Background: an optimization exercise with open tools, aiming at a short achievable clock period and few clock cycles. Do not read the settings as production practice.
Only simulation tests tie the RTL to the original design; equivalence was not proved.
Not every run is shown, and edits may drop behaviour that the tests do not exercise.
No activity file was given, so power comes from the tool's default toggle rates.

$ cat design.v
typedef enum bit [6:0] {
	op_lui   = 7'b0110111,  
	op_auipc = 7'b0010111,  
	op_jal   = 7'b1101111,  
	op_jalr  = 7'b1100111,  
	op_br    = 7'b1100011,  
	op_load  = 7'b0000011,  
	op_store = 7'b0100011,  
	op_imm   = 7'b0010011,  
	op_reg   = 7'b0110011,  
	op_csr   = 7'b1110011   
} rv32i_opcode_e;
typedef logic [6:0] rv32i_opcode;
typedef enum bit [2:0] {
	beq  = 3'b000,
	bne  = 3'b001,
	blt  = 3'b100,
	bge  = 3'b101,
	bltu = 3'b110,
	bgeu = 3'b111
} branch_funct3_t_e;
typedef logic [2:0] branch_funct3_t;
typedef enum bit [2:0] {
	lb  = 3'b000,
	lh  = 3'b001,
	lw  = 3'b010,
	lbu = 3'b100,
	lhu = 3'b101
} load_funct3_t_e;
typedef logic [2:0] load_funct3_t;
typedef enum bit [2:0] {
	sb = 3'b000,
	sh = 3'b001,
	sw = 3'b010
} store_funct3_t_e;
typedef logic [2:0] store_funct3_t;
typedef enum bit [2:0] {
	add  = 3'b000,  
	sll  = 3'b001,
	slt  = 3'b010,
	sltu = 3'b011,
	axor = 3'b100,
	sr   = 3'b101,  
	aor  = 3'b110,
	aand = 3'b111
} arith_funct3_t_e;
typedef logic [2:0] arith_funct3_t;
typedef enum bit [2:0] {
	alu_add = 3'b000,
	alu_sll = 3'b001,
	alu_sra = 3'b010,
	alu_sub = 3'b011,
	alu_xor = 3'b100,
	alu_srl = 3'b101,
	alu_or  = 3'b110,
	alu_and = 3'b111
} alu_ops_e;
typedef logic [2:0] alu_ops;
typedef logic [31:0] rv32i_word;
typedef logic [4:0] rv32i_reg;
typedef logic [3:0] rv32i_mem_wmask;
typedef struct packed {
	rv32i_opcode opcode;
	logic [2:0] alumux_sel;
	logic [2:0] alumux2_sel;
	logic [1:0] exoutmux_sel;
	alu_ops aluop;
	branch_funct3_t cmpop;
	logic is_branch;
	logic is_jump;
	logic is_jalr;
	logic write_data;
	logic read_data;
	logic [3:0] write_mask;
	logic [2:0] load_type;
	logic wbmux_sel;
	logic load_regfile;
	logic instr_type_load;  
	logic instr_type_store;  
	logic forwarding_exempt;
} rv32i_control_word;
module mux2 #(parameter width = 32)
(
	input sel,
	input [width-1:0] a, b,
	output logic [width-1:0] f
);
always_comb
begin
	if (sel == 0)
		f = a;
	else
		f = b;
	end
endmodule
module mux4 #(parameter width = 32)
(
	input [1:0] sel,
	input [width-1:0] a, b, c, d,
	output logic [width-1:0] f
);
logic [width-1:0] out;
assign f = out;
always_comb
begin
	if (sel == 2'b00)
		out = a;
	else if (sel == 2'b01)
		out = b;
	else if (sel == 2'b10)
		out = c;
	else  
		out = d;
	end
endmodule
module mux8 #(parameter width = 32)
(
	input [2:0] sel,
	input [width-1:0] a, b, c, d, e, f, g, h,
	output logic [width-1:0] i
);
logic [width-1:0] out;
assign i = out;
always_comb
begin
	unique case (sel)
		3'b000  : out = a;
		3'b001  : out = b;
		3'b010  : out = c;
		3'b011  : out = d;
		3'b100  : out = e;
		3'b101  : out = f;
		3'b110  : out = g;
		default : out = h;  
	endcase
end
endmodule
module alu
(
    input alu_ops aluop,
    input [31:0] a, b,
    output logic [31:0] f
);
always_comb
begin
    case (aluop)
        alu_add:  f = a + b;
        alu_sll:  f = a << b[4:0];
        alu_sra:  f = $signed(a) >>> b[4:0];
        alu_sub:  f = a - b;
        alu_xor:  f = a ^ b;
        alu_srl:  f = a >> b[4:0];
        alu_or:   f = a | b;
        alu_and:  f = a & b;
    endcase
end
endmodule
module cmp
(
	input branch_funct3_t cmpop,
	input rv32i_word a, b,
	output logic enable
);
logic out;
assign enable = out;
always_comb
begin
	case(cmpop)
		beq: out = a == b;
		bne: out = a != b;
		blt: out = $signed(a) < $signed(b);
		bge: out = $signed(a) >= $signed(b);
		bltu: out = a < b;
		bgeu: out = a >= b;
		slt: out = $signed(a) < $signed(b);
		sltu: out = a < b;
		default: begin
			out = 1'b0;
			$display("Unrecognized cmp: ", cmpop);
		end
	endcase
end
endmodule
module control_rom (
	input rv32i_opcode opcode,
	input logic [2:0] funct3,
	input logic [6:0] funct7,
	output rv32i_control_word ctrl
);
logic bit30;
assign bit30 = funct7[5];
always_comb
begin
	ctrl.opcode = opcode;
	ctrl.load_regfile = 1'b0;
	ctrl.alumux_sel = 3'b000;
	ctrl.alumux2_sel = 3'b000;
	ctrl.exoutmux_sel = 2'b00;
	ctrl.aluop = alu_add;
	ctrl.cmpop = funct3;
	ctrl.is_branch = 1'b0;
	ctrl.is_jump = 1'b0;
	ctrl.is_jalr = 1'b0;
	ctrl.write_data = 1'b0;
	ctrl.read_data = 1'b0;
	ctrl.write_mask = 4'b1111;
	ctrl.load_type = 3'b000;
	ctrl.wbmux_sel = 1'b0;
	ctrl.instr_type_load = 1'b0;
	ctrl.instr_type_store = 1'b0;
	ctrl.forwarding_exempt = 1'b0;
	case(opcode)
		op_lui: begin
			ctrl.load_regfile = 1'b1;
			ctrl.alumux_sel = 3'd2;
			ctrl.alumux2_sel = 3'd1;
			ctrl.forwarding_exempt = 1'b1;
		end
		op_auipc: begin
			ctrl.load_regfile = 1'b1;
			ctrl.alumux_sel = 3'd1;
			ctrl.alumux2_sel = 3'd1;
			ctrl.forwarding_exempt = 1'b1;
		end
		op_jal: begin
			ctrl.is_jump = 1'b1;
			ctrl.exoutmux_sel = 2'b10;
			ctrl.load_regfile = 1'b1;
			ctrl.forwarding_exempt = 1'b1;
		end
		op_jalr: begin
			ctrl.is_jump = 1'b1;
			ctrl.is_jalr = 1'b1;
			ctrl.exoutmux_sel = 2'b10;
			ctrl.load_regfile = 1'b1;
		end
		op_br: begin
			ctrl.is_branch = 1;
		end
		op_load: begin
			ctrl.load_regfile = 1'b1;
			ctrl.read_data = 1'b1;
			ctrl.wbmux_sel = 1'b1;
			ctrl.instr_type_load = 1'b1;
			case(funct3)
				lw: begin
					ctrl.load_type = 3'b000;  
				end
				lhu: begin
					ctrl.load_type = 3'b001;  
				end
				lh: begin
					ctrl.load_type = 3'b010;  
				end
				lbu: begin
					ctrl.load_type = 3'b011;  
				end
				lb: begin
					ctrl.load_type = 3'b100;  
				end
				default: $display("Unrecognized load: ", funct3);
			endcase
		end
		op_store: begin
			ctrl.alumux2_sel = 3'd2;
			ctrl.write_data = 1'b1;
			ctrl.instr_type_store = 1'b1;
			case(funct3)
				sb: ctrl.write_mask = 4'b0001;
				sh: ctrl.write_mask = 4'b0011;
				sw: ctrl.write_mask = 4'b1111;
				default: $display("Unrecognized store: ", funct3);
			endcase
		end
		op_imm: begin
			ctrl.load_regfile = 1'b1;
			case(funct3)
				slt: ctrl.exoutmux_sel = 2'b01;
				sltu: ctrl.exoutmux_sel = 2'b01;
				sr: ctrl.aluop = bit30 ? alu_sra : alu_srl;
				default: ctrl.aluop = funct3;  
			endcase
		end
		op_reg: begin
			ctrl.load_regfile = 1'b1;
			ctrl.alumux2_sel = 3'd3;
			case(funct3)
				slt: ctrl.exoutmux_sel = 2'b01;
				sltu: ctrl.exoutmux_sel = 2'b01;
				sr: ctrl.aluop = bit30 ? alu_sra : alu_srl;
				add: ctrl.aluop = bit30 ? alu_sub : alu_add;
				default: ctrl.aluop = funct3;  
			endcase
		end
		op_csr: begin
		end
		default: begin
			ctrl = 0;  
		end
	endcase
end
endmodule
module regfile
(
    input clk,
    input load,
    input [31:0] in,
    input [4:0] src_a, src_b, dest,
    output logic [31:0] reg_a, reg_b
);
logic [31:0] data [32]  ;
always_ff @(posedge clk)
begin
    if (load && dest)
    begin
        data[dest] <= in;
    end
end
always_comb
begin
    if (src_a == 5'd0)  
        reg_a = 32'b0;
    else  
        reg_a = load & (dest == src_a) ? in : data[src_a];
    if (src_b == 5'd0)  
        reg_b = 32'b0;
    else  
        reg_b = load & (dest == src_b) ? in : data[src_b];
end
endmodule
module pipeline_register #(parameter width = 32, parameter [width-1:0] reset_value = {width{1'b0}})
(
    input clk,
    input rst,
    input stall,
    input clear,
    input [width-1:0] in,
    output logic [width-1:0] out
);
logic [width-1:0] data;
always_ff @(posedge clk)
begin
    if (rst)
    begin
        data <= reset_value;
    end
    else if (~stall)
    begin
        data <= clear ? {width{1'b0}} : in;
    end
end
always_comb
begin
    out = data;
end
endmodule
module data_forwarding_unit (
	input rv32i_control_word EX_ctrl,
	input rv32i_control_word MEM_ctrl,
	input rv32i_control_word WB_ctrl,
	input rv32i_word EX_ir,
	input rv32i_word MEM_ir,
	input rv32i_word WB_ir,
	output logic stall_EX,
	output logic [2:0] rs1_outmux_sel,
	output logic [2:0] rs2_outmux_sel,
	output logic wdatabmux_sel
);
logic [4:0] EX_rs1, EX_rs2;
logic [4:0] MEM_rs2, MEM_dr;
logic [4:0] WB_dr;
assign EX_rs1 = EX_ir[19:15];
assign EX_rs2 = EX_ir[24:20];
assign MEM_rs2 = MEM_ir[24:20];
assign MEM_dr = MEM_ir[11:7];
assign WB_dr = WB_ir[11:7];
logic is_MEMMEM;
logic stall_condition, stall_match_rs1, stall_match_rs2;
assign stall_condition = MEM_ctrl.load_regfile & MEM_ctrl.instr_type_load
	& ~(MEM_dr == 0) & ~EX_ctrl.forwarding_exempt; 
assign stall_match_rs1 = EX_rs1 == MEM_dr;
assign stall_match_rs2 = EX_rs2 == MEM_dr;
assign stall_EX = stall_condition & (stall_match_rs1 | stall_match_rs2);
logic exex_condition, exex_match_rs1, exex_match_rs2;
assign exex_condition = MEM_ctrl.load_regfile & ~MEM_ctrl.instr_type_load
	& ~(MEM_dr == 0) & ~EX_ctrl.forwarding_exempt; 
assign exex_match_rs1 = EX_rs1 == MEM_dr;  
assign exex_match_rs2 = EX_rs2 == MEM_dr;  
logic memex_condition, memex_match_rs1, memex_match_rs2;
assign memex_condition = WB_ctrl.load_regfile & ~(WB_dr == 0)
	& ~EX_ctrl.forwarding_exempt;
assign memex_match_rs1 = EX_rs1 == WB_dr;
assign memex_match_rs2 = EX_rs2 == WB_dr;
logic memmem_condition, memmem_match_rs1, memmem_match_rs2;
assign memmem_condition = WB_ctrl.load_regfile & WB_ctrl.instr_type_load
	& ~(WB_dr == 0) & MEM_ctrl.instr_type_store;
assign memmem_match_rs2 = MEM_rs2 == WB_dr;  
assign is_MEMMEM = memmem_condition & memmem_match_rs2;
always_comb
begin
	if (exex_condition & exex_match_rs1)
		rs1_outmux_sel = 2'b01;
	else if (memex_condition & memex_match_rs1)
		rs1_outmux_sel = 2'b10;
	else
		rs1_outmux_sel = 2'b00;
	if (exex_condition & exex_match_rs2)
		rs2_outmux_sel = 2'b01;
	else if (memex_condition & memex_match_rs2)
		rs2_outmux_sel = 2'b10;
	else
		rs2_outmux_sel = 2'b00;
end
assign wdatabmux_sel = is_MEMMEM;
endmodule
module cpu
(
    input clk,
    input rst,
    output logic read_a,
    output logic [31:0] address_a,
    input logic resp_a,
    input logic [31:0] rdata_a,
    output logic read_b,
    output logic write_b,
    output logic [3:0] wmask_b,
    output logic [31:0] address_b,
    output logic [31:0] wdata_b,
    input logic resp_b,
    input logic [31:0] rdata_b
);
localparam int BI = 5;           
localparam int BT = 4;           
localparam int NB = 1 << BI;
localparam int BH = 13;          
assign read_a = 1'b1;
function automatic logic [31:0] ks_add(input logic [31:0] a, input logic [31:0] b, input logic cin);
    logic [31:0] g, p, gg, pp;
    g = a & b;
    p = a ^ b;
    gg = g;
    gg[0] = g[0] | (p[0] & cin);
    pp = p;
    for (int l = 0; l < 5; l++) begin
        for (int i = 31; i >= (1 << l); i--) begin
            gg[i] = gg[i] | (pp[i] & gg[i - (1 << l)]);
            pp[i] = pp[i] & pp[i - (1 << l)];
        end
    end
    ks_add = p ^ {gg[30:0], cin};
endfunction
function automatic logic lt31(input logic [31:0] a, input logic [31:0] b);
    logic [30:0] l, e;
    l = ~a[30:0] & b[30:0];
    e = ~(a[30:0] ^ b[30:0]);
    for (int k = 0; k < 5; k++) begin
        for (int i = 30; i >= (1 << k); i--) begin
            l[i] = l[i] | (e[i] & l[i - (1 << k)]);
            e[i] = e[i] & e[i - (1 << k)];
        end
    end
    lt31 = l[30];
endfunction
logic [31:0] fpc;
logic        D_v;
logic [31:0] D_ir, D_pc;
logic        D_pt, D_phit;
logic [1:0]  D_pctr;
logic [31:0] D_ptgt;
logic        D_bj;
logic [31:0] D_immbj;
logic        E_v, E_k;          
logic [31:0] E_ptgt;
logic [31:0] E_aa, E_ba;        
logic [31:0] E_ax, E_bx;        
logic [31:0] E_bn;              
logic [31:0] E_pc, E_pc4, E_tgt, E_cT, E_cF, E_jp0, E_jp1;
logic        E_phit, E_mT, E_mF, E_mJ, E_jv, E_mTt, E_mFt;
logic        E_mTx, E_mFx;
logic [1:0]  E_pctr;
logic [4:0]  E_rd;
logic        E_wr, E_ld, E_st, E_br, E_jal, E_jalr, E_sdM;
logic        E_rAdd, E_rSub, E_rXor, E_rOr, E_rAnd, E_rSll, E_rSrl, E_rSra, E_rSlt, E_rSltu, E_rLink;
logic        E_cEq, E_cNe, E_cLt, E_cGe, E_cLtu, E_cGeu;
logic [3:0]  E_mask;
logic [4:0]  E_lt;               
logic        M_v;
logic [31:0] M_res, M_addr, M_sd, M_pc4;
logic [4:0]  M_rd;
logic        M_wr, M_ld, M_st, M_rq, M_wq;
logic [3:0]  M_mask;
logic [4:0]  M_lt;
logic        W_v;
logic [31:0] W_res;
logic [4:0]  W_rd;
logic        W_wr;
logic [31:0] rf [32];
logic           bv   [NB];
logic [BT-1:0]  btag [NB];
logic [BH:2]    btgt [NB];
logic [1:0]     bctr [NB];
logic mstall, m_stl_r, stall_D, E_mis, D_redir;
logic [31:0] E_cpc, D_rtgt;
assign mstall = (M_rq | M_wq) & ~resp_b;
assign address_a = fpc;
logic [BI-1:0] f_idx;
logic [BT-1:0] f_tag;
logic f_hit, f_pt;
logic [31:0] f_tgt;
assign f_idx = fpc[BI+1:2];
assign f_tag = fpc[BI+BT+1:BI+2];
logic [NB-1:0] f_oh, f_hv, f_tv;
always_comb begin
    for (int i = 0; i < NB; i++) begin
        f_oh[i] = f_idx == i[BI-1:0];
        f_hv[i] = bv[i] & (btag[i] == f_tag);
        f_tv[i] = f_hv[i] & bctr[i][1];
    end
end
assign f_hit = |(f_oh & f_hv);
assign f_pt  = |(f_oh & f_tv);
assign f_tgt = {fpc[31:BH+1], btgt[f_idx], 2'b00};
logic [31:0] f_pc4;
assign f_pc4 = ks_add(fpc, 32'd4, 1'b0);
logic f_h1, f_h2, f_dup;
logic [31:0] f_norm, f_nT, f_nF, f_nJ;
always_comb begin
    if (f_h1)
        f_norm = D_pc;
    else if (f_h2 || stall_D)
        f_norm = fpc;
    else if (D_redir)
        f_norm = D_rtgt;
    else if (f_pt)
        f_norm = f_tgt;
    else
        f_norm = f_pc4;
end
assign f_nT = E_mTx ? E_cT : f_norm;
assign f_nF = E_mFx ? E_cF : f_norm;
assign f_nJ = (E_mJ | ~x_jok) ? {x_sum[31:1], 1'b0} : f_norm;
always_ff @(posedge clk) begin
    if (rst)
        fpc <= 32'd0;
    else if (m_stl_r)
        fpc <= M_pc4;
    else
        fpc <= E_jvx ? f_nJ : x_cond ? f_nT : f_nF;
end
always_ff @(posedge clk) begin
    if (rst) begin
        m_stl_r <= 1'b0;
        f_h1  <= 1'b0;
        f_h2  <= 1'b0;
        f_dup <= 1'b0;
    end else begin
        m_stl_r <= mstall;
        if (mstall || m_stl_r || E_mis) begin
            f_h1  <= 1'b0;
            f_h2  <= 1'b0;
            f_dup <= 1'b0;
        end else if (f_h1) begin
            f_h1  <= 1'b0;
            f_h2  <= 1'b1;
        end else if (f_h2) begin
            f_h2  <= ~resp_a;
            f_dup <= resp_a;
        end else begin
            f_h1  <= ~f_dup & ~stall_D & ~D_redir & ~resp_a;
            f_dup <= f_dup & stall_D;
        end
    end
end
logic f_jal, f_br;
assign f_jal = rdata_a[6:0] == 7'b1101111;
assign f_br  = rdata_a[6:0] == 7'b1100011;
always_ff @(posedge clk) begin
    if (rst) begin
        D_v <= 1'b0;
    end else begin
        if (mstall || m_stl_r || E_mis || f_h1)
            D_v <= 1'b0;
        else if (f_h2)
            D_v <= resp_a;
        else if (!stall_D)
            D_v <= resp_a & ~D_redir & ~f_dup;
    end
    if (!stall_D && !f_h1) begin
        D_ir   <= rdata_a;
        D_bj   <= f_jal | (f_br & rdata_a[31]);
        D_immbj <= f_jal ? {{12{rdata_a[31]}}, rdata_a[19:12], rdata_a[20], rdata_a[30:21], 1'b0}
                         : {{20{rdata_a[31]}}, rdata_a[7], rdata_a[30:25], rdata_a[11:8], 1'b0};
        D_pc   <= fpc;
        D_pt   <= f_pt;
        D_phit <= f_hit;
        D_pctr <= bctr[f_idx];
        D_ptgt <= f_tgt;
    end
end
logic [6:0] d_op;
logic [2:0] d_f3;
logic [4:0] d_rd, d_rs1, d_rs2;
logic d_lui, d_auipc, d_jal, d_jalr, d_br, d_ld, d_st, d_opi, d_opr;
logic d_wr, d_useA, d_useB;
logic [31:0] d_immI, d_immS, d_immB, d_immU, d_immJ, d_imm;
assign d_op  = D_ir[6:0];
assign d_f3  = D_ir[14:12];
assign d_rd  = D_ir[11:7];
assign d_rs1 = D_ir[19:15];
assign d_rs2 = D_ir[24:20];
assign d_lui   = d_op == 7'b0110111;
assign d_auipc = d_op == 7'b0010111;
assign d_jal   = d_op == 7'b1101111;
assign d_jalr  = d_op == 7'b1100111;
assign d_br    = d_op == 7'b1100011;
assign d_ld    = d_op == 7'b0000011;
assign d_st    = d_op == 7'b0100011;
assign d_opi   = d_op == 7'b0010011;
assign d_opr   = d_op == 7'b0110011;
assign d_wr   = (d_lui | d_auipc | d_jal | d_jalr | d_ld | d_opi | d_opr) & (d_rd != 5'd0);
assign d_useA = (d_jalr | d_br | d_ld | d_st | d_opi | d_opr) & (d_rs1 != 5'd0);
assign d_useB = (d_br | d_opr) & (d_rs2 != 5'd0);
logic d_useX;
assign d_useX = (d_br | d_opr | d_st) & (d_rs2 != 5'd0);
assign d_immI = {{21{D_ir[31]}}, D_ir[30:20]};
assign d_immS = {{21{D_ir[31]}}, D_ir[30:25], D_ir[11:7]};
assign d_immB = {{20{D_ir[31]}}, D_ir[7], D_ir[30:25], D_ir[11:8], 1'b0};
assign d_immU = {D_ir[31:12], 12'h000};
assign d_immJ = {{12{D_ir[31]}}, D_ir[19:12], D_ir[20], D_ir[30:21], 1'b0};
always_comb begin
    if (d_st) d_imm = d_immS;
    else if (d_lui | d_auipc) d_imm = d_immU;
    else d_imm = d_immI;
end
logic [31:0] m_ld, m_val;
logic E_wrv, M_wrv, W_wrv;
assign E_wrv = E_v & E_wr;
assign M_wrv = M_v & M_wr;
assign W_wrv = W_v & W_wr;
logic d_aE, d_aM, d_aW, d_bE, d_bM, d_bW;
assign d_aE = E_wrv && E_rd == d_rs1;
assign d_aM = M_wrv && M_rd == d_rs1;
assign d_aW = W_wrv && W_rd == d_rs1;
assign d_bE = E_wrv && E_rd == d_rs2;
assign d_bM = M_wrv && M_rd == d_rs2;
assign d_bW = W_wrv && W_rd == d_rs2;
logic [31:0] d_ra, d_rb;    
assign d_ra = (d_rs1 == 5'd0) ? 32'd0 : d_aM ? M_res : d_aW ? W_res : rf[d_rs1];
assign d_rb = (d_rs2 == 5'd0) ? 32'd0 : d_bM ? M_res : d_bW ? W_res : rf[d_rs2];
logic d_aL, d_bL;           
assign d_aL = d_aM & M_ld & (d_rs1 != 5'd0);
assign d_bL = d_bM & M_ld & (d_rs2 != 5'd0);
assign stall_D = D_v & E_v & E_ld & ((d_useA & d_aE) | (d_useB & d_bE));
logic [31:0] d_btgt;    
logic [31:0] d_pc4;
assign d_pc4 = ks_add(D_pc, 32'd4, 1'b0);
assign d_btgt = ks_add(D_pc, D_immbj, 1'b0);
assign D_rtgt = d_btgt;
assign D_redir = D_v & ~D_pt & D_bj;
logic [31:0] x_res;
logic d_go, d_ptk;
assign d_go  = D_v & ~stall_D;             
assign d_ptk = D_pt | D_redir;             
always_ff @(posedge clk) begin
    if (rst) begin
        E_v <= 1'b0;
        E_k <= 1'b1;
    end else begin
        E_v <= d_go;
        E_k <= E_mis | mstall;
    end
    begin
        E_aa   <= x_byp(d_useA & d_aE) | ((d_useA & d_aE) ? 32'd0 : (d_useA & d_aL) ? m_ld : d_lui ? 32'd0 : d_auipc ? D_pc : d_ra);
        E_ax   <= x_byp(d_useA & d_aE) | ((d_useA & d_aE) ? 32'd0 : (d_useA & d_aL) ? m_ld : d_ra);
        E_ba   <= x_byp(d_useB & d_bE) | ((d_useB & d_bE) ? 32'd0 : (d_useB & d_bL) ? m_ld : (d_br | d_opr) ? d_rb : d_imm);
        E_bn   <= ~(x_byp(d_useB & d_bE) | ((d_useB & d_bE) ? 32'd0 : (d_useB & d_bL) ? m_ld : (d_br | d_opr) ? d_rb : d_imm));
        E_bx   <= x_byp(d_useX & d_bE) | ((d_useX & d_bE) ? 32'd0 : (d_useX & d_bL) ? m_ld : (d_br | d_opr | d_st) ? d_rb : d_imm);
        E_sdM  <= d_st & (d_rs2 != 5'd0) & d_bE & E_ld;
        E_pc   <= D_pc;
        E_pc4  <= d_pc4;
        E_tgt  <= d_btgt;
        E_cT   <= (d_br | d_jal) ? d_btgt : d_pc4;
        E_cF   <= d_jal ? d_btgt : d_pc4;
        E_mT   <= d_go & ((d_br | d_jal) ? ~d_ptk : D_pt);
        E_mF   <= d_go & (d_jal ? ~d_ptk : d_ptk);
        E_mTt  <= d_go & (d_br | d_jal) & D_pt;
        E_mFt  <= d_go & d_jal & D_pt;
        E_mJ   <= ~D_pt;
        E_jv   <= d_go & d_jalr;
        E_jp0  <= ks_add(D_ptgt, ~d_immI, 1'b1);
        E_jp1  <= ks_add({D_ptgt[31:1], 1'b1}, ~d_immI, 1'b1);
        E_ptgt <= D_ptgt;
        E_phit <= D_phit;
        E_pctr <= D_pctr;
        E_rd   <= d_rd;
        E_wr   <= d_wr;
        E_ld   <= d_ld;
        E_st   <= d_st;
        E_br   <= d_br;
        E_jal  <= d_jal;
        E_jalr <= d_jalr;
        E_rAdd <= d_lui | d_auipc | d_ld | d_st | ((d_opi | d_opr) & d_f3 == 3'b000 & ~(d_opr & D_ir[30]));
        E_rSub <= d_opr & d_f3 == 3'b000 & D_ir[30];
        E_rSll <= (d_opi | d_opr) & d_f3 == 3'b001;
        E_rSlt <= (d_opi | d_opr) & d_f3 == 3'b010;
        E_rSltu<= (d_opi | d_opr) & d_f3 == 3'b011;
        E_rXor <= (d_opi | d_opr) & d_f3 == 3'b100;
        E_rSrl <= (d_opi | d_opr) & d_f3 == 3'b101 & ~D_ir[30];
        E_rSra <= (d_opi | d_opr) & d_f3 == 3'b101 & D_ir[30];
        E_rOr  <= (d_opi | d_opr) & d_f3 == 3'b110;
        E_rAnd <= (d_opi | d_opr) & d_f3 == 3'b111;
        E_rLink<= d_jal | d_jalr;
        E_cEq  <= d_f3 == 3'b000;
        E_cNe  <= d_f3 == 3'b001;
        E_cLt  <= d_f3 == 3'b100;
        E_cGe  <= d_f3 == 3'b101;
        E_cLtu <= d_f3 == 3'b110;
        E_cGeu <= d_f3 == 3'b111;
        E_mask <= d_f3[1] ? 4'b1111 : d_f3[0] ? 4'b0011 : 4'b0001;
        E_lt   <= {d_f3 == 3'b000, d_f3 == 3'b100, d_f3 == 3'b001, d_f3 == 3'b101, d_f3[1]};
    end
end
logic [31:0] x_a, x_b;
assign x_a = E_ax;
assign x_b = E_bx;
logic [31:0] x_sum, x_diff, x_sll, x_srl, x_sra;
logic x_eq, x_ltu, x_lt, x_lt31;
assign x_sum  = ks_add(E_aa, E_ba, 1'b0);
assign x_diff = ks_add(E_ax, E_bn, 1'b1);
assign x_sll  = x_a << x_b[4:0];
assign x_srl  = x_a >> x_b[4:0];
assign x_sra  = $signed(x_a) >>> x_b[4:0];
assign x_eq   = &(~(x_a ^ x_b));
assign x_lt31 = lt31(x_a, x_b);
assign x_ltu  = (~x_a[31] & x_b[31]) | (~(x_a[31] ^ x_b[31]) & x_lt31);
assign x_lt   = (x_a[31] & ~x_b[31]) | (~(x_a[31] ^ x_b[31]) & x_lt31);
function automatic logic [31:0] x_byp(input logic sel);
    x_byp = ({32{sel & E_rAdd}} & x_sum)
          | ({32{sel & E_rSub}} & x_diff)
          | ({32{sel & E_rSll}} & x_sll)
          | ({32{sel & E_rSrl}} & x_srl)
          | ({32{sel & E_rSra}} & x_sra)
          | ({32{sel & E_rXor}} & (x_a ^ x_b))
          | ({32{sel & E_rOr}}  & (x_a | x_b))
          | ({32{sel & E_rAnd}} & (x_a & x_b))
          | {31'd0, sel & ((E_rSlt & x_lt) | (E_rSltu & x_ltu))}
          | ({32{sel & E_rLink}} & E_pc4);
endfunction
assign x_res = ({32{E_rAdd}} & x_sum)
             | ({32{E_rSub}} & x_diff)
             | ({32{E_rSll}} & x_sll)
             | ({32{E_rSrl}} & x_srl)
             | ({32{E_rSra}} & x_sra)
             | ({32{E_rXor}} & (x_a ^ x_b))
             | ({32{E_rOr}}  & (x_a | x_b))
             | ({32{E_rAnd}} & (x_a & x_b))
             | {31'd0, (E_rSlt & x_lt) | (E_rSltu & x_ltu)}
             | ({32{E_rLink}} & E_pc4);
logic x_cond, x_jok;
assign x_cond = (E_cEq & x_eq) | (E_cNe & ~x_eq) | (E_cLt & x_lt) | (E_cGe & ~x_lt)
              | (E_cLtu & x_ltu) | (E_cGeu & ~x_ltu);
assign x_jok = (&(~(x_a ^ E_jp0))) | (&(~(x_a ^ E_jp1)));
logic x_tok;
assign x_tok = &(~(E_ptgt ^ E_tgt));
logic E_jvx;
assign E_mTx = ~E_k & (E_mT | (E_mTt & ~x_tok));
assign E_mFx = ~E_k & (E_mF | (E_mFt & ~x_tok));
assign E_jvx = ~E_k & E_jv;
assign E_mis = E_jvx ? (E_mJ | ~x_jok) : (x_cond ? E_mTx : E_mFx);
assign E_cpc = E_jalr ? {x_sum[31:1], 1'b0} : (x_cond ? E_cT : E_cF);
logic          u_we;
logic [BI-1:0] u_idx;
logic [BT-1:0] u_tag;
logic [BH:2]   u_tgt;
logic [1:0]    u_ctr;
logic [1:0]    e_ctr;
always_comb begin
    if (!E_br || !E_phit)
        e_ctr = 2'b11;
    else if (x_cond)
        e_ctr = (E_pctr == 2'b11) ? 2'b11 : E_pctr + 2'd1;
    else
        e_ctr = (E_pctr == 2'b00) ? 2'b00 : E_pctr - 2'd1;
end
always_ff @(posedge clk) begin
    if (rst)
        u_we <= 1'b0;
    else
        u_we <= ~mstall & E_v & ~E_k & (E_jal | E_jalr | E_br);
    u_idx <= E_pc[BI+1:2];
    u_tag <= E_pc[BI+BT+1:BI+2];
    u_tgt <= E_jalr ? x_sum[BH:2] : E_tgt[BH:2];
    u_ctr <= (E_br & ~E_phit & ~x_cond) ? 2'b01 : e_ctr;
end
always_ff @(posedge clk) begin
    for (int i = 0; i < NB; i++) begin
        if (rst)
            bv[i] <= 1'b0;
        else if (u_we && u_idx == i[BI-1:0])
            bv[i] <= 1'b1;
        if (u_we && u_idx == i[BI-1:0]) begin
            btag[i] <= u_tag;
            btgt[i] <= u_tgt;
            bctr[i] <= u_ctr;
        end
    end
end
always_ff @(posedge clk) begin
    if (rst) begin
        M_v  <= 1'b0;
        M_rq <= 1'b0;
        M_wq <= 1'b0;
    end else if (!mstall) begin
        M_v  <= E_v & ~E_k;
        M_rq <= E_v & ~E_k & E_ld;
        M_wq <= E_v & ~E_k & E_st;
    end
    if (!mstall) begin
        M_pc4  <= E_pc4;
        M_res  <= x_res;
        M_addr <= x_sum;
        M_sd   <= E_sdM ? m_ld : E_bx;    
        M_rd   <= E_rd;
        M_wr   <= E_wr;
        M_ld   <= E_ld;
        M_st   <= E_st;
        M_mask <= E_mask;
        M_lt   <= E_lt;
    end
end
assign read_b    = M_rq;
assign write_b   = M_wq;
assign address_b = M_addr;
assign wmask_b   = M_mask;
assign wdata_b   = M_sd;
assign m_ld = ({32{M_lt[0]}} & rdata_b)
            | ({32{M_lt[1]}} & {16'd0, rdata_b[15:0]})
            | ({32{M_lt[2]}} & {{16{rdata_b[15]}}, rdata_b[15:0]})
            | ({32{M_lt[3]}} & {24'd0, rdata_b[7:0]})
            | ({32{M_lt[4]}} & {{24{rdata_b[7]}}, rdata_b[7:0]});
assign m_val = M_ld ? m_ld : M_res;
always_ff @(posedge clk) begin
    if (rst) begin
        W_v <= 1'b0;
    end else begin
        W_v <= M_v & ~mstall;
    end
    W_res <= m_val;
    W_rd  <= M_rd;
    W_wr  <= M_wr;
end
always_ff @(posedge clk) begin
    if (W_wrv)
        rf[W_rd] <= W_res;
end
endmodule
$ cat run.sh
#!/bin/bash
# synth_recipe.tcl (not shown) runs the flow's synth.tcl, then flattens the netlist and writes it again
# the make line also repeats each setting of config.mk as NAME=value (left out here)
make -C /OpenROAD-flow-scripts/flow DESIGN_CONFIG=/design/flow/config.mk WORK_HOME=/design/flow/orfs CLKGATE_MAP_FILE= SYNTH_SCRIPT=/design/flow/synth_recipe.tcl finish
$ cat config.mk
export PLATFORM = sky130hd
export DESIGN_NAME = cpu
export DESIGN_NICKNAME = cpu
export VERILOG_FILES = /design/flow/design.v
export SDC_FILE = /design/flow/constraint.sdc
export NUM_CORES = 4
export LEC_CHECK = 0
export ABC_CLOCK_PERIOD_IN_PS = 3000
export CAP_MARGIN = 35
export CORE_MARGIN = 2
export CORE_UTILIZATION = 40
export SETUP_SLACK_MARGIN = 5.0
export SLEW_MARGIN = 35
$ cat constraint.sdc
create_clock -name core_clock -period 8.5 [get_ports {clk}]
set_input_delay 1.7000 -clock core_clock [delete_from_list [all_inputs] [get_ports {clk}]]
set_output_delay 1.7000 -clock core_clock [all_outputs]
set_load 0.01 [all_outputs]
Fig. 1: run 1, the metal 1 layer
(1 px per µm) Cells faint in the background.
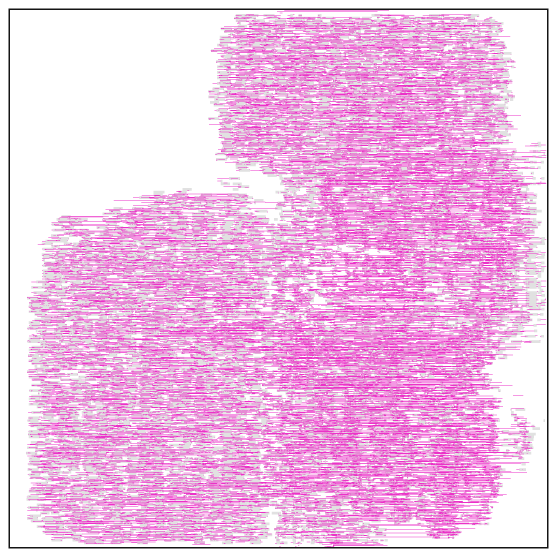
The layer holds 37% of the routed length. The layer carries 174 mm of wire. The wires run mostly horizontal. The longest straight run is 104 µm. 8621 nets have wire on it.

Fig. 2: run 1, clock tree after CTS
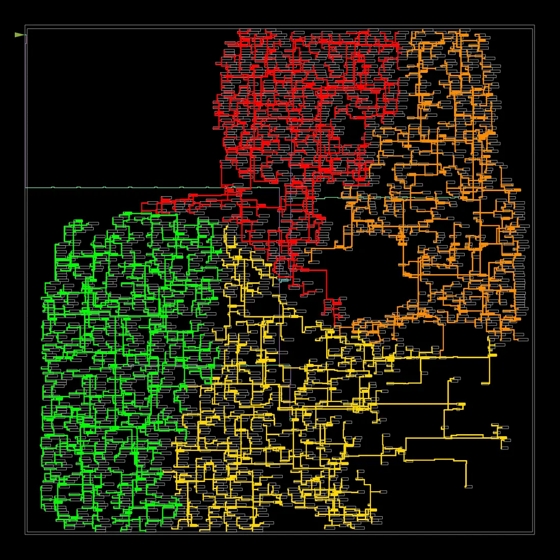
seq_cells: 2412
H-tree Lvls: 5

Fig. 3: run 1, cell classes on the final placement
(1 px per µm) Fill, decap, tap and diode cells in gray.
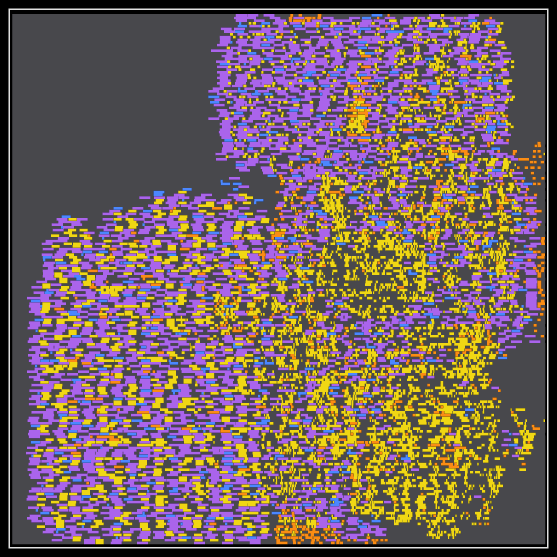
Yellow shows remaining logic cells, cells 5241. Orange shows remaining buffers and delay cells, cells 788. Blue shows clock drivers and dummy loads, cells 490. Purple shows sequential cells, cells 2412.

Fig. 4: run 1, sequential cells colored by netlist name
(1 px per µm) Other sequential cells in the stronger gray, the rest of the logic in the fainter gray.
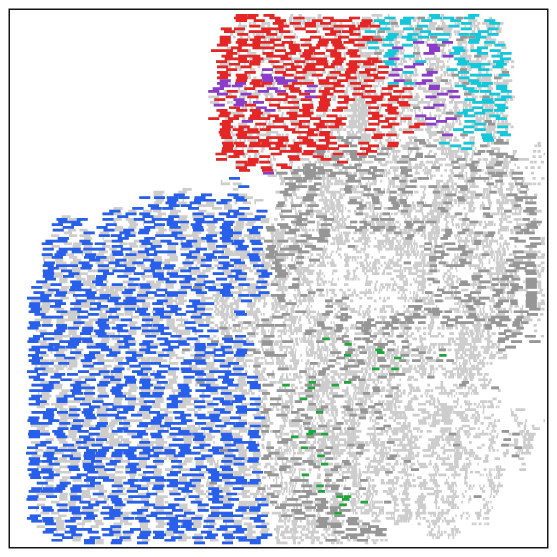
Purple shows bctr, flops 64. Blue shows rf, flops 1024. Green shows E_bn, flops 32, where bottom center. Red shows btgt, flops 384, where top center. Cyan shows btag, flops 128, where upper right.

## run 1: metal layers
metal	GRT usage	wire length (µm)
met1	0.4188	173800
met2	0.4604	201900
met3	0.07777	55680
met4	0.1908	33120
met5	0	178
## run 1: area by class of cell
| cell class | count | area, µm² | share of cell area |
|---|---|---|---|
| flip-flops and latches | 2412 | 66880 | 0.4872 |
| multi-input cells | 5017 | 47750 | 0.3478 |
| repair buffers | 788 | 8314 | 0.06056 |
| clock buffers | 341 | 7208 | 0.05250 |
| well taps | 3743 | 4683 | 0.03411 |
| clock inverters | 149 | 1486 | 0.01083 |
| inverters | 223 | 862.1 | 0.006279 |
| diodes | 40 | 100.1 | 0.0007291 |
| repair inverters | 1 | 7.507 | 0.00005468 |
## run 1: what timing repair did
| action | CTS | global route |
|---|---|---|
| hold buffers | 0 | 0 |
| endpoints found under the setup margin | 491 | 272 |
| pin swaps | 118 | 107 |
| setup buffers | 188 | 92 |
| cloned | 22 | 9 |
| resized for setup | 664 | 239 |
## run 1: critical path, cell delays in order (launching register included)
cell,delay (ns)
dfxtp_4,0.40
inv_4,0.05
ha_4,0.21
or4_4,0.53
or3_4,0.39
or2_4,0.26
nor2_4,0.11
buf_4,0.12
mux2i_1,0.19
nand4b_1,0.21
buf_4,0.21
a211o_4,0.37
buf_12,0.16
nand2_8,0.11
buf_4,0.14
o221ai_2,0.10
o211a_1,0.25
a311oi_1,0.21
## run 1: cells in the final DEF (no fill, tap or decap), types with 39 or more instances in the layout
cell type,Yosys,layout
a21o_1,76,73
nand2_1,425,411
clkinv_2,0,47
diode_2,0,40
nor3_1,112,100
buf_12,0,41
o21ai_0,291,239
edfxtp_1,1836,1836
a211oi_1,59,51
buf_4,30,438
a21oi_1,488,426
a22oi_1,102,101
o211ai_1,61,61
nand4_1,106,106
a21oi_2,0,39
xnor2_1,282,258
and3_1,54,48
dlygate4sd2_1,0,55
clkbuf_16,0,281
nand2b_1,39,39
dfxtp_4,0,40
mux2_2,62,53
clkinv_1,4,44
mux2i_1,168,118
a22o_1,65,65
dfxtp_1,576,480
clkdlybuf4s50_1,0,103
nor2_1,662,575
ha_1,228,188
inv_1,219,208
dfxtp_2,0,56
mux4_2,691,691
a221oi_1,97,80
buf_6,0,69
xor2_1,137,128
nor2_4,0,57
clkbuf_1,414,57
nand3_1,170,165
## run 1: sequential cells by signal, indices dropped and copies added, names as in the netlist, 32 cells and up, named ones only
register  cells
rf         1024
btgt        384
btag        128
bctr         64
D_pc         32
E_aa         32
E_ax         32
E_ba         32
E_bn         32
E_bx         32
E_cF         32
E_jp0        32
E_jp1        32
M_addr       32
M_pc4        32
M_res        32
M_sd         32
W_res        32
bv           32
fpc          32
## run 1: report_power, final
| group | internal, µW | total [µW] | switching (µW) |
|---|---|---|---|
| sequential | 13900 | 14800 | 946 |
| combinational | 3870 | 10000 | 6180 |
| clock | 6660 | 11700 | 5030 |
| total | 24400 | 36600 | 12200 |
## run 1: metrics by stage
step,power (µW),hold slack [ns],cell area [µm²],setup WS [ns],util
global route,37410,0.3279,137200,4.263,0.4858
floorplan,19220,0.3096,114000,4.180,-
finish,36560,0.3203,137300,4.290,0.4859
detailed placement,23280,0.3138,121300,3.186,0.4295
CTS,35840,0.3238,134800,4.384,0.4773
global placement,23230,0.3134,121000,2.657,0.4282
## run 1: worst max path at each step
stage	start	to	slack, ns	cells past startpoint
6_report	E_ax[23]	fpc[21]	4.29	17
5_1_grt	E_ax[23]	fpc[12]	4.26	19
4_1_cts	E_bx[26]	fpc[21]	4.38	16
3_5_place_dp	E_ax[30]	fpc[25]	3.19	15
3_3_place_gp	D_ir[21]	D_pc[28]	2.66	9
2_1_floorplan	resp_b	M_addr[0]	4.18	2
## run 1: cells by family (layout without fill, tap and decap cells)
logic type                 Yosys count  count (layout)  share of synthesized area
DFF                               2412            2412                     0.5866
and+or+nand+nor                   1817            1821                    0.07517
AOI/OAI and AO/OA                 1621            1621                    0.09450
muxes                              922             922                     0.1580
buffers and inverters              800            1502                    0.02767
xor gates and xnor gates           419             419                    0.03229
adders and majority gates          232             232                    0.02580
other                                1              42                 0.00003299
==> run_results.csv, run 1 <==
group,metric,value,unit
min_path,hold_path.startpoint,"D_pctr[0]",
timing,fin_worst_skew,0.07312,ns
logic_synthesis,synthCells,8224,
worst_setup_path,crit_arrival,4.96,ns
outcome,status,"no timing/DRC/antenna violations",
worst_setup_path,r2r_start,"E_ax[23]",
global_routing,grt_pass1_vias,78740,
timing,fin_crit_sh,0.4953,
worst_setup_path,reg2reg_to,"fpc[21]",
logic_synthesis,synth_flop_cell,"edfxtp_1",
power,p_leak,0.04802,µW
min_path,hp-class,"reg -> reg",
timing,worst_pin_slew,1.059,ns
worst_setup_path,crit_path_end_kind,"flop",
timing,rsz0062_at_grt,"yes",
timing,min_period,4.210,ns
logic_synthesis,synthTopCellsByArea,"edfxtp_1 (49%), mux4_2 (14%), dfxtp_1 (10%)",
floorplan,fp.dieW,537.0,µm
placement,io_buffer_count,168,
floorplan,initial_core_util,0.4023,
clock_network,clock_latency,0.92,ns
global_routing,antenna_found_initial,61,
run,drv_cap,0,
detailed_routing,vias,82570,
logic_synthesis,ys_ff_latch,2412,
global_routing,overflow,0,
floorplan,core_area,282500,µm²
timing,final_hold_viol_count,0,
global_routing,grt_pass1_wl,632000,µm
floorplan,io_pins,171,
cells_and_area,nets,9012,
global_routing,grt_max_degree,66,
power,ir_worst_vdd,176.1,µV
min_path,min_path_cells,0,
worst_setup_path,criticalPathCategory,"reg -> reg",
logic_synthesis,avgSynthCellArea,13.82,µm²
placement,dp_hpwl,301100,µm
detailed_routing,wl_per_cell,36.55,µm
logic_synthesis,yosys-top-cells-count,"edfxtp_1 (1836), mux4_2 (691), nor2_1 (662), dfxtp_1 (576), a21oi_1 (488)",
worst_setup_path,path_max_fanout,7,
floorplan,die-area,288400,µm²
floorplan,die_h,537.0,µm
global_routing,track_usage,0.3133,
detailed_routing,wirelength,464700,µm
detailed_routing,ant_nets,0,
placement,gp_congestion,1.070,
cells_and_area,syn_to_final_growth,20.80,%
timing,setup_violations,0,
clock_network,cts_buffer_depth,4,
logic_synthesis,synth.most_common_cell,"edfxtp_1",
logic_synthesis,synth_cell_types,94,
Testbench counts for the RTL of run 1, summed over its fixed seeds: cycles 63,157.
==> run 1 -> run 2 <==
--- a/design.v
+++ b/design.v
@@ -476,2 +476,3 @@
 logic [31:0] E_bn;              
+logic [4:0]  E_sa;              
 logic [31:0] E_pc, E_pc4, E_tgt, E_cT, E_cF, E_jp0, E_jp1;
@@ -677,2 +678,3 @@
         E_bx   <= x_byp(d_useX & d_bE) | ((d_useX & d_bE) ? 32'd0 : (d_useX & d_bL) ? m_ld : (d_br | d_opr | d_st) ? d_rb : d_imm);
+        E_sa   <= x_byp(d_useB & d_bE) | ((d_useB & d_bE) ? 5'd0 : (d_useB & d_bL) ? m_ld[4:0] : d_opr ? d_rb[4:0] : d_imm[4:0]);
         E_sdM  <= d_st & (d_rs2 != 5'd0) & d_bE & E_ld;
@@ -729,5 +731,5 @@
 assign x_diff = ks_add(E_ax, E_bn, 1'b1);
-assign x_sll  = x_a << x_b[4:0];
-assign x_srl  = x_a >> x_b[4:0];
-assign x_sra  = $signed(x_a) >>> x_b[4:0];
+assign x_sll  = x_a << E_sa;
+assign x_srl  = x_a >> E_sa;
+assign x_sra  = $signed(x_a) >>> E_sa;
 assign x_eq   = &(~(x_a ^ x_b));
==> run 2 against run 1 <==
Total power shrank 0.67%. Non-clock buffer count grew 87. Critical path depth shrank 2. Clock power barely moved. Fmax rose by 7.7%. First-iteration DRC count grew 1.4%. Largest cell class unchanged. Highest routed layer unchanged. Area after synthesis up 0.48%. Synthesized cell count up 1.1%. Sequential cell count increased by 5. Combinational power is 4% lower. Clock skew grew 0.0099 ns. Cell count is 1.4% higher.
==> run_results.csv, run 2 <==
group,metric,value,unit
cells_and_area,nets,9185,
timing,fin_worst_skew,0.08301,ns
power,p_total,36320,µW
logic_synthesis,synthTopCellsByArea,"edfxtp_1 (48%), mux4_2 (14%), dfxtp_1 (10%)",
power,p_leak,0.04900,µW
worst_setup_path,crit_slowest_cell,"mux2i_4",
global_routing,antenna_found_initial,54,
worst_setup_path,slowest_delay,0.48,ns
run,drv_cap,0,
cells_and_area,syn_to_final_growth,22.52,%
outcome,status,"no timing/DRC/antenna violations",
cells_and_area,final_common_cell,"edfxtp_1",
clock_network,cts_buffer_depth,4,
worst_setup_path,crit_family,"compound AO/OA/AOI/OAI gates",
timing,hold_slack,0.3026,ns
detailed_routing,vias,83950,
detailed_routing,wl_per_cell,37.92,µm
global_routing,met3_usage,0.08427,
global_routing,grt_use_met1,0.4413,
global_routing,use_met2,0.4782,
global_routing,overflow,0,
detailed_routing,wirelength,489000,µm
min_path,min_path_cells,0,
cells_and_area,reg_top3,"rf (1024), btgt (384), btag (128)",
global_routing,track_usage,0.3266,
min_path,hp-class,"reg -> reg",
worst_setup_path,crit_path_end_kind,"flop",
worst_setup_path,r2r_start,"E_aa[0]",
floorplan,io_pins,171,
global_routing,grt_pass1_wl,659000,µm
logic_synthesis,synth.most_common_cell,"edfxtp_1",
placement,dp_hpwl,314000,µm
Testbench counts for the RTL of run 2, summed over its fixed seeds: cycles 63,157.
## run 2: repair_timing
action,in CTS,in global routing
gates cloned,30,12
gates resized for setup,864,308
pin swaps,130,151
buffers inserted,281,89
endpoints found under the hold margin,0,0
endpoints found under the setup margin,478,197
hold buffers,0,0
## run 2: worst max-delay path by stage
| stage | cells past startpoint | to | startpoint | slack [ns] |
|---|---|---|---|---|
| after global routing | 17 | fpc[7] | fpc[3] | 4.52 |
| after floorplan | 2 | M_addr[0] | resp_b | 4.20 |
| after global placement | 13 | fpc[8] | E_ax[25] | 2.85 |
| after CTS | 15 | E_ba[16] | E_aa[0] | 4.69 |
| after detailed placement | 14 | fpc[31] | E_ax[25] | 2.87 |
| final | 15 | E_ba[16] | E_aa[0] | 4.59 |
## run 2: cell families after synthesis
| kind of cell | share of synthesized area |
|---|---|
| xor gates and xnor gates | 0.03229 |
| muxes | 0.1560 |
| adders and majority gates | 0.02557 |
| DFF | 0.5846 |
| AOI/OAI and AO/OA | 0.09661 |
| other | 0.00003284 |
| and+or+nand+nor | 0.07560 |
| buffers and inverters | 0.02929 |
## run 2: power breakdown
part	total [µW]	leakage, µW	switching (µW)	internal, µW
combinational	9630	0.0228	5880	3750
clock	11800	0.00427	5000	6750
sequential	14900	0.0220	1100	13800
## run 2: area by class of cell
class | instances | area (µm²) | area share
Timing Repair Buffer | 875 | 9662 | 0.06905
Clock inverter | 123 | 1142 | 0.008164
Sequential cell | 2417 | 67120 | 0.4797
Clock buffer | 365 | 7574 | 0.05413
Inverter | 249 | 1013 | 0.007243
Multi-Input combinational cell | 5069 | 48610 | 0.3474
Tap cell | 3762 | 4707 | 0.03364
Antenna cell | 35 | 87.58 | 0.0006260
Timing Repair inverter | 1 | 7.507 | 0.00005365
## run 2: per-layer routing
| layer | vias to the layer above | part of all wire |
|---|---|---|
| li1 | 33640 | - |
| met1 | 43240 | 0.38 |
| met2 | 5885 | 0.43 |
| met3 | 1169 | 0.12 |
| met4 | 14 | 0.065 |
| met5 | - | 0.00022 |
## run 2: through the flow
| step | setup WS (ns) | std cells | instance area [µm²] | utilization |
|---|---|---|---|---|
| after floorplan | 4.197 | 8314 | 114500 | - |
| after global placement | 2.847 | 11930 | 121100 | 0.4259 |
| after detailed placement | 2.872 | 11960 | 122000 | 0.4289 |
| after CTS | 4.691 | 12760 | 137300 | 0.4826 |
| after global routing | 4.517 | 12880 | 139900 | 0.4917 |
| final | 4.591 | 12900 | 139900 | 0.4919 |
Fig. 5: run 2, wires at chosen ports, followed through buffers
(1.5 px per µm)
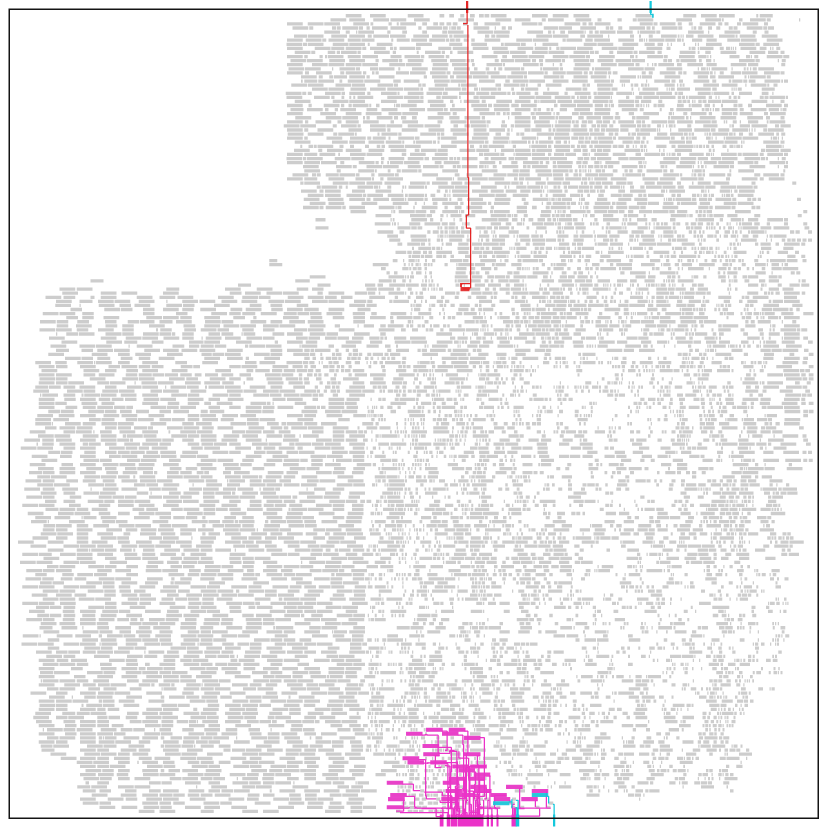
Magenta shows wdata_b, bits 32, direction output, edge bottom, end cells 32, wire 1360 µm. Cyan shows wmask_b, bits 4, direction output, edge 3 bottom, 1 top, end cells 3, wire 45.2 µm. Red shows resp_b, bits 1, direction input, edge top, end cells 3, wire 205 µm.

Fig. 6: run 2, cell classes on the final placement
(1 px per µm) Fill, decap, tap and diode cells in gray.
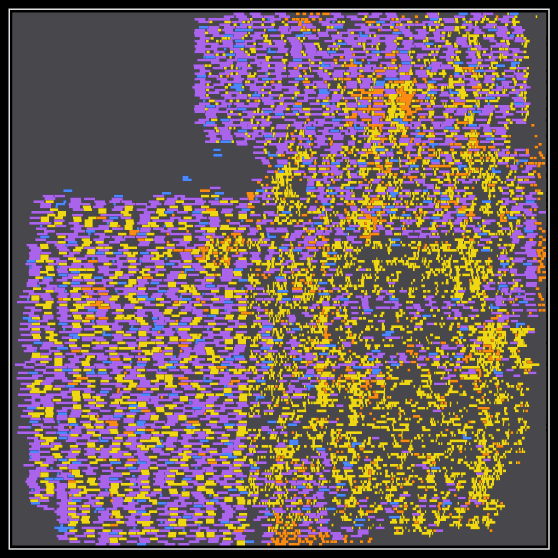
Yellow shows remaining logic cells, cells 5319. Orange shows remaining buffers and delay cells, cells 875. Blue shows clock drivers and dummy loads, cells 488. Purple shows sequential cells, cells 2417.

Fig. 7: run 2, sequential cells colored by netlist name
(1 px per µm) Other sequential cells in the stronger gray, the rest of the logic in the fainter gray.
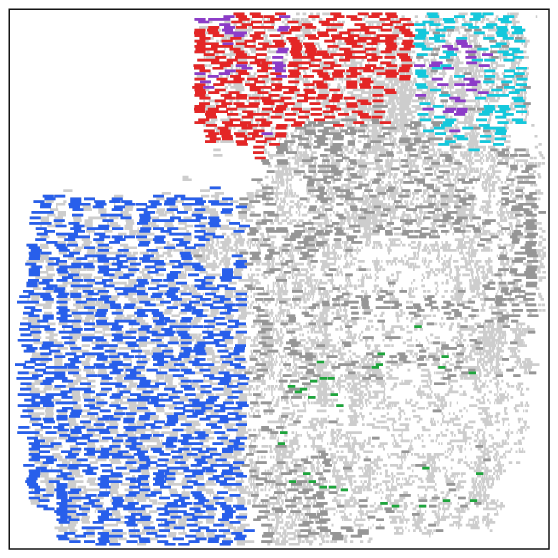
Green shows E_bn, flops 32. Cyan shows btag, flops 128, where upper right. Purple shows bctr, flops 64. Blue shows rf, flops 1024. Red shows btgt, flops 384, where top center.
Another 785 sequential cells are not colored.

Fig. 8: run 2, clock tree after CTS
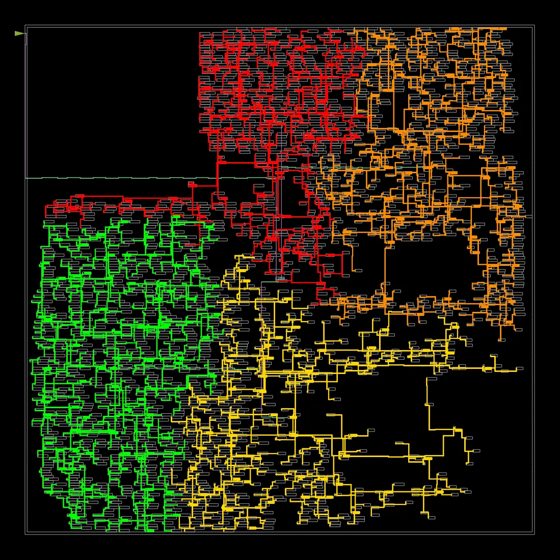
TritonCTS Buffers: 273
Clock Root Buffer: clkbuf_16
# clock sinks: 2417
seq_cells: 2417

==> run 2 -> run 3 <==
--- a/design.v
+++ b/design.v
@@ -473,2 +473,3 @@
 logic [31:0] E_ptgt;
+logic        E_tok;
 logic [31:0] E_aa, E_ba;        
@@ -476,3 +477,2 @@
 logic [31:0] E_bn;              
-logic [4:0]  E_sa;              
 logic [31:0] E_pc, E_pc4, E_tgt, E_cT, E_cF, E_jp0, E_jp1;
@@ -526,18 +526,20 @@
 logic f_h1, f_h2, f_dup;
-logic [31:0] f_norm, f_nT, f_nF, f_nJ;
+logic [31:0] f_norm1, f_norm, f_cpc;
+logic f_blk, f_mis;
 always_comb begin
-    if (f_h1)
-        f_norm = D_pc;
+    if (m_stl_r)
+        f_norm1 = M_pc4;
+    else if (f_h1)
+        f_norm1 = D_pc;
     else if (f_h2 || stall_D)
-        f_norm = fpc;
+        f_norm1 = fpc;
     else if (D_redir)
-        f_norm = D_rtgt;
-    else if (f_pt)
-        f_norm = f_tgt;
+        f_norm1 = D_rtgt;
     else
-        f_norm = f_pc4;
+        f_norm1 = f_pc4;
 end
-assign f_nT = E_mTx ? E_cT : f_norm;
-assign f_nF = E_mFx ? E_cF : f_norm;
-assign f_nJ = (E_mJ | ~x_jok) ? {x_sum[31:1], 1'b0} : f_norm;
+assign f_blk  = m_stl_r | f_h1 | f_h2 | stall_D | D_redir;
+assign f_norm = (f_pt & ~f_blk) ? f_tgt : f_norm1;
+assign f_mis = E_mis & ~m_stl_r;
+assign f_cpc = E_jvx ? {x_sum[31:1], 1'b0} : x_cond ? E_cT : E_cF;
 always_ff @(posedge clk) begin
@@ -545,6 +547,4 @@
         fpc <= 32'd0;
-    else if (m_stl_r)
-        fpc <= M_pc4;
     else
-        fpc <= E_jvx ? f_nJ : x_cond ? f_nT : f_nF;
+        fpc <= f_mis ? f_cpc : f_norm;
 end
@@ -678,3 +678,2 @@
         E_bx   <= x_byp(d_useX & d_bE) | ((d_useX & d_bE) ? 32'd0 : (d_useX & d_bL) ? m_ld : (d_br | d_opr | d_st) ? d_rb : d_imm);
-        E_sa   <= x_byp(d_useB & d_bE) | ((d_useB & d_bE) ? 5'd0 : (d_useB & d_bL) ? m_ld[4:0] : d_opr ? d_rb[4:0] : d_imm[4:0]);
         E_sdM  <= d_st & (d_rs2 != 5'd0) & d_bE & E_ld;
@@ -694,2 +693,3 @@
         E_ptgt <= D_ptgt;
+        E_tok  <= D_ptgt == d_btgt;
         E_phit <= D_phit;
@@ -731,5 +731,5 @@
 assign x_diff = ks_add(E_ax, E_bn, 1'b1);
-assign x_sll  = x_a << E_sa;
-assign x_srl  = x_a >> E_sa;
-assign x_sra  = $signed(x_a) >>> E_sa;
+assign x_sll  = x_a << x_b[4:0];
+assign x_srl  = x_a >> x_b[4:0];
+assign x_sra  = $signed(x_a) >>> x_b[4:0];
 assign x_eq   = &(~(x_a ^ x_b));
@@ -765,3 +765,3 @@
 logic x_tok;
-assign x_tok = &(~(E_ptgt ^ E_tgt));
+assign x_tok = E_tok;
 logic E_jvx;
==> run 3 against run 2 <==
Area after synthesis increased by 0.15%. First-iteration DRC count increased by 1.8%. Die area increased by 0.15%. Synthesized cell count increased by 0.59%. Wire length decreased by 3.2%. Critical path depth decreased by 3. Cell count decreased by 1.0%. Global-route usage decreased by 1.3 points. Clock power decreased by 7%. Sequential share of layout area about the same.
==> run_results.csv, run 3 <==
group,metric,value,unit
cells_and_area,final-instance-count-excl-fill,12770,
cells_and_area,reg_top3,"rf (1024), btgt (384), btag (128)",
cells_and_area,final_common_cell,"edfxtp_1",
placement,dp_hpwl,301900,µm
global_routing,track_usage,0.3139,
global_routing,grt_pass1_wl,640000,µm
run,drv_cap,0,
detailed_routing,dr.max_layer_used,"met5",
logic_synthesis,synth_flop_cell,"edfxtp_1",
logic_synthesis,synth.most_common_cell,"edfxtp_1",
min_path,min_path_cells,0,
cells_and_area,syn_to_final_growth,20.22,%
power,p_per_area,258.8,nW/µm²
detailed_routing,dr_wl_met3,50870,µm
logic_synthesis,synthCells,8362,
timing,fin_worst_skew,0.1224,ns
clock_network,cts_buffer_depth,4,
detailed_routing,vias,83580,
detailed_routing,dr.pass1.iters,6,
cells_and_area,fin_util,0.4829,
worst_setup_path,rr_worst_depth,12,
outcome,status,"no timing/DRC/antenna violations",
power,p_leak,0.04759,µW
global_routing,overflow,0,
placement,placedCellCount,11960,
clock_network,cts_root_buffer,"clkbuf_16",
global_routing,antenna_found_initial,55,
detailed_routing,wl_met1,181500,µm
worst_setup_path,crit_arrival,4.54,ns
clock_network,clock-sinks,2364,
detailed_routing,wl_per_cell,37.07,µm
min_path,hp-class,"reg -> reg",
floorplan,io_pins,171,
global_routing,grt_max_degree,91,
logic_synthesis,synth_top_area_cell,"edfxtp_1",
timing,hold_slack,0.3245,ns
power,p_total,35580,µW
detailed_routing,wirelength,473300,µm
floorplan,initial_core_util,0.4017,
Testbench counts for the RTL of run 3, summed over its fixed seeds: cycles 63,157.
[run 3: cell types whose count changed in the layout (fill, tap and decap cells not counted), moves of 32 or more]
cell / change
buf_4: -112
nand3_1: -62
a221oi_1: +57
a22oi_1: -45
nor2_1: +40
dfxtp_1: -32
[run 3: area by class of cell]
class	count	area (µm²)	area share
clock inverters	130	1360	0.009892
multi-input cells	5178	49100	0.3571
well taps	3762	4707	0.03424
repair inverters	1	7.507	0.00005460
clock buffers	316	6721	0.04889
repair buffers	749	8645	0.06287
inverters	223	869.6	0.006325
diodes	42	105.1	0.0007644
flip-flops and latches	2364	65970	0.4798
[run 3: kinds of logic after synthesis]
logic type,after synthesis,share of synthesized area
buffers and inverters,824,0.02974
and+or+nand+nor,1776,0.07281
xor gates and xnor gates,439,0.03471
muxes,920,0.1571
adders and majority gates,232,0.02564
other,1,0.00003279
AOI/OAI and AO/OA,1806,0.1055
DFF,2364,0.5745
[run 3: worst max-delay path by stage]
| stage | to | startpoint | depth (start not counted) |
|---|---|---|---|
| after CTS | fpc[4] | E_ax[25] | 15 |
| after global placement | fpc[16] | D_ir[21] | 14 |
| after detailed placement | fpc[16] | D_ir[21] | 14 |
| after global routing | E_tok | D_pc[1] | 13 |
| after floorplan | M_addr[0] | resp_b | 2 |
| final | fpc[0] | E_ax[31] | 12 |
[run 3: per-stage QoR]
step	setup WS, ns	instance area, µm²
finish	4.735	137500
global route	4.668	137400
CTS	4.827	134800
detailed placement	3.247	121800
global placement	2.921	121100
floorplan	4.197	114600
[run 3: metal layers]
layer	global-route usage	up-vias
li1	-	33600
met1	0.4263	42940
met2	0.4732	5841
met3	0.06494	1181
met4	0.1681	26
met5	0	-
[run 3: timing repair]
action | in CTS | in global routing
endpoints found under the setup margin | 462 | 202
setup buffers | 184 | 70
gates resized for setup | 682 | 305
pin swaps | 112 | 95
cloned | 35 | 17
[run 3: where the power goes]
| part | internal (µW) | switching, µW | total (µW) |
|---|---|---|---|
| clock network | 6220 | 4760 | 11000 |
| logic | 3910 | 6110 | 10000 |
| registers | 13600 | 1040 | 14600 |
[run 3: worst max-delay path, stage by stage, from the launching register on]
cell and delay (ns):
dfxtp_1 0.38, buf_4 0.43, ha_1 0.35, mux2_2 0.36, a211oi_1 0.46, o211ai_1 0.22
mux2i_4 0.21, buf_12 0.17, buf_16 0.13, mux2i_1 0.08, a311o_1 0.43, a222oi_1 0.35
a311oi_1 0.07
Fig. 9: run 3, clock tree after CTS
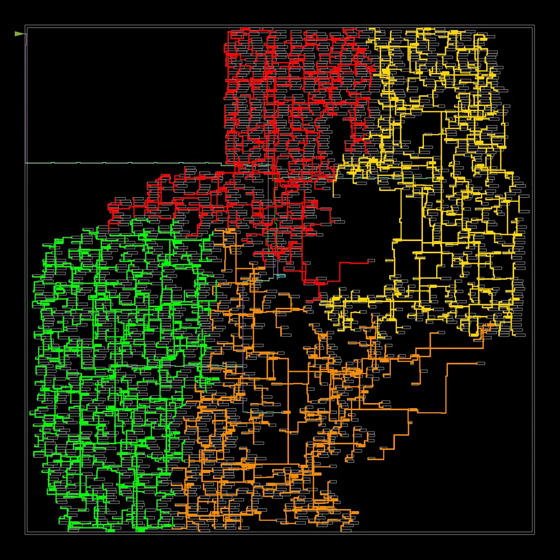
seq_cells: 2364
TritonCTS Buffers: 243

Fig. 10: run 3, the metal 1 layer
(1 px per µm) Cells faint in the background.
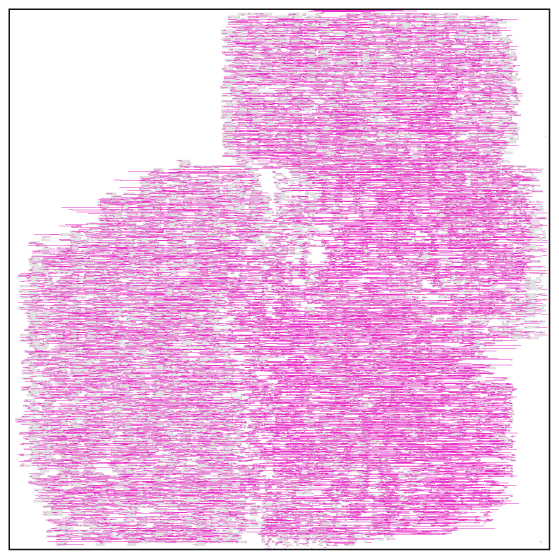
The wires run mostly horizontal. 8682 nets have wire on it. The longest straight run is 150 µm.

Fig. 11: run 3, sequential cells colored by netlist name
(1 px per µm) Other sequential cells in the stronger gray, the rest of the logic in the fainter gray.
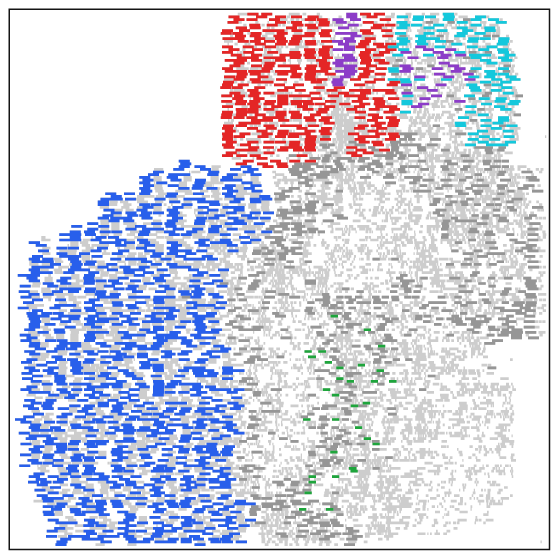
Blue shows rf, flops 1024. Red shows btgt, flops 384, where top center. Green shows E_bn, flops 32, where bottom center. Purple shows bctr, flops 64. Cyan shows btag, flops 128, where upper right.
Another 732 sequential cells are not colored.

Fig. 12: run 3, cell classes on the final placement
(1 px per µm) Fill, decap, tap and diode cells in gray.
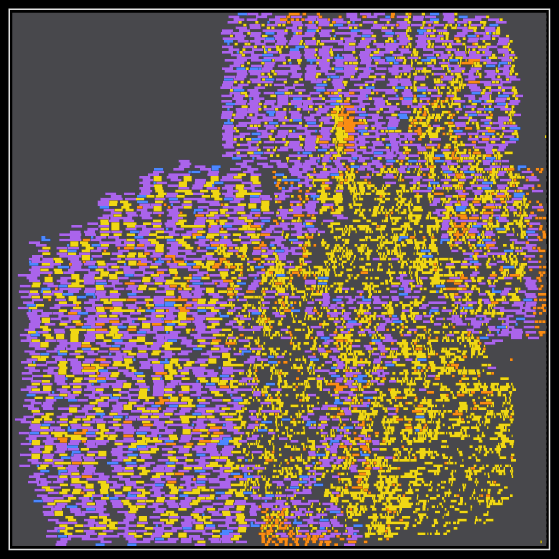
Blue shows clock drivers and dummy loads, cells 446. Yellow shows remaining logic cells, cells 5402. Purple shows sequential cells, cells 2364. Orange shows remaining buffers and delay cells, cells 749.

==> run 3 -> run 4 <==
--- a/design.v
+++ b/design.v
@@ -473,3 +473,2 @@
 logic [31:0] E_ptgt;
-logic        E_tok;
 logic [31:0] E_aa, E_ba;        
@@ -477,2 +476,5 @@
 logic [31:0] E_bn;              
+logic [4:0]  E_sa;              
+logic [31:0] E_ca, E_cb;        
+logic [31:0] E_la, E_lb;        
 logic [31:0] E_pc, E_pc4, E_tgt, E_cT, E_cF, E_jp0, E_jp1;
@@ -524,3 +526,7 @@
 logic [31:0] f_pc4;
-assign f_pc4 = ks_add(fpc, 32'd4, 1'b0);
+assign f_pc4[1:0] = 2'b00;
+assign f_pc4[2] = ~fpc[2];
+for (genvar k = 3; k < 32; k++) begin : g_inc
+    assign f_pc4[k] = fpc[k] ^ (&fpc[k-1:2]);
+end
 logic f_h1, f_h2, f_dup;
@@ -624,2 +630,5 @@
 logic d_useX;
+logic d_cmpE, d_cmpL;    
+assign d_cmpE = (d_br & ~d_f3[2]) | d_jalr;
+assign d_cmpL = (d_br & d_f3[2]) | ((d_opi | d_opr) & (d_f3 == 3'b010 | d_f3 == 3'b011));
 assign d_useX = (d_br | d_opr | d_st) & (d_rs2 != 5'd0);
@@ -678,2 +687,7 @@
         E_bx   <= x_byp(d_useX & d_bE) | ((d_useX & d_bE) ? 32'd0 : (d_useX & d_bL) ? m_ld : (d_br | d_opr | d_st) ? d_rb : d_imm);
+        E_sa   <= x_byp(d_useB & d_bE) | ((d_useB & d_bE) ? 5'd0 : (d_useB & d_bL) ? m_ld[4:0] : d_opr ? d_rb[4:0] : d_imm[4:0]);
+        E_ca   <= x_byp(d_cmpE & d_useA & d_aE) | ((~d_cmpE | (d_useA & d_aE)) ? 32'd0 : (d_useA & d_aL) ? m_ld : d_ra);
+        E_cb   <= x_byp(d_cmpE & d_useX & d_bE) | ((~d_cmpE | (d_useX & d_bE)) ? 32'd0 : (d_useX & d_bL) ? m_ld : (d_br | d_opr) ? d_rb : d_imm);
+        E_la   <= x_byp(d_cmpL & d_useA & d_aE) | ((~d_cmpL | (d_useA & d_aE)) ? 32'd0 : (d_useA & d_aL) ? m_ld : d_ra);
+        E_lb   <= x_byp(d_cmpL & d_useX & d_bE) | ((~d_cmpL | (d_useX & d_bE)) ? 32'd0 : (d_useX & d_bL) ? m_ld : (d_br | d_opr) ? d_rb : d_imm);
         E_sdM  <= d_st & (d_rs2 != 5'd0) & d_bE & E_ld;
@@ -693,3 +707,2 @@
         E_ptgt <= D_ptgt;
-        E_tok  <= D_ptgt == d_btgt;
         E_phit <= D_phit;
@@ -731,9 +744,9 @@
 assign x_diff = ks_add(E_ax, E_bn, 1'b1);
-assign x_sll  = x_a << x_b[4:0];
-assign x_srl  = x_a >> x_b[4:0];
-assign x_sra  = $signed(x_a) >>> x_b[4:0];
-assign x_eq   = &(~(x_a ^ x_b));
-assign x_lt31 = lt31(x_a, x_b);
-assign x_ltu  = (~x_a[31] & x_b[31]) | (~(x_a[31] ^ x_b[31]) & x_lt31);
-assign x_lt   = (x_a[31] & ~x_b[31]) | (~(x_a[31] ^ x_b[31]) & x_lt31);
+assign x_sll  = x_a << E_sa;
+assign x_srl  = x_a >> E_sa;
+assign x_sra  = $signed(x_a) >>> E_sa;
+assign x_eq   = &(~(E_ca ^ E_cb));
+assign x_lt31 = lt31(E_la, E_lb);
+assign x_ltu  = (~E_la[31] & E_lb[31]) | (~(E_la[31] ^ E_lb[31]) & x_lt31);
+assign x_lt   = (E_la[31] & ~E_lb[31]) | (~(E_la[31] ^ E_lb[31]) & x_lt31);
 function automatic logic [31:0] x_byp(input logic sel);
@@ -763,5 +776,5 @@
               | (E_cLtu & x_ltu) | (E_cGeu & ~x_ltu);
-assign x_jok = (&(~(x_a ^ E_jp0))) | (&(~(x_a ^ E_jp1)));
+assign x_jok = (&(~(E_ca ^ E_jp0))) | (&(~(E_ca ^ E_jp1)));
 logic x_tok;
-assign x_tok = E_tok;
+assign x_tok = &(~(E_ptgt ^ E_tgt));
 logic E_jvx;
==> run 4 against run 3 <==
Still clean on timing, DRC and antenna. Clock skew shrank 0.044 ns. Setup slack gained 0.062 ns. Sequential power grew 12%. Fmax grew 1.7%. Combinational power grew 21%. Design area grew 4.9%. Sequential cell count grew 181. Sequential share of layout area grew 0.27 points. First-iteration DRC count grew 4.9%. Via count grew 4.8%. Hold slack lost 0.019 ns.
==> run_results.csv, run 4 <==
group,metric,value,unit
outcome,status,"no timing/DRC/antenna violations",
clock_network,cts_root_buffer,"clkbuf_16",
cells_and_area,syn_to_final_growth,20.90,%
power,p_per_area,283.6,nW/µm²
run,drv_cap,0,
worst_setup_path,cp-startpoint,"E_lb[6]",
timing,min_period,3.703,ns
timing,fin_worst_skew,0.07792,ns
power,p_leak,0.05100,µW
detailed_routing,wirelength,489400,µm
power,clkPwrFrac,0.307,
cells_and_area,fin_util,0.4858,
logic_synthesis,synth_flop_cell,"edfxtp_1",
global_routing,track_usage,0.3110,
logic_synthesis,synth_top_area_cell,"edfxtp_1",
worst_setup_path,rr_worst_depth,15,
logic_synthesis,synth_edf_count,1836,
worst_setup_path,slowest_delay,0.58,ns
power,share_seq_of_total_power,0.398,
clock_network,clock_latency,0.94,ns
floorplan,initial_core_util,0.4018,
logic_synthesis,synth_area,119200,µm²
global_routing,overflow,0,
logic_synthesis,synthCells,8861,
placement,dp_slack,3.492,ns
min_path,hp-class,"reg -> reg",
worst_setup_path,crit_slowest_cell,"or4_4",
cells_and_area,reg_top3,"rf (1024), btgt (384), btag (128)",
detailed_routing,dr.pass1.iters,8,
min_path,min_path_cells,0,
timing,final_hold_viol_count,0,
worst_setup_path,critical_path_depth,15,
logic_synthesis,ys_async_sr_fraction,0,
worst_setup_path,crit_family,"simple AND/OR/NAND/NOR gates",
floorplan,fp.dieW,550.0,µm
worst_setup_path,path_cells,"ha_1, or3_4, o211ai_1, a211o_4, nand4b_1, a221o_1, nand4_1, buf_4, buf_12, nand2_8, a32o_2, buf_12, or4_4, buf_12, o221ai_2",
detailed_routing,vias,87590,
floorplan,io_pins,171,
power,comb_power_share,0.295,
detailed_routing,ant_nets,0,
power,switchingPower,14070,µW
placement,dp_hpwl,312500,µm
worst_setup_path,crit_buf_inv,4,
global_routing,grt_pass1_wl,659900,µm
global_routing,antenna_found_initial,51,
global_routing,grt_max_degree,84,
clock_network,cts_buffer_depth,4,
power,intPower,26810,µW
worst_setup_path,crit_path_end,"fpc[23]",
cells_and_area,final_common_cell,"edfxtp_1",
power,p_total,40880,µW
detailed_routing,wl_per_cell,36.12,µm
logic_synthesis,ys_seq_area_frac,0.5814,
worst_setup_path,crit_arrival,4.53,ns
worst_setup_path,crit_top_cell,"buf_12",
logic_synthesis,synth.most_common_cell,"edfxtp_1",
Testbench counts for the RTL of run 4, summed over its fixed seeds: cycles 63,157.
## run 4: cell count changes after synthesis, moves of 27 or more
| cell | before | now |
|---|---|---|
| and2_1 | 38 | 65 |
| nand2_1 | 446 | 528 |
| dfxtp_1 | 528 | 709 |
| nand3_1 | 114 | 160 |
| a221oi_1 | 125 | 95 |
| a22oi_1 | 79 | 107 |
| nor2_1 | 656 | 743 |
| inv_1 | 218 | 302 |
| xor2_1 | 136 | 220 |
| a211oi_1 | 82 | 141 |
| xnor2_1 | 294 | 223 |
## run 4: layer usage
| metal | up-vias | track usage | share of wire |
|---|---|---|---|
| li1 | 35400 | - | - |
| met1 | 44680 | 0.4182 | 0.38 |
| met2 | 6284 | 0.4644 | 0.44 |
| met3 | 1213 | 0.06724 | 0.11 |
| met4 | 16 | 0.1833 | 0.071 |
| met5 | - | 0 | 0.00022 |
## run 4: worst register-to-register path, delay by kind of cell (launching register included)
kind / cells / cell delay [ns]
AOI/OAI and AO/OA: 5 / 1.10
adders and majority gates: 1 / 0.24
and+or+nand+nor: 5 / 1.28
DFF: 1 / 0.34
buffers and inverters: 4 / 0.63
## run 4: how the worst min path moves through the flow
stage | slack [ns] | start | to
after floorplan | 0.31 | E_pc[2] | u_idx[0]
after global placement | 0.31 | E_pc[9] | u_tag[2]
after detailed placement | 0.31 | E_pc[9] | u_tag[2]
after CTS | 0.32 | E_pc[3] | u_idx[1]
after global routing | 0.33 | E_pc[3] | u_idx[1]
final | 0.31 | E_pc[3] | u_idx[1]
## run 4: stage by stage
step / std cells / hold slack [ns] / cell area, µm²
6_report: 13550 / 0.3054 / 144200
3_3_place_gp: 12660 / 0.3142 / 126400
4_1_cts: 13380 / 0.3190 / 140700
3_5_place_dp: 12680 / 0.3143 / 127000
2_1_floorplan: 8862 / 0.3096 / 119300
5_1_grt: 13530 / 0.3306 / 144100
## run 4: power by group through the flow
stage / clock network [µW] / logic (µW) / registers, µW
3_3_place_gp: 0 / 9770 / 16500
3_5_place_dp: 0 / 9840 / 16600
2_1_floorplan: 0 / 5770 / 15800
5_1_grt: 13100 / 12400 / 16300
6_report: 12500 / 12100 / 16300
4_1_cts: 12600 / 11000 / 16200
## run 4: cell families (layout without fill, tap and decap cells)
family                     after synthesis  after routing  synth area share
other                                    1             31        0.00003145
DFF                                   2545           2545            0.5814
buffers and inverters                  893           1613           0.03063
xor gates and xnor gates               443            443           0.03254
and+or+nand+nor                       1998           1998           0.07689
adders and majority gates              233            233           0.02470
AOI/OAI and AO/OA                     1848           1849            0.1043
muxes                                  900            900            0.1495
## run 4: layout make-up
cell class,count,area [µm²]
antenna,29,72.57
fill,25570,152600
clock buffer,351,7602
inverter,308,1170
timing repair inverter,1,7.507
sequential,2545,69570
multi-input combinational,5425,50050
clock inverter,158,1755
tap,3939,4928
timing repair buffer,795,9010
## run 4: timing repair
item                                   4_1_cts  5_1_grt
setup endpoints to repair                  612      340
endpoints found under the hold margin        0        0
setup buffers                              155      111
gates cloned                                28       28
pin swaps                                   82      113
gates resized for setup                    643      382
Fig. 13: run 4, clock tree after CTS
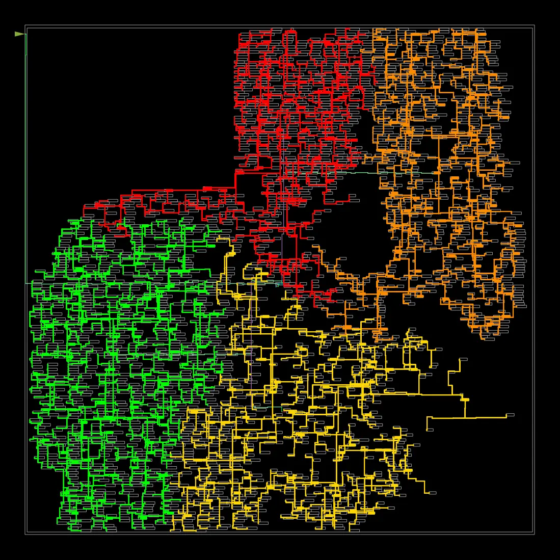
seq_cells: 2545
TritonCTS Buffers: 280
# clock sinks: 2545

Fig. 14: run 4, wires at chosen ports, followed through buffers
(1.5 px per µm)
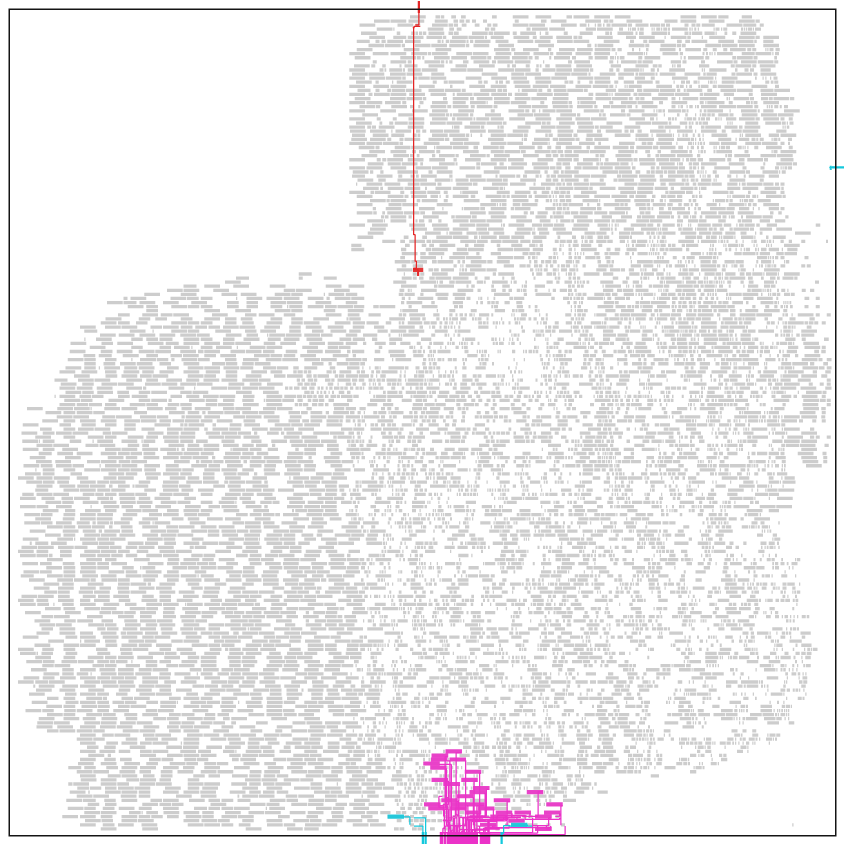
Red shows resp_b, bits 1, direction input, edge top, end cells 2, wire 189 µm. Cyan shows wmask_b, bits 4, direction output, edge 3 bottom, 1 right, end cells 3, wire 70.3 µm. Magenta shows wdata_b, bits 32, direction output, edge bottom, end cells 32, wire 1460 µm.

Fig. 15: run 4, sequential cells colored by netlist name
(1 px per µm) Other sequential cells in the stronger gray, the rest of the logic in the fainter gray.
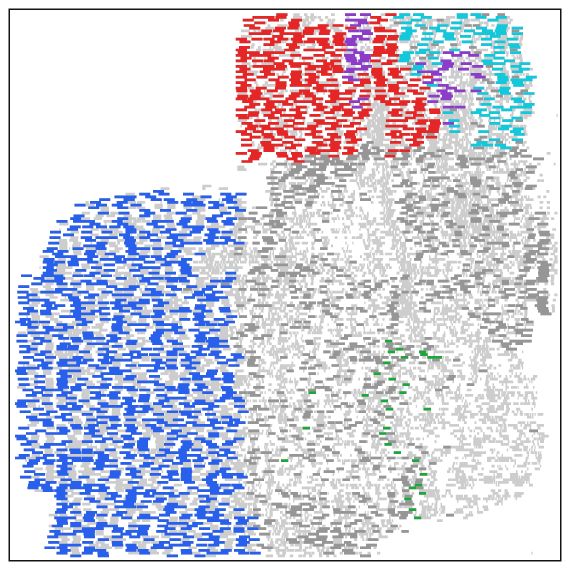
Green shows E_bn, flops 32. Purple shows bctr, flops 64. Red shows btgt, flops 384, where top center. Blue shows rf, flops 1024. Cyan shows btag, flops 128, where upper right.

Fig. 16: run 4, cell classes on the final placement
(1 px per µm) Fill, decap, tap and diode cells in gray.
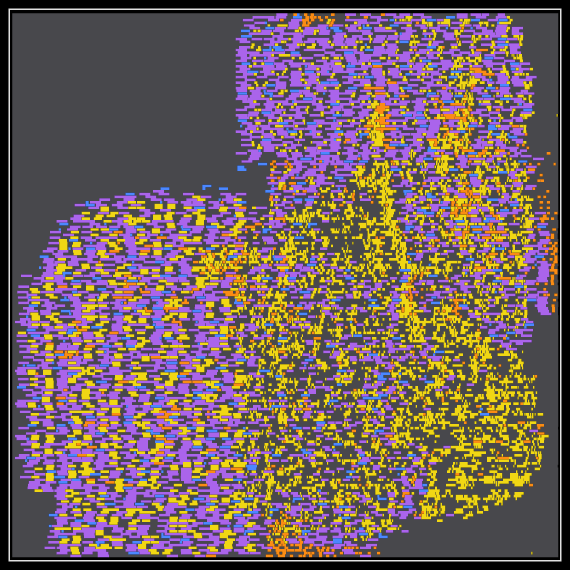
Yellow shows remaining logic cells, cells 5734. Blue shows clock drivers and dummy loads, cells 509. Orange shows remaining buffers and delay cells, cells 795. Purple shows sequential cells, cells 2545.

==> run 4 -> run 5 <==
--- a/design.v
+++ b/design.v
@@ -431,3 +431,3 @@
 );
-localparam int BI = 5;           
+localparam int BI = 4;           
 localparam int BT = 4;           
Fig. 17: run 5, the metal 1 layer
(1 px per µm) Cells faint in the background.
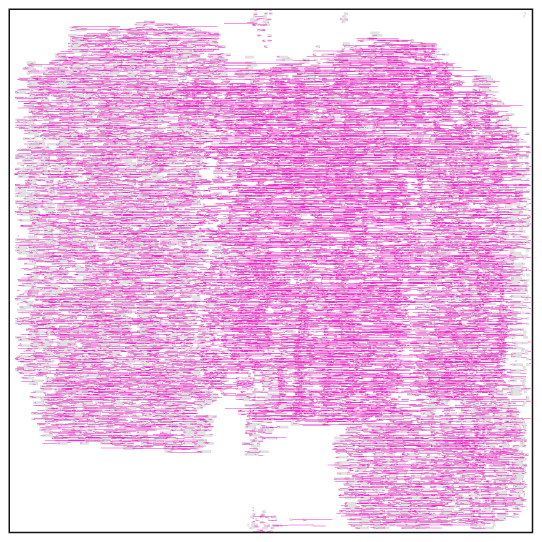
The longest straight run is 204 µm. 8438 nets have wire on it. The layer holds 38% of the routed length.

Fig. 18: run 5, sequential cells colored by netlist name
(1 px per µm) Other sequential cells in the stronger gray, the rest of the logic in the fainter gray.
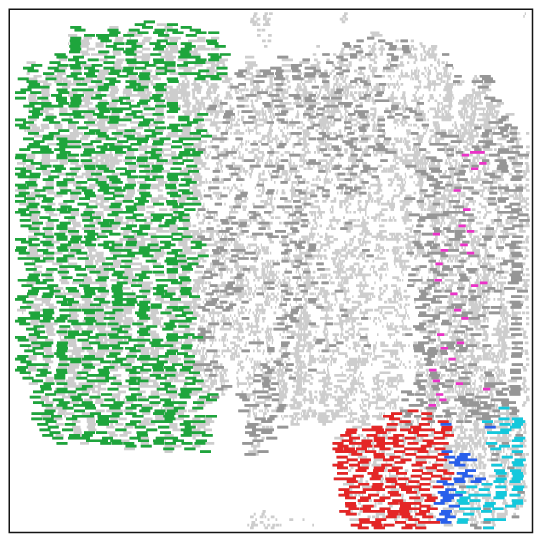
Green shows rf, flops 1024. Cyan shows btag, flops 64, where lower right. Blue shows bctr, flops 32, where lower right. Magenta shows E_cT, flops 31. Red shows btgt, flops 192, where lower right.
Another 896 sequential cells are not colored.

Fig. 19: run 5, clock tree after CTS
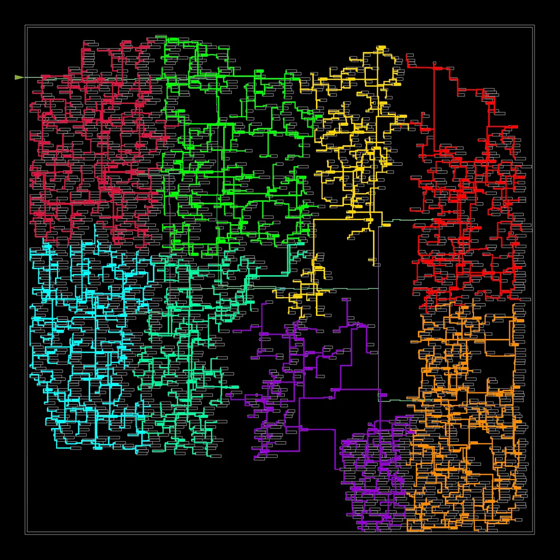
H-tree Lvls: 4
TritonCTS Buffers: 241
seq_cells: 2239
# clock sinks: 2239

Fig. 20: run 5, cell classes on the final placement
(1 px per µm) Fill, decap, tap and diode cells in gray.
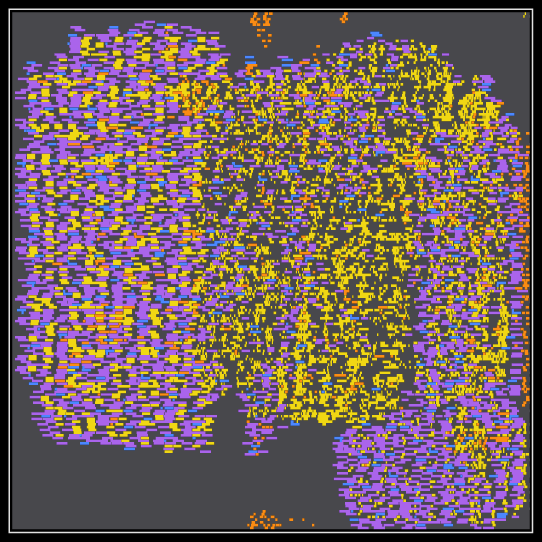
Blue shows clock drivers and dummy loads, cells 435. Purple shows sequential cells, cells 2239. Yellow shows remaining logic cells, cells 5353. Orange shows remaining buffers and delay cells, cells 654.

==> run 5 against run 4 <==
Fmax decreased by 0.22%. Cell count shrank 9.5%. Die area fell by 10%. Via count is 11% lower. Clock power is 14% lower. Highest routed layer unchanged. Critical endpoint is now wdata_b[29]. Largest power group unchanged.
==> run_results.csv, run 5 <==
group,metric,value,unit
power,p_total,33160,µW
worst_setup_path,slowest_delay,0.83,ns
logic_synthesis,ys_async_sr_fraction,0,
cells_and_area,reg_top3,"rf (1024), btgt (192), btag (64)",
worst_setup_path,critical_path_depth,1,
cells_and_area,design_area,128200,µm²
floorplan,initial_core_util,0.4011,
power,switchingPower,10710,µW
power,clkPwrFrac,0.326,
logic_synthesis,synth_flop_cell,"edfxtp_1",
logic_synthesis,synthCells,8122,
logic_synthesis,ys_seq_area_frac,0.5623,
placement,placedCellCount,11540,
logic_synthesis,synth.most_common_cell,"edfxtp_1",
global_routing,overflow,0,
global_routing,antenna_found_initial,31,
worst_setup_path,crit_slowest_cell,"edfxtp_1",
outcome,status,"no timing/DRC/antenna violations",
power,intPower,22460,µW
clock_network,clock_latency,0.95,ns
global_routing,track_usage,0.3087,
global_routing,grt_max_degree,110,
floorplan,fp.dieW,521.9,µm
placement,dp_slack,2.813,ns
power,p_per_area,258.7,nW/µm²
placement,placed_cell_area,113500,µm²
worst_setup_path,rr_worst_depth,8,
logic_synthesis,synth_top_area_cell,"edfxtp_1",
clock_network,cts_buffer_depth,4,
worst_setup_path,crit_buf_inv,1,
logic_synthesis,synth_edf_count,1548,
placement,dp_hpwl,286600,µm
power,comb_power_share,0.258,
detailed_routing,wirelength,436100,µm
timing,min_period,3.712,ns
power,p_leak,0.04544,µW
Testbench counts for the RTL of run 5, summed over its fixed seeds: cycles 63,291.
==> run 5: cell types whose count changed after synthesis, moves of 45 or more <==
cell      delta
clkbuf_1    -83
nor2_1      +45
a21oi_1     +67
a221oi_1    -48
xnor2_1     +58
edfxtp_1   -288
nand2_1     -50
xor2_1     -101
==> run 5: timing repair <==
item | in CTS | in global routing
gates cloned | 30 | 22
pin swaps | 46 | 115
resized for setup | 605 | 315
setup buffers | 96 | 110
endpoints found under the setup margin | 661 | 303
hold endpoints to repair | 0 | 0
==> run 5: worst max path at each step <==
stage / endpoint / slack [ns]
6_report: wdata_b[29] / 4.79
4_1_cts: wdata_b[29] / 4.78
3_5_place_dp: fpc[18] / 2.81
2_1_floorplan: M_addr[0] / 4.20
3_3_place_gp: fpc[25] / 2.93
5_1_grt: wdata_b[29] / 4.80
==> run 5: logic make-up after synthesis <==
| family | count (synthesis) | synth area share |
|---|---|---|
| buffers and inverters | 813 | 0.03251 |
| DFF | 2239 | 0.5623 |
| xor gates and xnor gates | 400 | 0.03266 |
| AOI/OAI and AO/OA | 1665 | 0.1003 |
| adders and majority gates | 232 | 0.02734 |
| other | 1 | 0.00003496 |
| and+or+nand+nor | 1870 | 0.07831 |
| muxes | 902 | 0.1666 |
==> run 5: per-stage QoR <==
step | util | hold WS (ns)
3_3_place_gp | 0.4237 | 0.3161
6_report | 0.4794 | 0.2998
5_1_grt | 0.4792 | 0.2942
2_1_floorplan | - | 0.3096
3_5_place_dp | 0.4242 | 0.3135
4_1_cts | 0.4681 | 0.2724
==> run 5: final cells by class <==
type / instances / area, µm²
antenna: 37 / 92.59
clock buffer: 299 / 6462
clock inverter: 136 / 1526
fill: 23170 / 139200
inverter: 279 / 1076
multi-input combinational: 5073 / 46750
sequential: 2239 / 60520
tap: 3552 / 4444
timing repair buffer: 654 / 7318
timing repair inverter: 1 / 7.507
==> run 5: power by group through the flow <==
| stage | Sequential [µW] | Combinational, µW | Clock, µW |
|---|---|---|---|
| floorplan | 13500 | 4340 | 0 |
| finish | 13800 | 8540 | 10800 |
| global route | 13900 | 8850 | 11300 |
| detailed placement | 14100 | 7050 | 0 |
| CTS | 13800 | 7770 | 10900 |
| global placement | 14000 | 7020 | 0 |
==> run 5: routing by layer <==
metal	track usage	vias up	routed length (µm)
met5	0	-	258
met4	0.1737	8	30140
met3	0.05927	997	43000
met2	0.4787	4998	197500
met1	0.4071	40150	165200
li1	-	31990	-
==> run 5 -> run 6 <==
--- a/design.v
+++ b/design.v
@@ -547,3 +547,3 @@
 assign f_blk  = m_stl_r | f_h1 | f_h2 | stall_D | D_redir;
-assign f_norm = (f_pt & ~f_blk) ? f_tgt : f_norm1;
+assign f_norm = f_blk ? f_norm1 : f_dup ? (D_pt ? D_ptgt : f_pc4) : f_pt ? f_tgt : f_pc4;
 assign f_mis = E_mis & ~m_stl_r;
==> run 6 against run 5 <==
Global-route usage rose by 0.90 points. Register-to-register slack worse by 0.09 ns. First-iteration DRC count rose by 5.1%. Clock-buffer cell count rose by 3. Total power up 28%. Critical path type is now reg -> reg. Largest cell class unchanged.
==> run_results.csv, run 6 <==
group,metric,value,unit
floorplan,die_h,523.6,µm
global_routing,grt_pass1_wl,608400,µm
logic_synthesis,synthTopCellsByArea,"edfxtp_1 (43%), mux4_2 (14%), dfxtp_1 (13%)",
logic_synthesis,synth_flop_cell,"edfxtp_1",
cells_and_area,nets,9165,
power,p_per_area,320.1,nW/µm²
logic_synthesis,synth_edf_count,1548,
cells_and_area,reg_top3,"rf (1024), btgt (192), btag (64)",
worst_setup_path,rr_worst_depth,13,
floorplan,initial_core_util,0.4027,
timing,slew_viol_final,0,
logic_synthesis,ys_async_sr_fraction,0,
clock_network,clock_latency,0.93,ns
timing,rsz0062_at_grt,"yes",
worst_setup_path,path_max_fanout,6,
power,p_leak,0.04767,µW
logic_synthesis,synth_top_area_cell,"edfxtp_1",
placement,dp_slack,3.179,ns
floorplan,fp.dieW,523.6,µm
run,drv_cap,0,
global_routing,antenna_found_initial,29,
detailed_routing,wirelength,454100,µm
timing,min_period,3.729,ns
floorplan,io_pins,171,
cells_and_area,fillerInstances,23100,
floorplan,die-area,274100,µm²
placement,placedCellCount,11730,
outcome,status,"no timing/DRC/antenna violations",
cells_and_area,syn_to_final_growth,22.71,%
detailed_routing,vias,80670,
global_routing,grt_pass1_vias,75990,
min_path,hp-class,"reg -> reg",
logic_synthesis,synthCells,8287,
logic_synthesis,ys_ff_latch,2239,
power,ir_worst_vdd,197.0,µV
clock_network,clock-sinks,2239,
cells_and_area,mostFrequentLayoutCells,"edfxtp_1 (1548), mux4_2 (693), nor2_1 (633), dfxtp_1 (572), nand2_1 (499)",
global_routing,grt_max_degree,74,
cells_and_area,final-instance-count-excl-fill,12630,
cells_and_area,fin_util,0.4941,
logic_synthesis,synth.most_common_cell,"edfxtp_1",
logic_synthesis,avgSynthCellArea,13.03,µm²
detailed_routing,detail_route.iter0.violations,11620,
timing,setup_tns,0,ns
cells_and_area,layout-drive-gt1-share,0.2977,
worst_setup_path,criticalPathCategory,"reg -> reg",
global_routing,overflow,0,
clock_network,cts_buffer_depth,4,
logic_synthesis,synth_cell_types,96,
cells_and_area,final_common_cell,"edfxtp_1",
global_routing,track_usage,0.3177,
timing,setup_ws,4.771,ns
placement,dp_hpwl,294200,µm
clock_network,postCtsHoldBufs,0,
clock_network,cts_max_level,4,
logic_synthesis,ys_seq_area_frac,0.5586,
min_path,hold_path.startpoint,"E_pc[4]",
worst_setup_path,worst-endpoint-required,9.29,ns
timing,setup_violations,0,
Testbench counts for the RTL of run 6, summed over its fixed seeds: cycles 63,291.
run 6: what timing repair did:
action	4_1_cts	5_1_grt
pin swaps	122	211
resized for setup	831	504
buffers inserted	209	164
setup endpoints to repair	639	341
cloned	30	41
run 6: worst max-delay path by stage:
| stage | from | endpoint | slack, ns | depth (start not counted) |
|---|---|---|---|---|
| finish | E_sa[0] | E_ba[22] | 4.77 | 13 |
| global route | E_sa[0] | E_ba[22] | 4.77 | 13 |
| CTS | D_pc[13] | fpc[25] | 4.82 | 14 |
| detailed placement | D_ir[21] | fpc[8] | 3.18 | 15 |
| global placement | D_ir[21] | E_cb[5] | 2.94 | 11 |
| floorplan | resp_b | u_we | 4.90 | 4 |
run 6: routing by layer:
layer	global-route usage	share of wire	up-vias
li1	-	-	32930
met1	0.4068	0.37	41030
met2	0.4972	0.45	5375
met3	0.06247	0.098	1311
met4	0.1983	0.080	20
met5	0	0.00028	-
run 6: layout make-up:
cell class	count	area, µm²	area share
clock buffers	302	6507	0.04911
diodes	17	42.54	0.0003211
flip-flops and latches	2239	60550	0.4570
well taps	3552	4444	0.03354
inverters	303	1169	0.008820
repair buffers	882	9872	0.07450
clock inverters	141	1200	0.009056
multi-input cells	5196	48710	0.3676
repair inverters	1	7.507	0.00005666
run 6: power by group:
part / switching, µW / leakage [µW] / internal [µW] / total, µW
Clock: 4570 / 0.00379 / 5940 / 10500
Sequential: 1800 / 0.0202 / 13400 / 15200
Combinational: 9870 / 0.0237 / 6830 / 16700
run 6: cell families after synthesis:
family                     Yosys count  synth area share
muxes                              934            0.1675
and+or+nand+nor                   1886           0.07900
buffers and inverters              855           0.03254
adders and majority gates          232           0.02716
DFF                               2239            0.5586
other                                1        0.00003473
AOI/OAI and AO/OA                 1733            0.1021
xor gates and xnor gates           407           0.03301
run 6: critical path, cell delays in order, from the launching register on:
cell       delay (ns)
dfxtp_4          0.40
buf_6            0.15
buf_6            0.11
clkbuf_16        0.14
mux4_2           0.50
mux2i_1          0.28
nor2_1           0.07
o21ai_0          0.51
o211ai_1         0.34
a221oi_2         0.31
buf_4            0.23
nand2_1          0.15
o21a_1           0.18
o21a_1           0.21
run 6: per-stage QoR:
stage	total power (µW)	hold slack, ns	instance area, µm²
2_1_floorplan	22190	0.3096	108000
3_3_place_gp	28320	0.3142	114400
3_5_place_dp	28440	0.3121	114600
4_1_cts	40610	0.3292	127900
5_1_grt	43440	0.3303	132500
6_report	42420	0.3262	132500
Fig. 21: run 6, wires at chosen ports, followed through buffers
(1.5 px per µm)
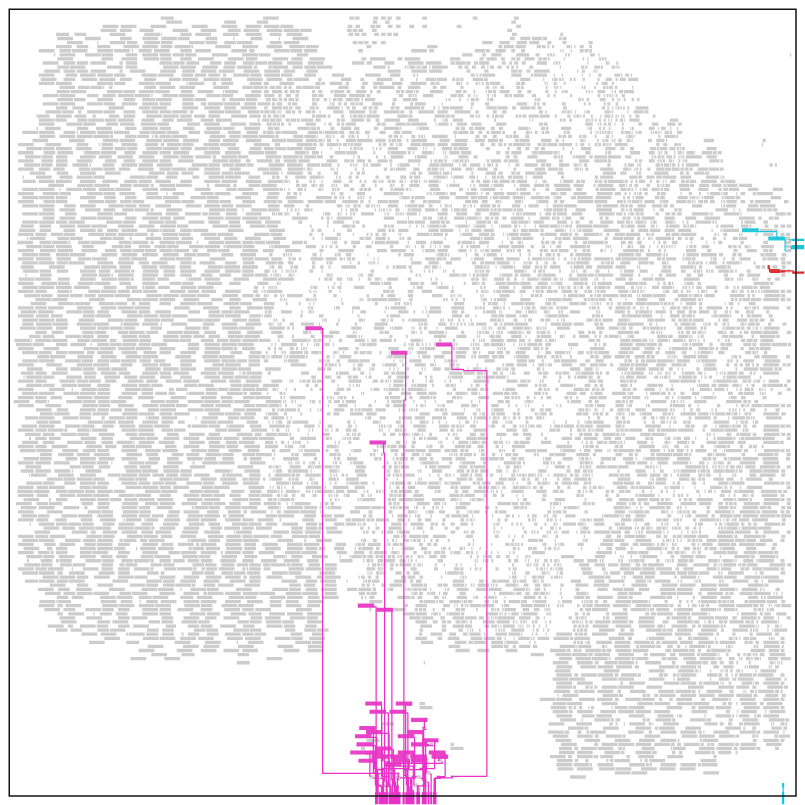
Red shows resp_b, bits 1, direction input, edge right, end cells 2, wire 24.3 µm. Cyan shows wmask_b, bits 4, direction output, edge 3 right, 1 bottom, end cells 3, wire 49.0 µm. Magenta shows wdata_b, bits 32, direction output, edge bottom, end cells 32, wire 2610 µm.

Fig. 22: run 6, clock tree after CTS
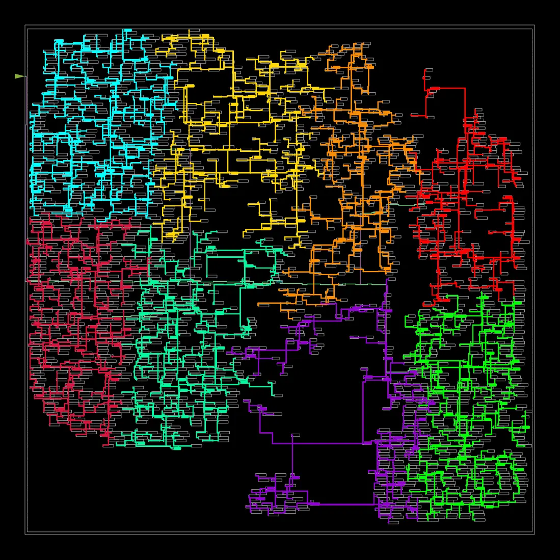
TritonCTS Buffers: 242

Fig. 23: run 6, the metal 1 layer
(1 px per µm) Cells faint in the background.
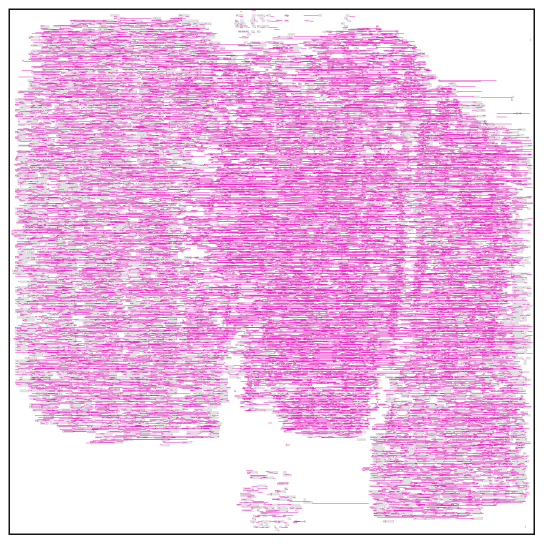
The longest straight run is 132 µm. The layer holds 37% of the routed length. The wires run mostly horizontal.

Fig. 24: run 6, sequential cells colored by netlist name
(1 px per µm) Other sequential cells in the stronger gray, the rest of the logic in the fainter gray.
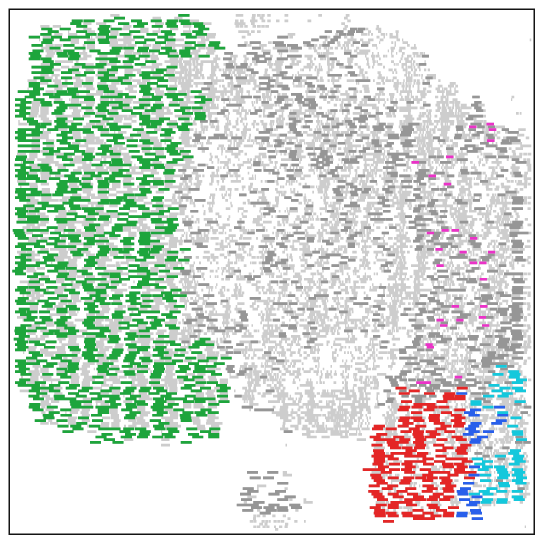
Cyan shows btag, flops 64, where lower right. Blue shows bctr, flops 32, where lower right. Green shows rf, flops 1024. Magenta shows E_cT, flops 31, where middle right. Red shows btgt, flops 192, where lower right.
Another 896 sequential cells are not colored.

==> run 6 -> run 7 <==
--- a/design.v
+++ b/design.v
@@ -431,3 +431,3 @@
 );
-localparam int BI = 4;           
+localparam int BI = 5;           
 localparam int BT = 4;           
Fig. 25: run 7, cell classes on the final placement
(1 px per µm) Fill, decap, tap and diode cells in gray.
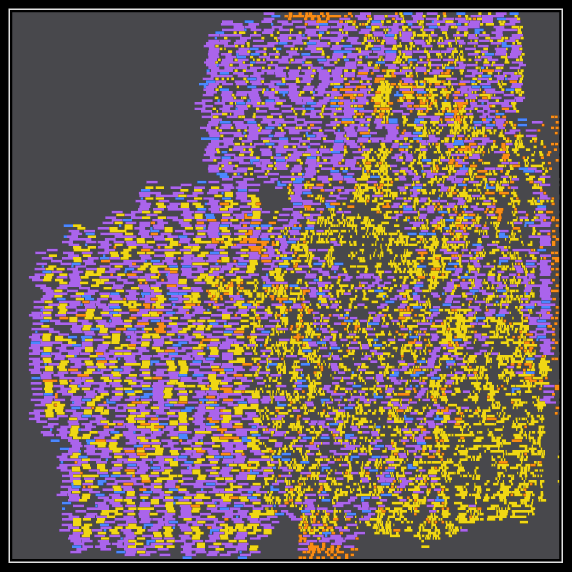
Purple shows sequential cells, cells 2545. Blue shows clock drivers and dummy loads, cells 519. Yellow shows remaining logic cells, cells 5883. Orange shows remaining buffers and delay cells, cells 849.

Fig. 26: run 7, wires at chosen ports, followed through buffers
(1.5 px per µm)
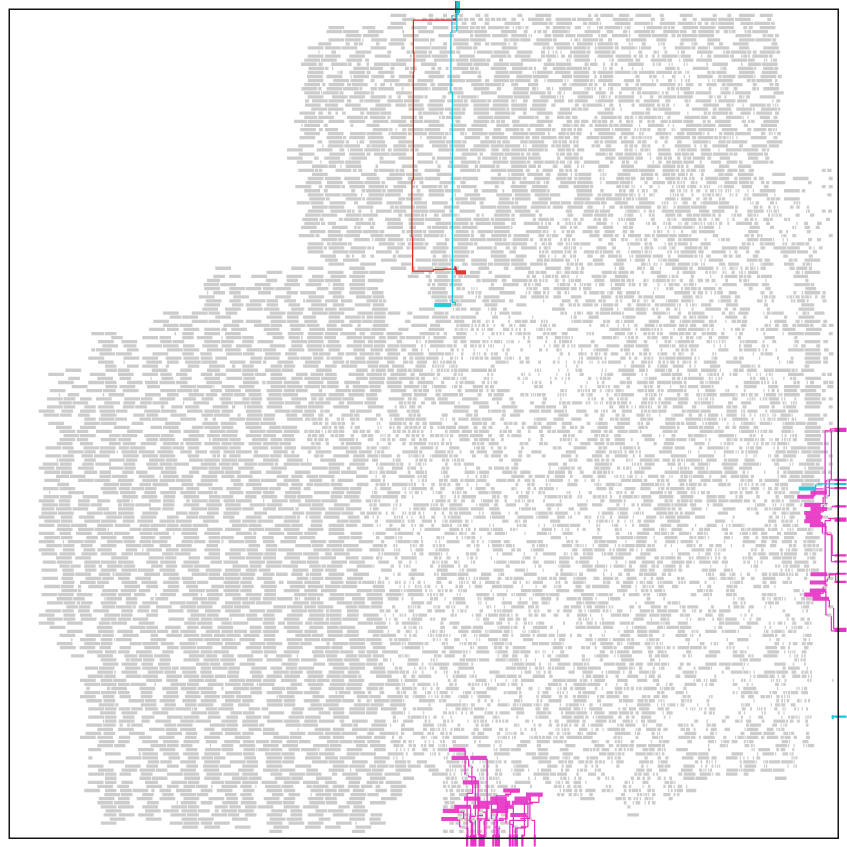
Cyan shows wmask_b, bits 4, direction output, edge 2 right, 2 top, end cells 3, wire 237 µm. Red shows resp_b, bits 1, direction input, edge top, end cells 2, wire 240 µm. Magenta shows wdata_b, bits 32, direction output, edge 19 bottom, 13 right, end cells 32, wire 995 µm.

==> run 7 against run 6 <==
Still clean on timing, DRC and antenna. Design area rose by 10%. Via count rose by 11%. Sequential share of layout area rose by 1.9 points. Cell count rose by 9.1%. Setup slack got worse by 0.21 ns. Register-to-register slack got worse by 0.21 ns. Fmax fell by 5.4%. Largest power group is now registers.
==> run_results.csv, run 7 <==
group,metric,value,unit
timing,setup_ws,4.560,ns
worst_setup_path,criticalPathCategory,"reg -> reg",
global_routing,grt_pass1_vias,84170,
clock_network,cts_buffer_depth,4,
power,comb_power_share,0.259,
clock_network,cts_max_level,5,
clock_network,numCtsBuffers,284,
cells_and_area,layout-drive-gt1-share,0.2722,
detailed_routing,detail_route.iter0.violations,13760,
min_path,hp-class,"reg -> reg",
timing,slew_viol_final,0,
run,drv_cap,0,
clock_network,clock_latency,0.93,ns
power,p_per_area,261.4,nW/µm²
placement,dp_slack,3.352,ns
logic_synthesis,ys_ff_latch,2545,
global_routing,grt_max_degree,145,
logic_synthesis,synth.most_common_cell,"edfxtp_1",
timing,rsz0062_at_grt,"yes",
cells_and_area,reg_top3,"rf (1024), btgt (384), btag (128)",
worst_setup_path,path_max_fanout,3,
power,ir_worst_vdd,152.7,µV
logic_synthesis,synth_cell_types,92,
cells_and_area,final_common_cell,"edfxtp_1",
worst_setup_path,worst-endpoint-required,9.24,ns
outcome,status,"no timing/DRC/antenna violations",
placement,dp_hpwl,330600,µm
floorplan,io_pins,171,
logic_synthesis,ys_seq_area_frac,0.5779,
timing,setup_violations,0,
cells_and_area,mostFrequentLayoutCells,"edfxtp_1 (1836), mux4_2 (705), nor2_1 (654), nand2_1 (582), dfxtp_1 (572)",
power,clkPwrFrac,0.327,
logic_synthesis,synth_edf_count,1836,
logic_synthesis,synth_flop_cell,"edfxtp_1",
Testbench counts for the RTL of run 7, summed over its fixed seeds: cycles 63,157.
Fig. 27: run 7, sequential cells colored by netlist name
(1 px per µm) Other sequential cells in the stronger gray, the rest of the logic in the fainter gray.
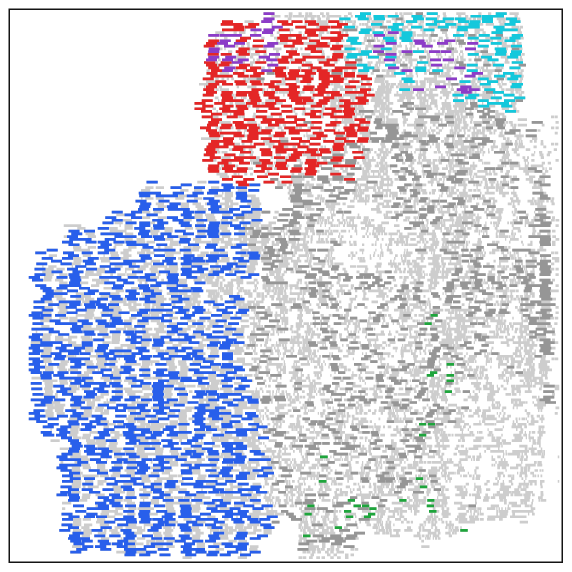
Blue shows rf, flops 1024. Red shows btgt, flops 384, where top center. Purple shows bctr, flops 64. Green shows E_bn, flops 32, where lower right. Cyan shows btag, flops 128, where upper right.

Fig. 28: run 7, the metal 1 layer
(1 px per µm) Cells faint in the background.
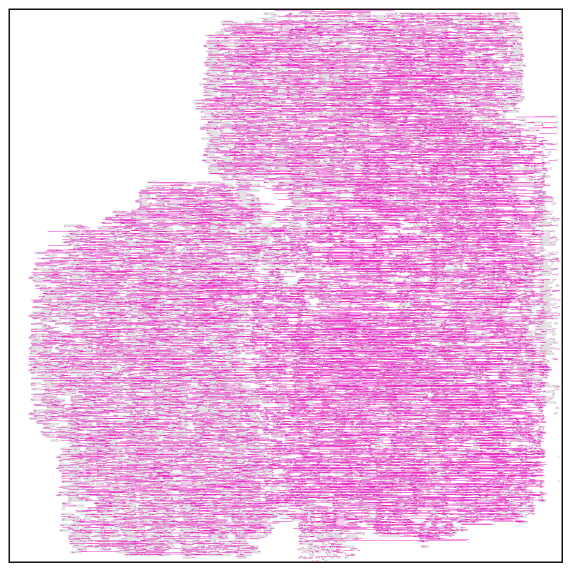
The wires run mostly horizontal. The layer carries 192 mm of wire. 9442 nets have wire on it. The longest straight run is 141 µm. The layer holds 38% of the routed length.

==> run 7: cells by family after synthesis <==
family | after synthesis | synth area share
multiplexers | 906 | 0.1496
XOR/XNOR | 457 | 0.03337
AO/OA/AOI/OAI | 1862 | 0.1031
adder cells (fa/ha/maj) | 233 | 0.02455
flip-flops | 2545 | 0.5779
other | 1 | 0.00003126
buffers and inverters | 904 | 0.02958
AND/OR/NAND/NOR | 2134 | 0.08181
==> run 7: final timing paths <==
kind	from	cells past startpoint	slack [ns]	end
min reg2reg	E_pc[5]	0	0.33	u_idx[3]
max	D_pc[2]	12	4.56	fpc[28]
min	E_pc[5]	0	0.33	u_idx[3]
max reg2reg	D_pc[2]	12	4.56	fpc[28]
==> run 7: worst max-delay path, cell delays in order, from the launching register on <==
cell and delay [ns]:
edfxtp_1 0.46, buf_4 0.20, ha_1 0.33, a211oi_2 0.26, o21ai_1 0.19, a211oi_2 0.37
nor3_2 0.13, o2111a_1 0.36, or2_2 0.41, a211oi_4 0.35, inv_1 0.21, o311ai_0 0.34
a311oi_1 0.14
==> run 7: cell type report <==
class                           instances  area [µm²]
Timing Repair Buffer                  849        9479
Sequential cell                      2545       69620
Tap cell                             3958        4952
Clock buffer                          389        8174
Antenna cell                           26       65.06
Multi-Input combinational cell       5597       51660
Fill cell                           25540      152800
Clock inverter                        130        1161
Timing Repair inverter                  2       12.51
Inverter                              284        1107
==> run 7: metrics by stage <==
step / hold slack, ns / util / area (µm²)
2_1_floorplan: 0.3096 / - / 120200
3_5_place_dp: 0.3121 / 0.4281 / 128000
3_3_place_gp: 0.3118 / 0.4259 / 127300
4_1_cts: 0.3252 / 0.4786 / 143100
6_report: 0.3254 / 0.4890 / 146200
5_1_grt: 0.3311 / 0.4889 / 146200
==> run 7: what timing repair did <==
action,CTS,global route
gates resized for setup,817,348
cloned,33,21
pin swaps,118,128
setup endpoints to repair,620,384
buffers inserted,207,122
==> run 7: power by group through the flow <==
stage | clock, µW | combinational (µW) | sequential [µW]
2_1_floorplan | 0 | 4620 | 15400
3_3_place_gp | 0 | 7960 | 16100
3_5_place_dp | 0 | 8010 | 16100
4_1_cts | 12500 | 9110 | 15800
5_1_grt | 13000 | 10100 | 15900
6_report | 12500 | 9890 | 15800
==> run 7: per-layer routing <==
layer	global-route usage	up-vias	part of all wire	wire, µm
li1	-	36130	-	-
met1	0.4318	45660	0.38	191800
met2	0.4775	6391	0.43	220400
met3	0.08077	1498	0.11	58590
met4	0.2052	24	0.079	40250
met5	0	-	0.00040	202
==> run 7 -> run 8 <==
--- a/design.v
+++ b/design.v
@@ -431,3 +431,3 @@
 );
-localparam int BI = 5;           
+localparam int BI = 4;           
 localparam int BT = 4;           
--- a/config.mk
+++ b/config.mk
@@ -10,3 +10,3 @@
 export CORE_MARGIN = 2
-export CORE_UTILIZATION = 40
+export CORE_UTILIZATION = 50
 export SETUP_SLACK_MARGIN = 5.0
Fig. 29: run 8, clock tree after CTS
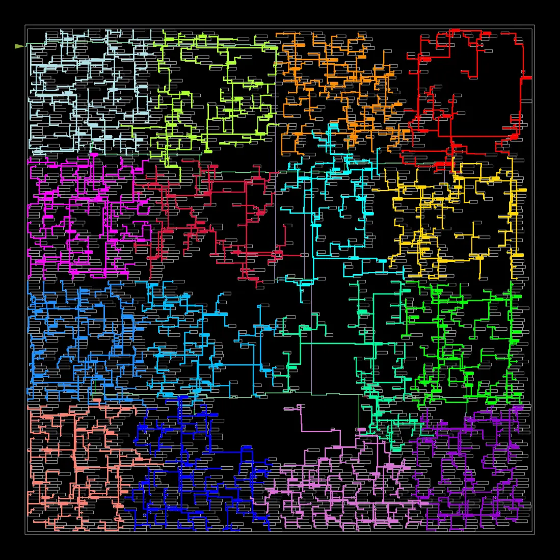
TritonCTS Buffers: 234

Fig. 30: run 8, sequential cells colored by netlist name
(1 px per µm) Other sequential cells in the stronger gray, the rest of the logic in the fainter gray.
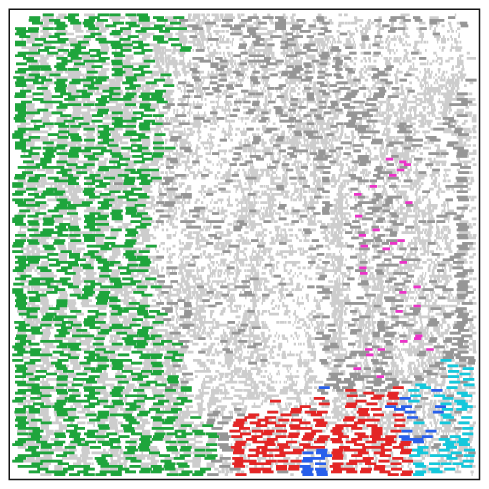
Red shows btgt, flops 192. Magenta shows E_cT, flops 31, where middle right. Cyan shows btag, flops 64, where lower right. Green shows rf, flops 1024. Blue shows bctr, flops 32, where lower right.
Another 896 sequential cells are not colored.

Fig. 31: run 8, the metal 1 layer
(1 px per µm) Cells faint in the background.
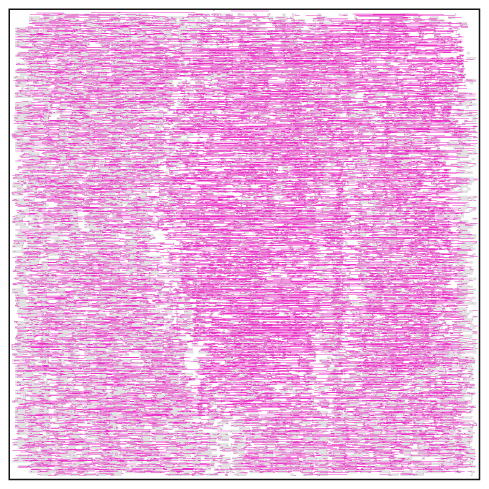
The longest straight run is 161 µm. The layer holds 37% of the routed length.

Fig. 32: run 8, wires at chosen ports, followed through buffers
(1.5 px per µm)
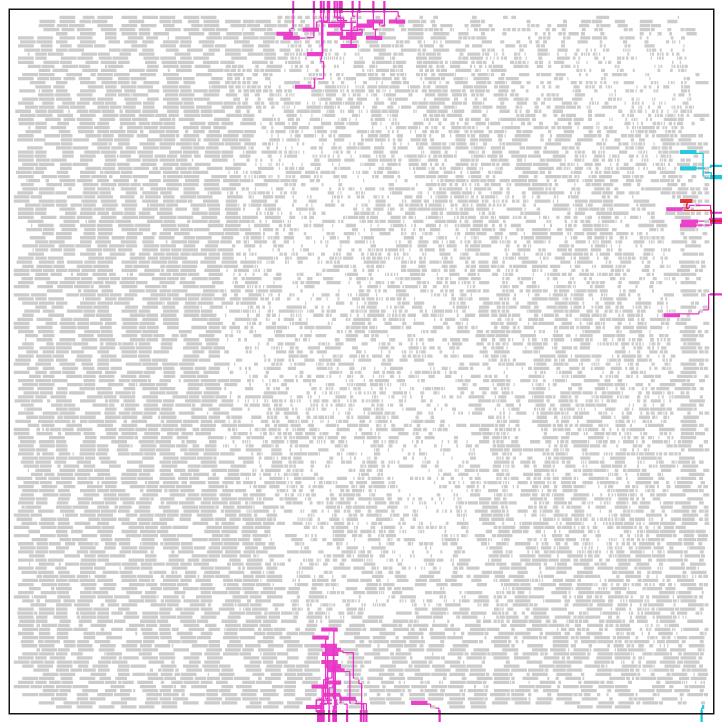
Cyan shows wmask_b, bits 4, direction output, edge 3 right, 1 bottom, end cells 3, wire 45.3 µm. Red shows resp_b, bits 1, direction input, edge right, end cells 2, wire 37.0 µm. Magenta shows wdata_b, bits 32, direction output, edge 14 bottom, 14 top, 4 right, end cells 32, wire 991 µm.

==> run 8 against run 7 <==
Still clean on timing, DRC and antenna. Sequential share of layout area is 1.9 points lower. Via count is 9.9% lower. First-iteration DRC count is 15% lower. Critical path type unchanged.
==> run_results.csv, run 8 <==
group,metric,value,unit
cells_and_area,reg_top3,"rf (1024), btgt (192), btag (64)",
timing,setup_tns,0,ns
global_routing,grt_pass1_vias,76000,
run,drv_cap,0,
global_routing,grt_max_degree,104,
min_path,hp-class,"reg -> reg",
power,ir_worst_vdd,238.1,µV
power,comb_power_share,0.391,
cells_and_area,layout-drive-gt1-share,0.3009,
timing,fin_crit_sh,0.4324,
cells_and_area,final_common_cell,"edfxtp_1",
timing,setup_violations,0,
logic_synthesis,synth_flop_cell,"edfxtp_1",
worst_setup_path,path_cells,"buf_16, buf_12, buf_12, buf_16, mux4_2, mux4_2, mux2i_4, nand2_2, o211ai_1, a21o_1, o21a_1, nand2_1, and3_4, a21oi_4, nor2_1",
clock_network,cts_buffer_depth,3,
clock_network,clock_latency,0.90,ns
cells_and_area,mostFrequentLayoutCells,"edfxtp_1 (1548), mux4_2 (693), nor2_1 (617), dfxtp_1 (578), nand2_1 (499)",
placement,dp_hpwl,295200,µm
worst_setup_path,crit_path_end_kind,"flop",
floorplan,io_pins,171,
logic_synthesis,synth_edf_count,1548,
clock_network,clock-sinks,2239,
worst_setup_path,criticalPathCategory,"reg -> reg",
cells_and_area,syn_to_final_growth,22.71,%
cells_and_area,design_area,132500,µm²
timing,setup_ws,4.825,ns
global_routing,track_usage,0.4025,
worst_setup_path,path_max_fanout,6,
detailed_routing,detail_route.iter0.violations,11650,
clock_network,cts_max_level,4,
detailed_routing,vias,80860,
placement,placed_cell_area,113800,µm²
floorplan,core.rowCount,170,
detailed_routing,ant_nets,0,
logic_synthesis,synth_top_area_share,0.4305,
detailed_routing,wl_per_cell,37.92,µm
logic_synthesis,synth_cell_types,96,
timing,timing.fmax,272.1,MHz
worst_setup_path,crit_slowest_cell,"mux4_2",
power,clkPwrFrac,0.252,
outcome,status,"no timing/DRC/antenna violations",
worst_setup_path,worst-endpoint-required,9.25,ns
logic_synthesis,avgSynthCellArea,13.03,µm²
placement,dp_slack,3.217,ns
timing,rsz0062_at_grt,"yes",
cells_and_area,multiInputGateArea,48970,µm²
cells_and_area,fillerInstances,16280,
power,switchingPower,16170,µW
worst_setup_path,slowest_delay,0.53,ns
cells_and_area,layout.area.seq,60540,µm²
logic_synthesis,synth.most_common_cell,"edfxtp_1",
logic_synthesis,ys_ff_latch,2239,
power,p_per_area,320.7,nW/µm²
logic_synthesis,ys_seq_area_frac,0.5586,
timing,slew_viol_final,0,
global_routing,antenna_found_initial,23,
Testbench counts for the RTL of run 8, summed over its fixed seeds: cycles 63,291.
run 8: changes by cell type after synthesis, moves of 32 or more:
cell / delta
nand4_1: -32
clkbuf_1: -84
buf_1: -45
nand2_1: -61
xnor2_1: -68
buf_2: +47
a21oi_1: +40
edfxtp_1: -288
o21ai_0: +42
a221oi_1: -47
nand3_1: -37
run 8: logic make-up (layout without fill, tap and decap cells):
group / count (synthesis) / in the layout / synth area share
compound gates: 1733 / 1733 / 0.1021
xor+xnor: 407 / 407 / 0.03301
fa+ha+maj: 232 / 232 / 0.02716
buf+inv: 855 / 1655 / 0.03254
flops: 2239 / 2239 / 0.5586
mux: 934 / 934 / 0.1675
other cells: 1 / 22 / 0.00003473
simple gates: 1886 / 1888 / 0.07900
run 8: power groups by stage:
stage | sequential, µW | clock (µW) | combinational (µW)
2_1_floorplan | 14400 | 0 | 7800
3_3_place_gp | 15400 | 0 | 12700
3_5_place_dp | 15400 | 0 | 12800
4_1_cts | 15100 | 10700 | 14800
5_1_grt | 15200 | 11200 | 17200
6_report | 15200 | 10700 | 16600
run 8: critical path, delay by kind of cell (launching register included):
kind                   cells  cell delay (ns)
AOI/OAI and AO/OA          4             0.84
DFF                        1             0.36
and+or+nand+nor            4             0.44
muxes                      3             1.32
buffers and inverters      4             0.55
run 8: per-layer routing:
layer	GRT usage	wire length [µm]
met5	0	56
met4	0.2502	35720
met3	0.07842	46900
met2	0.6112	201500
met1	0.5353	169000
run 8: path summary, 6_finish.rpt:
path           start       end  slack, ns  cells past startpoint
max             flop  E_lb[11]       4.82                     15
min reg2reg  E_pc[4]  u_idx[2]       0.33                      0
min          E_pc[4]  u_idx[2]       0.33                      0
max reg2reg     flop  E_lb[11]       4.82                     15
run 8: cell type report:
class | count | share of cell area
diodes | 20 | 0.0003777
flip-flops and latches | 2239 | 0.4569
well taps | 2838 | 0.02680
clock inverters | 153 | 0.01302
inverters | 303 | 0.008801
clock buffers | 289 | 0.04700
repair buffers | 907 | 0.07729
repair inverters | 3 | 0.0001511
multi-input cells | 5196 | 0.3696
run 8: through the flow:
stage | utilization | hold WS, ns
finish | 0.6174 | 0.3291
global route | 0.6172 | 0.3380
CTS | 0.5971 | 0.3308
detailed placement | 0.5302 | 0.3143
global placement | 0.5287 | 0.3123
floorplan | - | 0.3096
run 8: repair_timing:
item	in CTS	in global routing
resized for setup	838	544
setup endpoints to repair	576	334
gates cloned	37	19
setup buffers	243	171
hold endpoints to repair	0	0
pin swaps	131	223
Fig. 33: run 8, cell classes on the final placement
(1 px per µm) Fill, decap, tap and diode cells in gray.
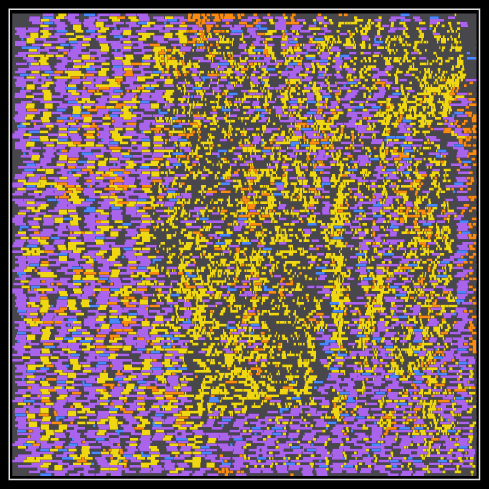

==> run 8 -> run 9 <==
--- a/config.mk
+++ b/config.mk
@@ -10,3 +10,3 @@
 export CORE_MARGIN = 2
-export CORE_UTILIZATION = 50
+export CORE_UTILIZATION = 60
 export SETUP_SLACK_MARGIN = 5.0
Fig. 34: run 9, cell classes on the final placement
(1 px per µm) Fill, decap, tap and diode cells in gray.
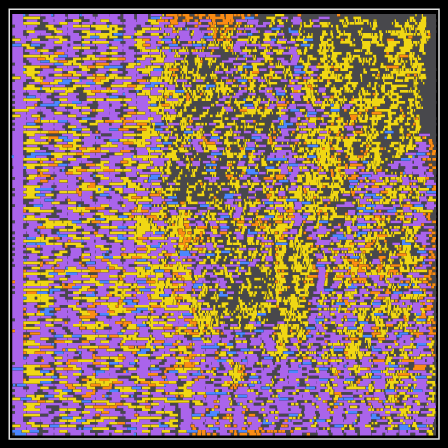
Orange shows remaining buffers and delay cells, cells 914. Purple shows sequential cells, cells 2239. Yellow shows remaining logic cells, cells 5499. Blue shows clock drivers and dummy loads, cells 414.

Fig. 35: run 9, sequential cells colored by netlist name
(1.5 px per µm) Other sequential cells in the stronger gray, the rest of the logic in the fainter gray.
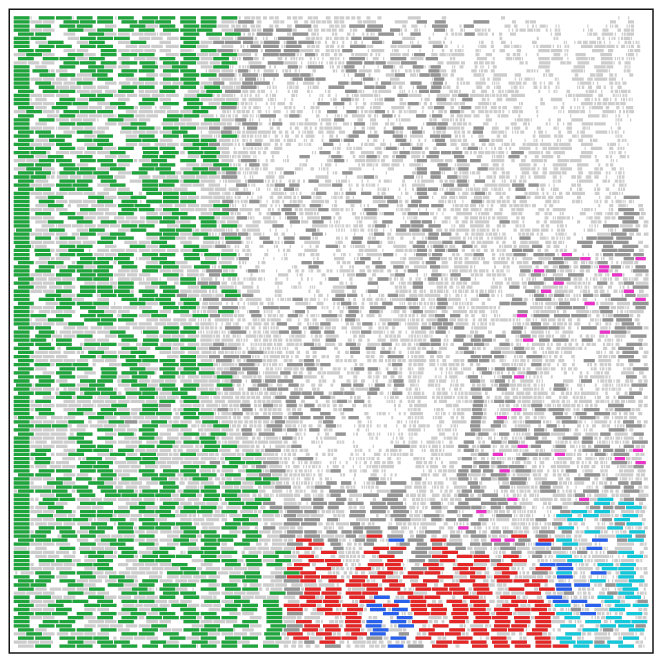
Cyan shows btag, flops 64, where lower right. Red shows btgt, flops 192. Green shows rf, flops 1024. Magenta shows E_cT, flops 31. Blue shows bctr, flops 32.

==> run 9 against run 8 <==
Still clean. Cell count down 4.1%. Global-route usage up 9.2 points. Via count up 10%. Core utilization up 12 points. Combinational power about the same. Register-to-register slack worse by 0.43 ns. Clock skew up 0.051 ns. Sequential share of layout area up 0.36 points. Wire length up 9.6%. Synthesized cell count unchanged. Largest power group unchanged.
==> run_results.csv, run 9 <==
group,metric,value,unit
cells_and_area,mostFrequentLayoutCells,"edfxtp_1 (1548), mux4_2 (693), nor2_1 (622), dfxtp_1 (557), nand2_1 (507)",
worst_setup_path,criticalPathCategory,"reg -> reg",
logic_synthesis,synth_xor_area_frac,0.03301,
logic_synthesis,synth_flop_cell,"edfxtp_1",
logic_synthesis,synth_compound_area_frac,0.1021,
worst_setup_path,worst-endpoint-required,9.28,ns
worst_setup_path,rr_worst_depth,17,
timing,setup_violations,0,
logic_synthesis,ys_seq_area_frac,0.5586,
detailed_routing,vias,89190,
worst_setup_path,crit_path_end_kind,"flop",
global_routing,grt_max_degree,130,
global_routing,track_usage,0.4948,
cells_and_area,reg_top3,"rf (1024), btgt (192), btag (64)",
timing,setup_tns,0,ns
min_path,holdPathEnd,"u_tag[1]",
detailed_routing,wl_per_cell,43.36,µm
outcome,status,"no timing/DRC/antenna violations",
min_path,hold_path.startpoint,"E_pc[7]",
cells_and_area,syn_to_final_growth,21.81,%
power,ir_worst_vdd,382.8,µV
worst_setup_path,reg2reg_to,"E_la[6]",
clock_network,cts_buffer_depth,3,
logic_synthesis,avgSynthCellArea,13.03,µm²
detailed_routing,ant_nets,0,
timing,rsz0062_at_grt,"yes",
min_path,hp-class,"reg -> reg",
Fig. 36: run 9, wires at chosen ports, followed through buffers
(2 px per µm)
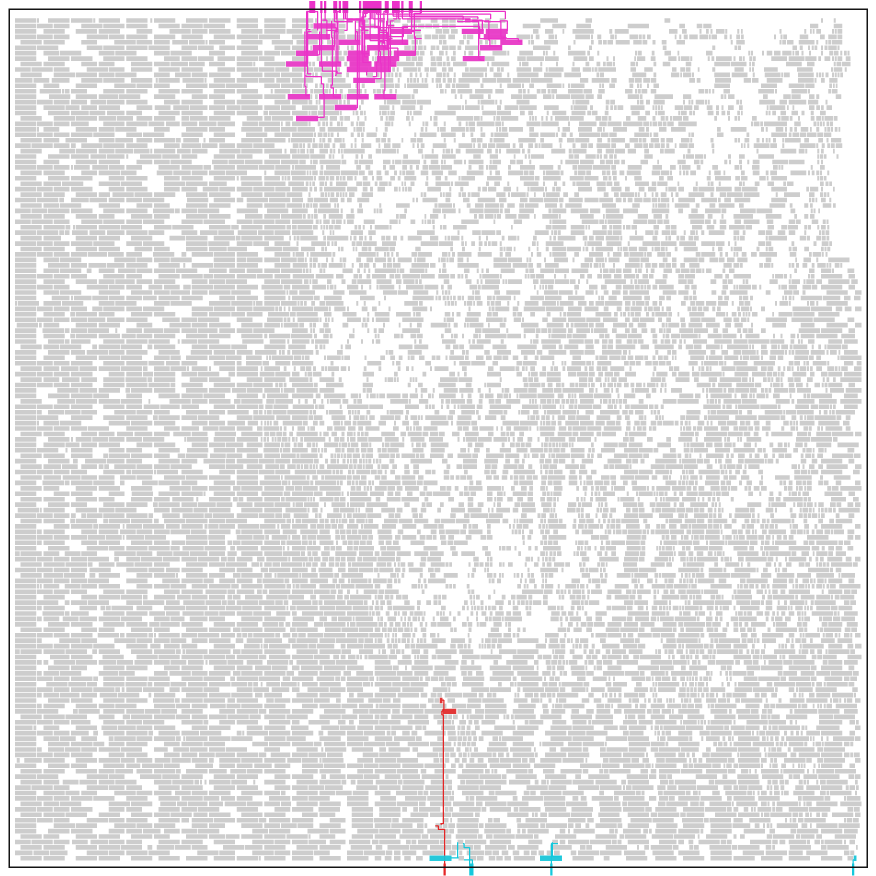
Red shows resp_b, bits 1, direction input, edge bottom, end cells 2, wire 90.5 µm. Magenta shows wdata_b, bits 32, direction output, edge top, end cells 32, wire 1410 µm. Cyan shows wmask_b, bits 4, direction output, edge bottom, end cells 3, wire 62.6 µm.

Fig. 37: run 9, clock tree after CTS
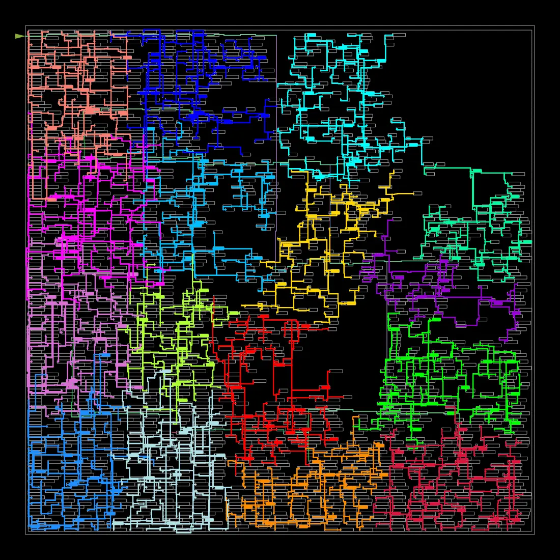
TritonCTS Buffers: 219

==> run 9: worst max path at each step <==
stage	startpoint	slack [ns]	cells past startpoint	end
final	flop	4.40	17	E_la[6]
after global routing	flop	4.37	17	E_la[6]
after global placement	D_ir[21]	3.16	15	fpc[20]
after floorplan	resp_b	4.90	4	u_we
after detailed placement	D_ir[21]	3.17	15	fpc[20]
after CTS	flop	4.80	11	E_la[29]
==> run 9: metrics by stage <==
step	hold WS, ns	setup slack (ns)	total power, µW	instance area [µm²]
after floorplan	0.3096	4.904	22190	108000
after global placement	0.3105	3.158	27790	112800
after detailed placement	0.3128	3.171	27960	113000
after CTS	0.3261	4.799	39780	126300
after global routing	0.3320	4.368	43220	131500
final	0.3246	4.397	42690	131500
==> run 9: power breakdown <==
part           switching (µW)  internal [µW]
clock network            4780           5800
registers                1860          13400
logic                   10000           6820
total                   16700          26000
==> run 9: critical path: stages, from the launching register on <==
cell and delay [ns]:
dfxtp_4 0.37, buf_12 0.13, clkbuf_16 0.15, buf_6 0.12
clkbuf_16 0.16, buf_12 0.13, buf_12 0.12, mux4_2 0.49
mux4_2 0.54, mux2i_4 0.51, a211oi_4 0.15, a21oi_2 0.18
nor3_2 0.08, a21oi_2 0.31, nor2_2 0.13, nor2_4 0.16
buf_12 0.17, nor2_4 0.05
==> run 9: layer usage <==
layer,vias up,wire length (µm),share of wire
li1,32930,-,-
met1,42790,154300,0.31
met2,10220,204400,0.41
met3,3217,78430,0.16
met4,34,59150,0.12
met5,-,328,0.00066
==> run 9: timing repair <==
item,in CTS,in global routing
gates resized for setup,826,572
cloned,36,39
pin swaps,145,215
setup endpoints to repair,600,351
buffers inserted,202,211
==> run 9: cell families after synthesis <==
family / Yosys count
DFF: 2239
other: 1
and+or+nand+nor: 1886
muxes: 934
adders and majority gates: 232
xor gates and xnor gates: 407
AOI/OAI and AO/OA: 1733
buffers and inverters: 855
==> run 9: cell type report <==
class	instances	area [µm²]
repair buffers	914	10350
clock buffers	302	6227
fillers	10760	47090
diodes	32	80.08
multi-input cells	5194	48850
flip-flops and latches	2239	60580
well taps	2355	2947
inverters	303	1172
clock inverters	112	1308
repair inverters	2	15.01

-- static timing again, ports no longer ideal --
In the flow no input, the clock included, has a driving cell. The finished layouts below were timed again as built, in two steps. Step 1: set_driving_cell puts a clkbuf_16 on clk and a buf_2 on each other input, an assumption about the parent block. Step 2 times the ports against the registers' clock, not the clock port: input delays grow and output delays shrink by t, the midpoint of the rising clock arrivals with the driver on. Three values: ideal ports, drivers, drivers and shift; two values: the first two.
run	t (ns)	slack for setup (ns)	latest minus earliest clock arrival (ns)	worst slew at a driven data input, ns
run 1	0.978	4.290 / 4.290 / 4.191	0.085 / 0.085	0.23
run 2	0.972	4.591 / 4.591 / 4.037	0.089 / 0.089	0.23
run 3	1.012	4.735 / 4.735 / 4.110	0.125 / 0.124	0.21
run 4	0.994	4.797 / 4.797 / 4.133	0.094 / 0.094	0.19
run 5	0.993	4.788 / 4.693 / 4.095	0.114 / 0.115	0.07
run 6	0.987	4.771 / 4.771 / 4.117	0.084 / 0.084	0.06
run 7	0.998	4.560 / 4.560 / 4.209	0.064 / 0.065	0.19
run 8	0.982	4.825 / 4.825 / 4.125	0.050 / 0.050	0.05
run 9	0.989	4.397 / 4.397 / 4.101	0.099 / 0.099	0.10
After both steps setup and hold are still met in every run listed. For run 8, which loses most, drivers alone change the setup slack by 0.000 ns; drivers and shift together by -0.700 ns.
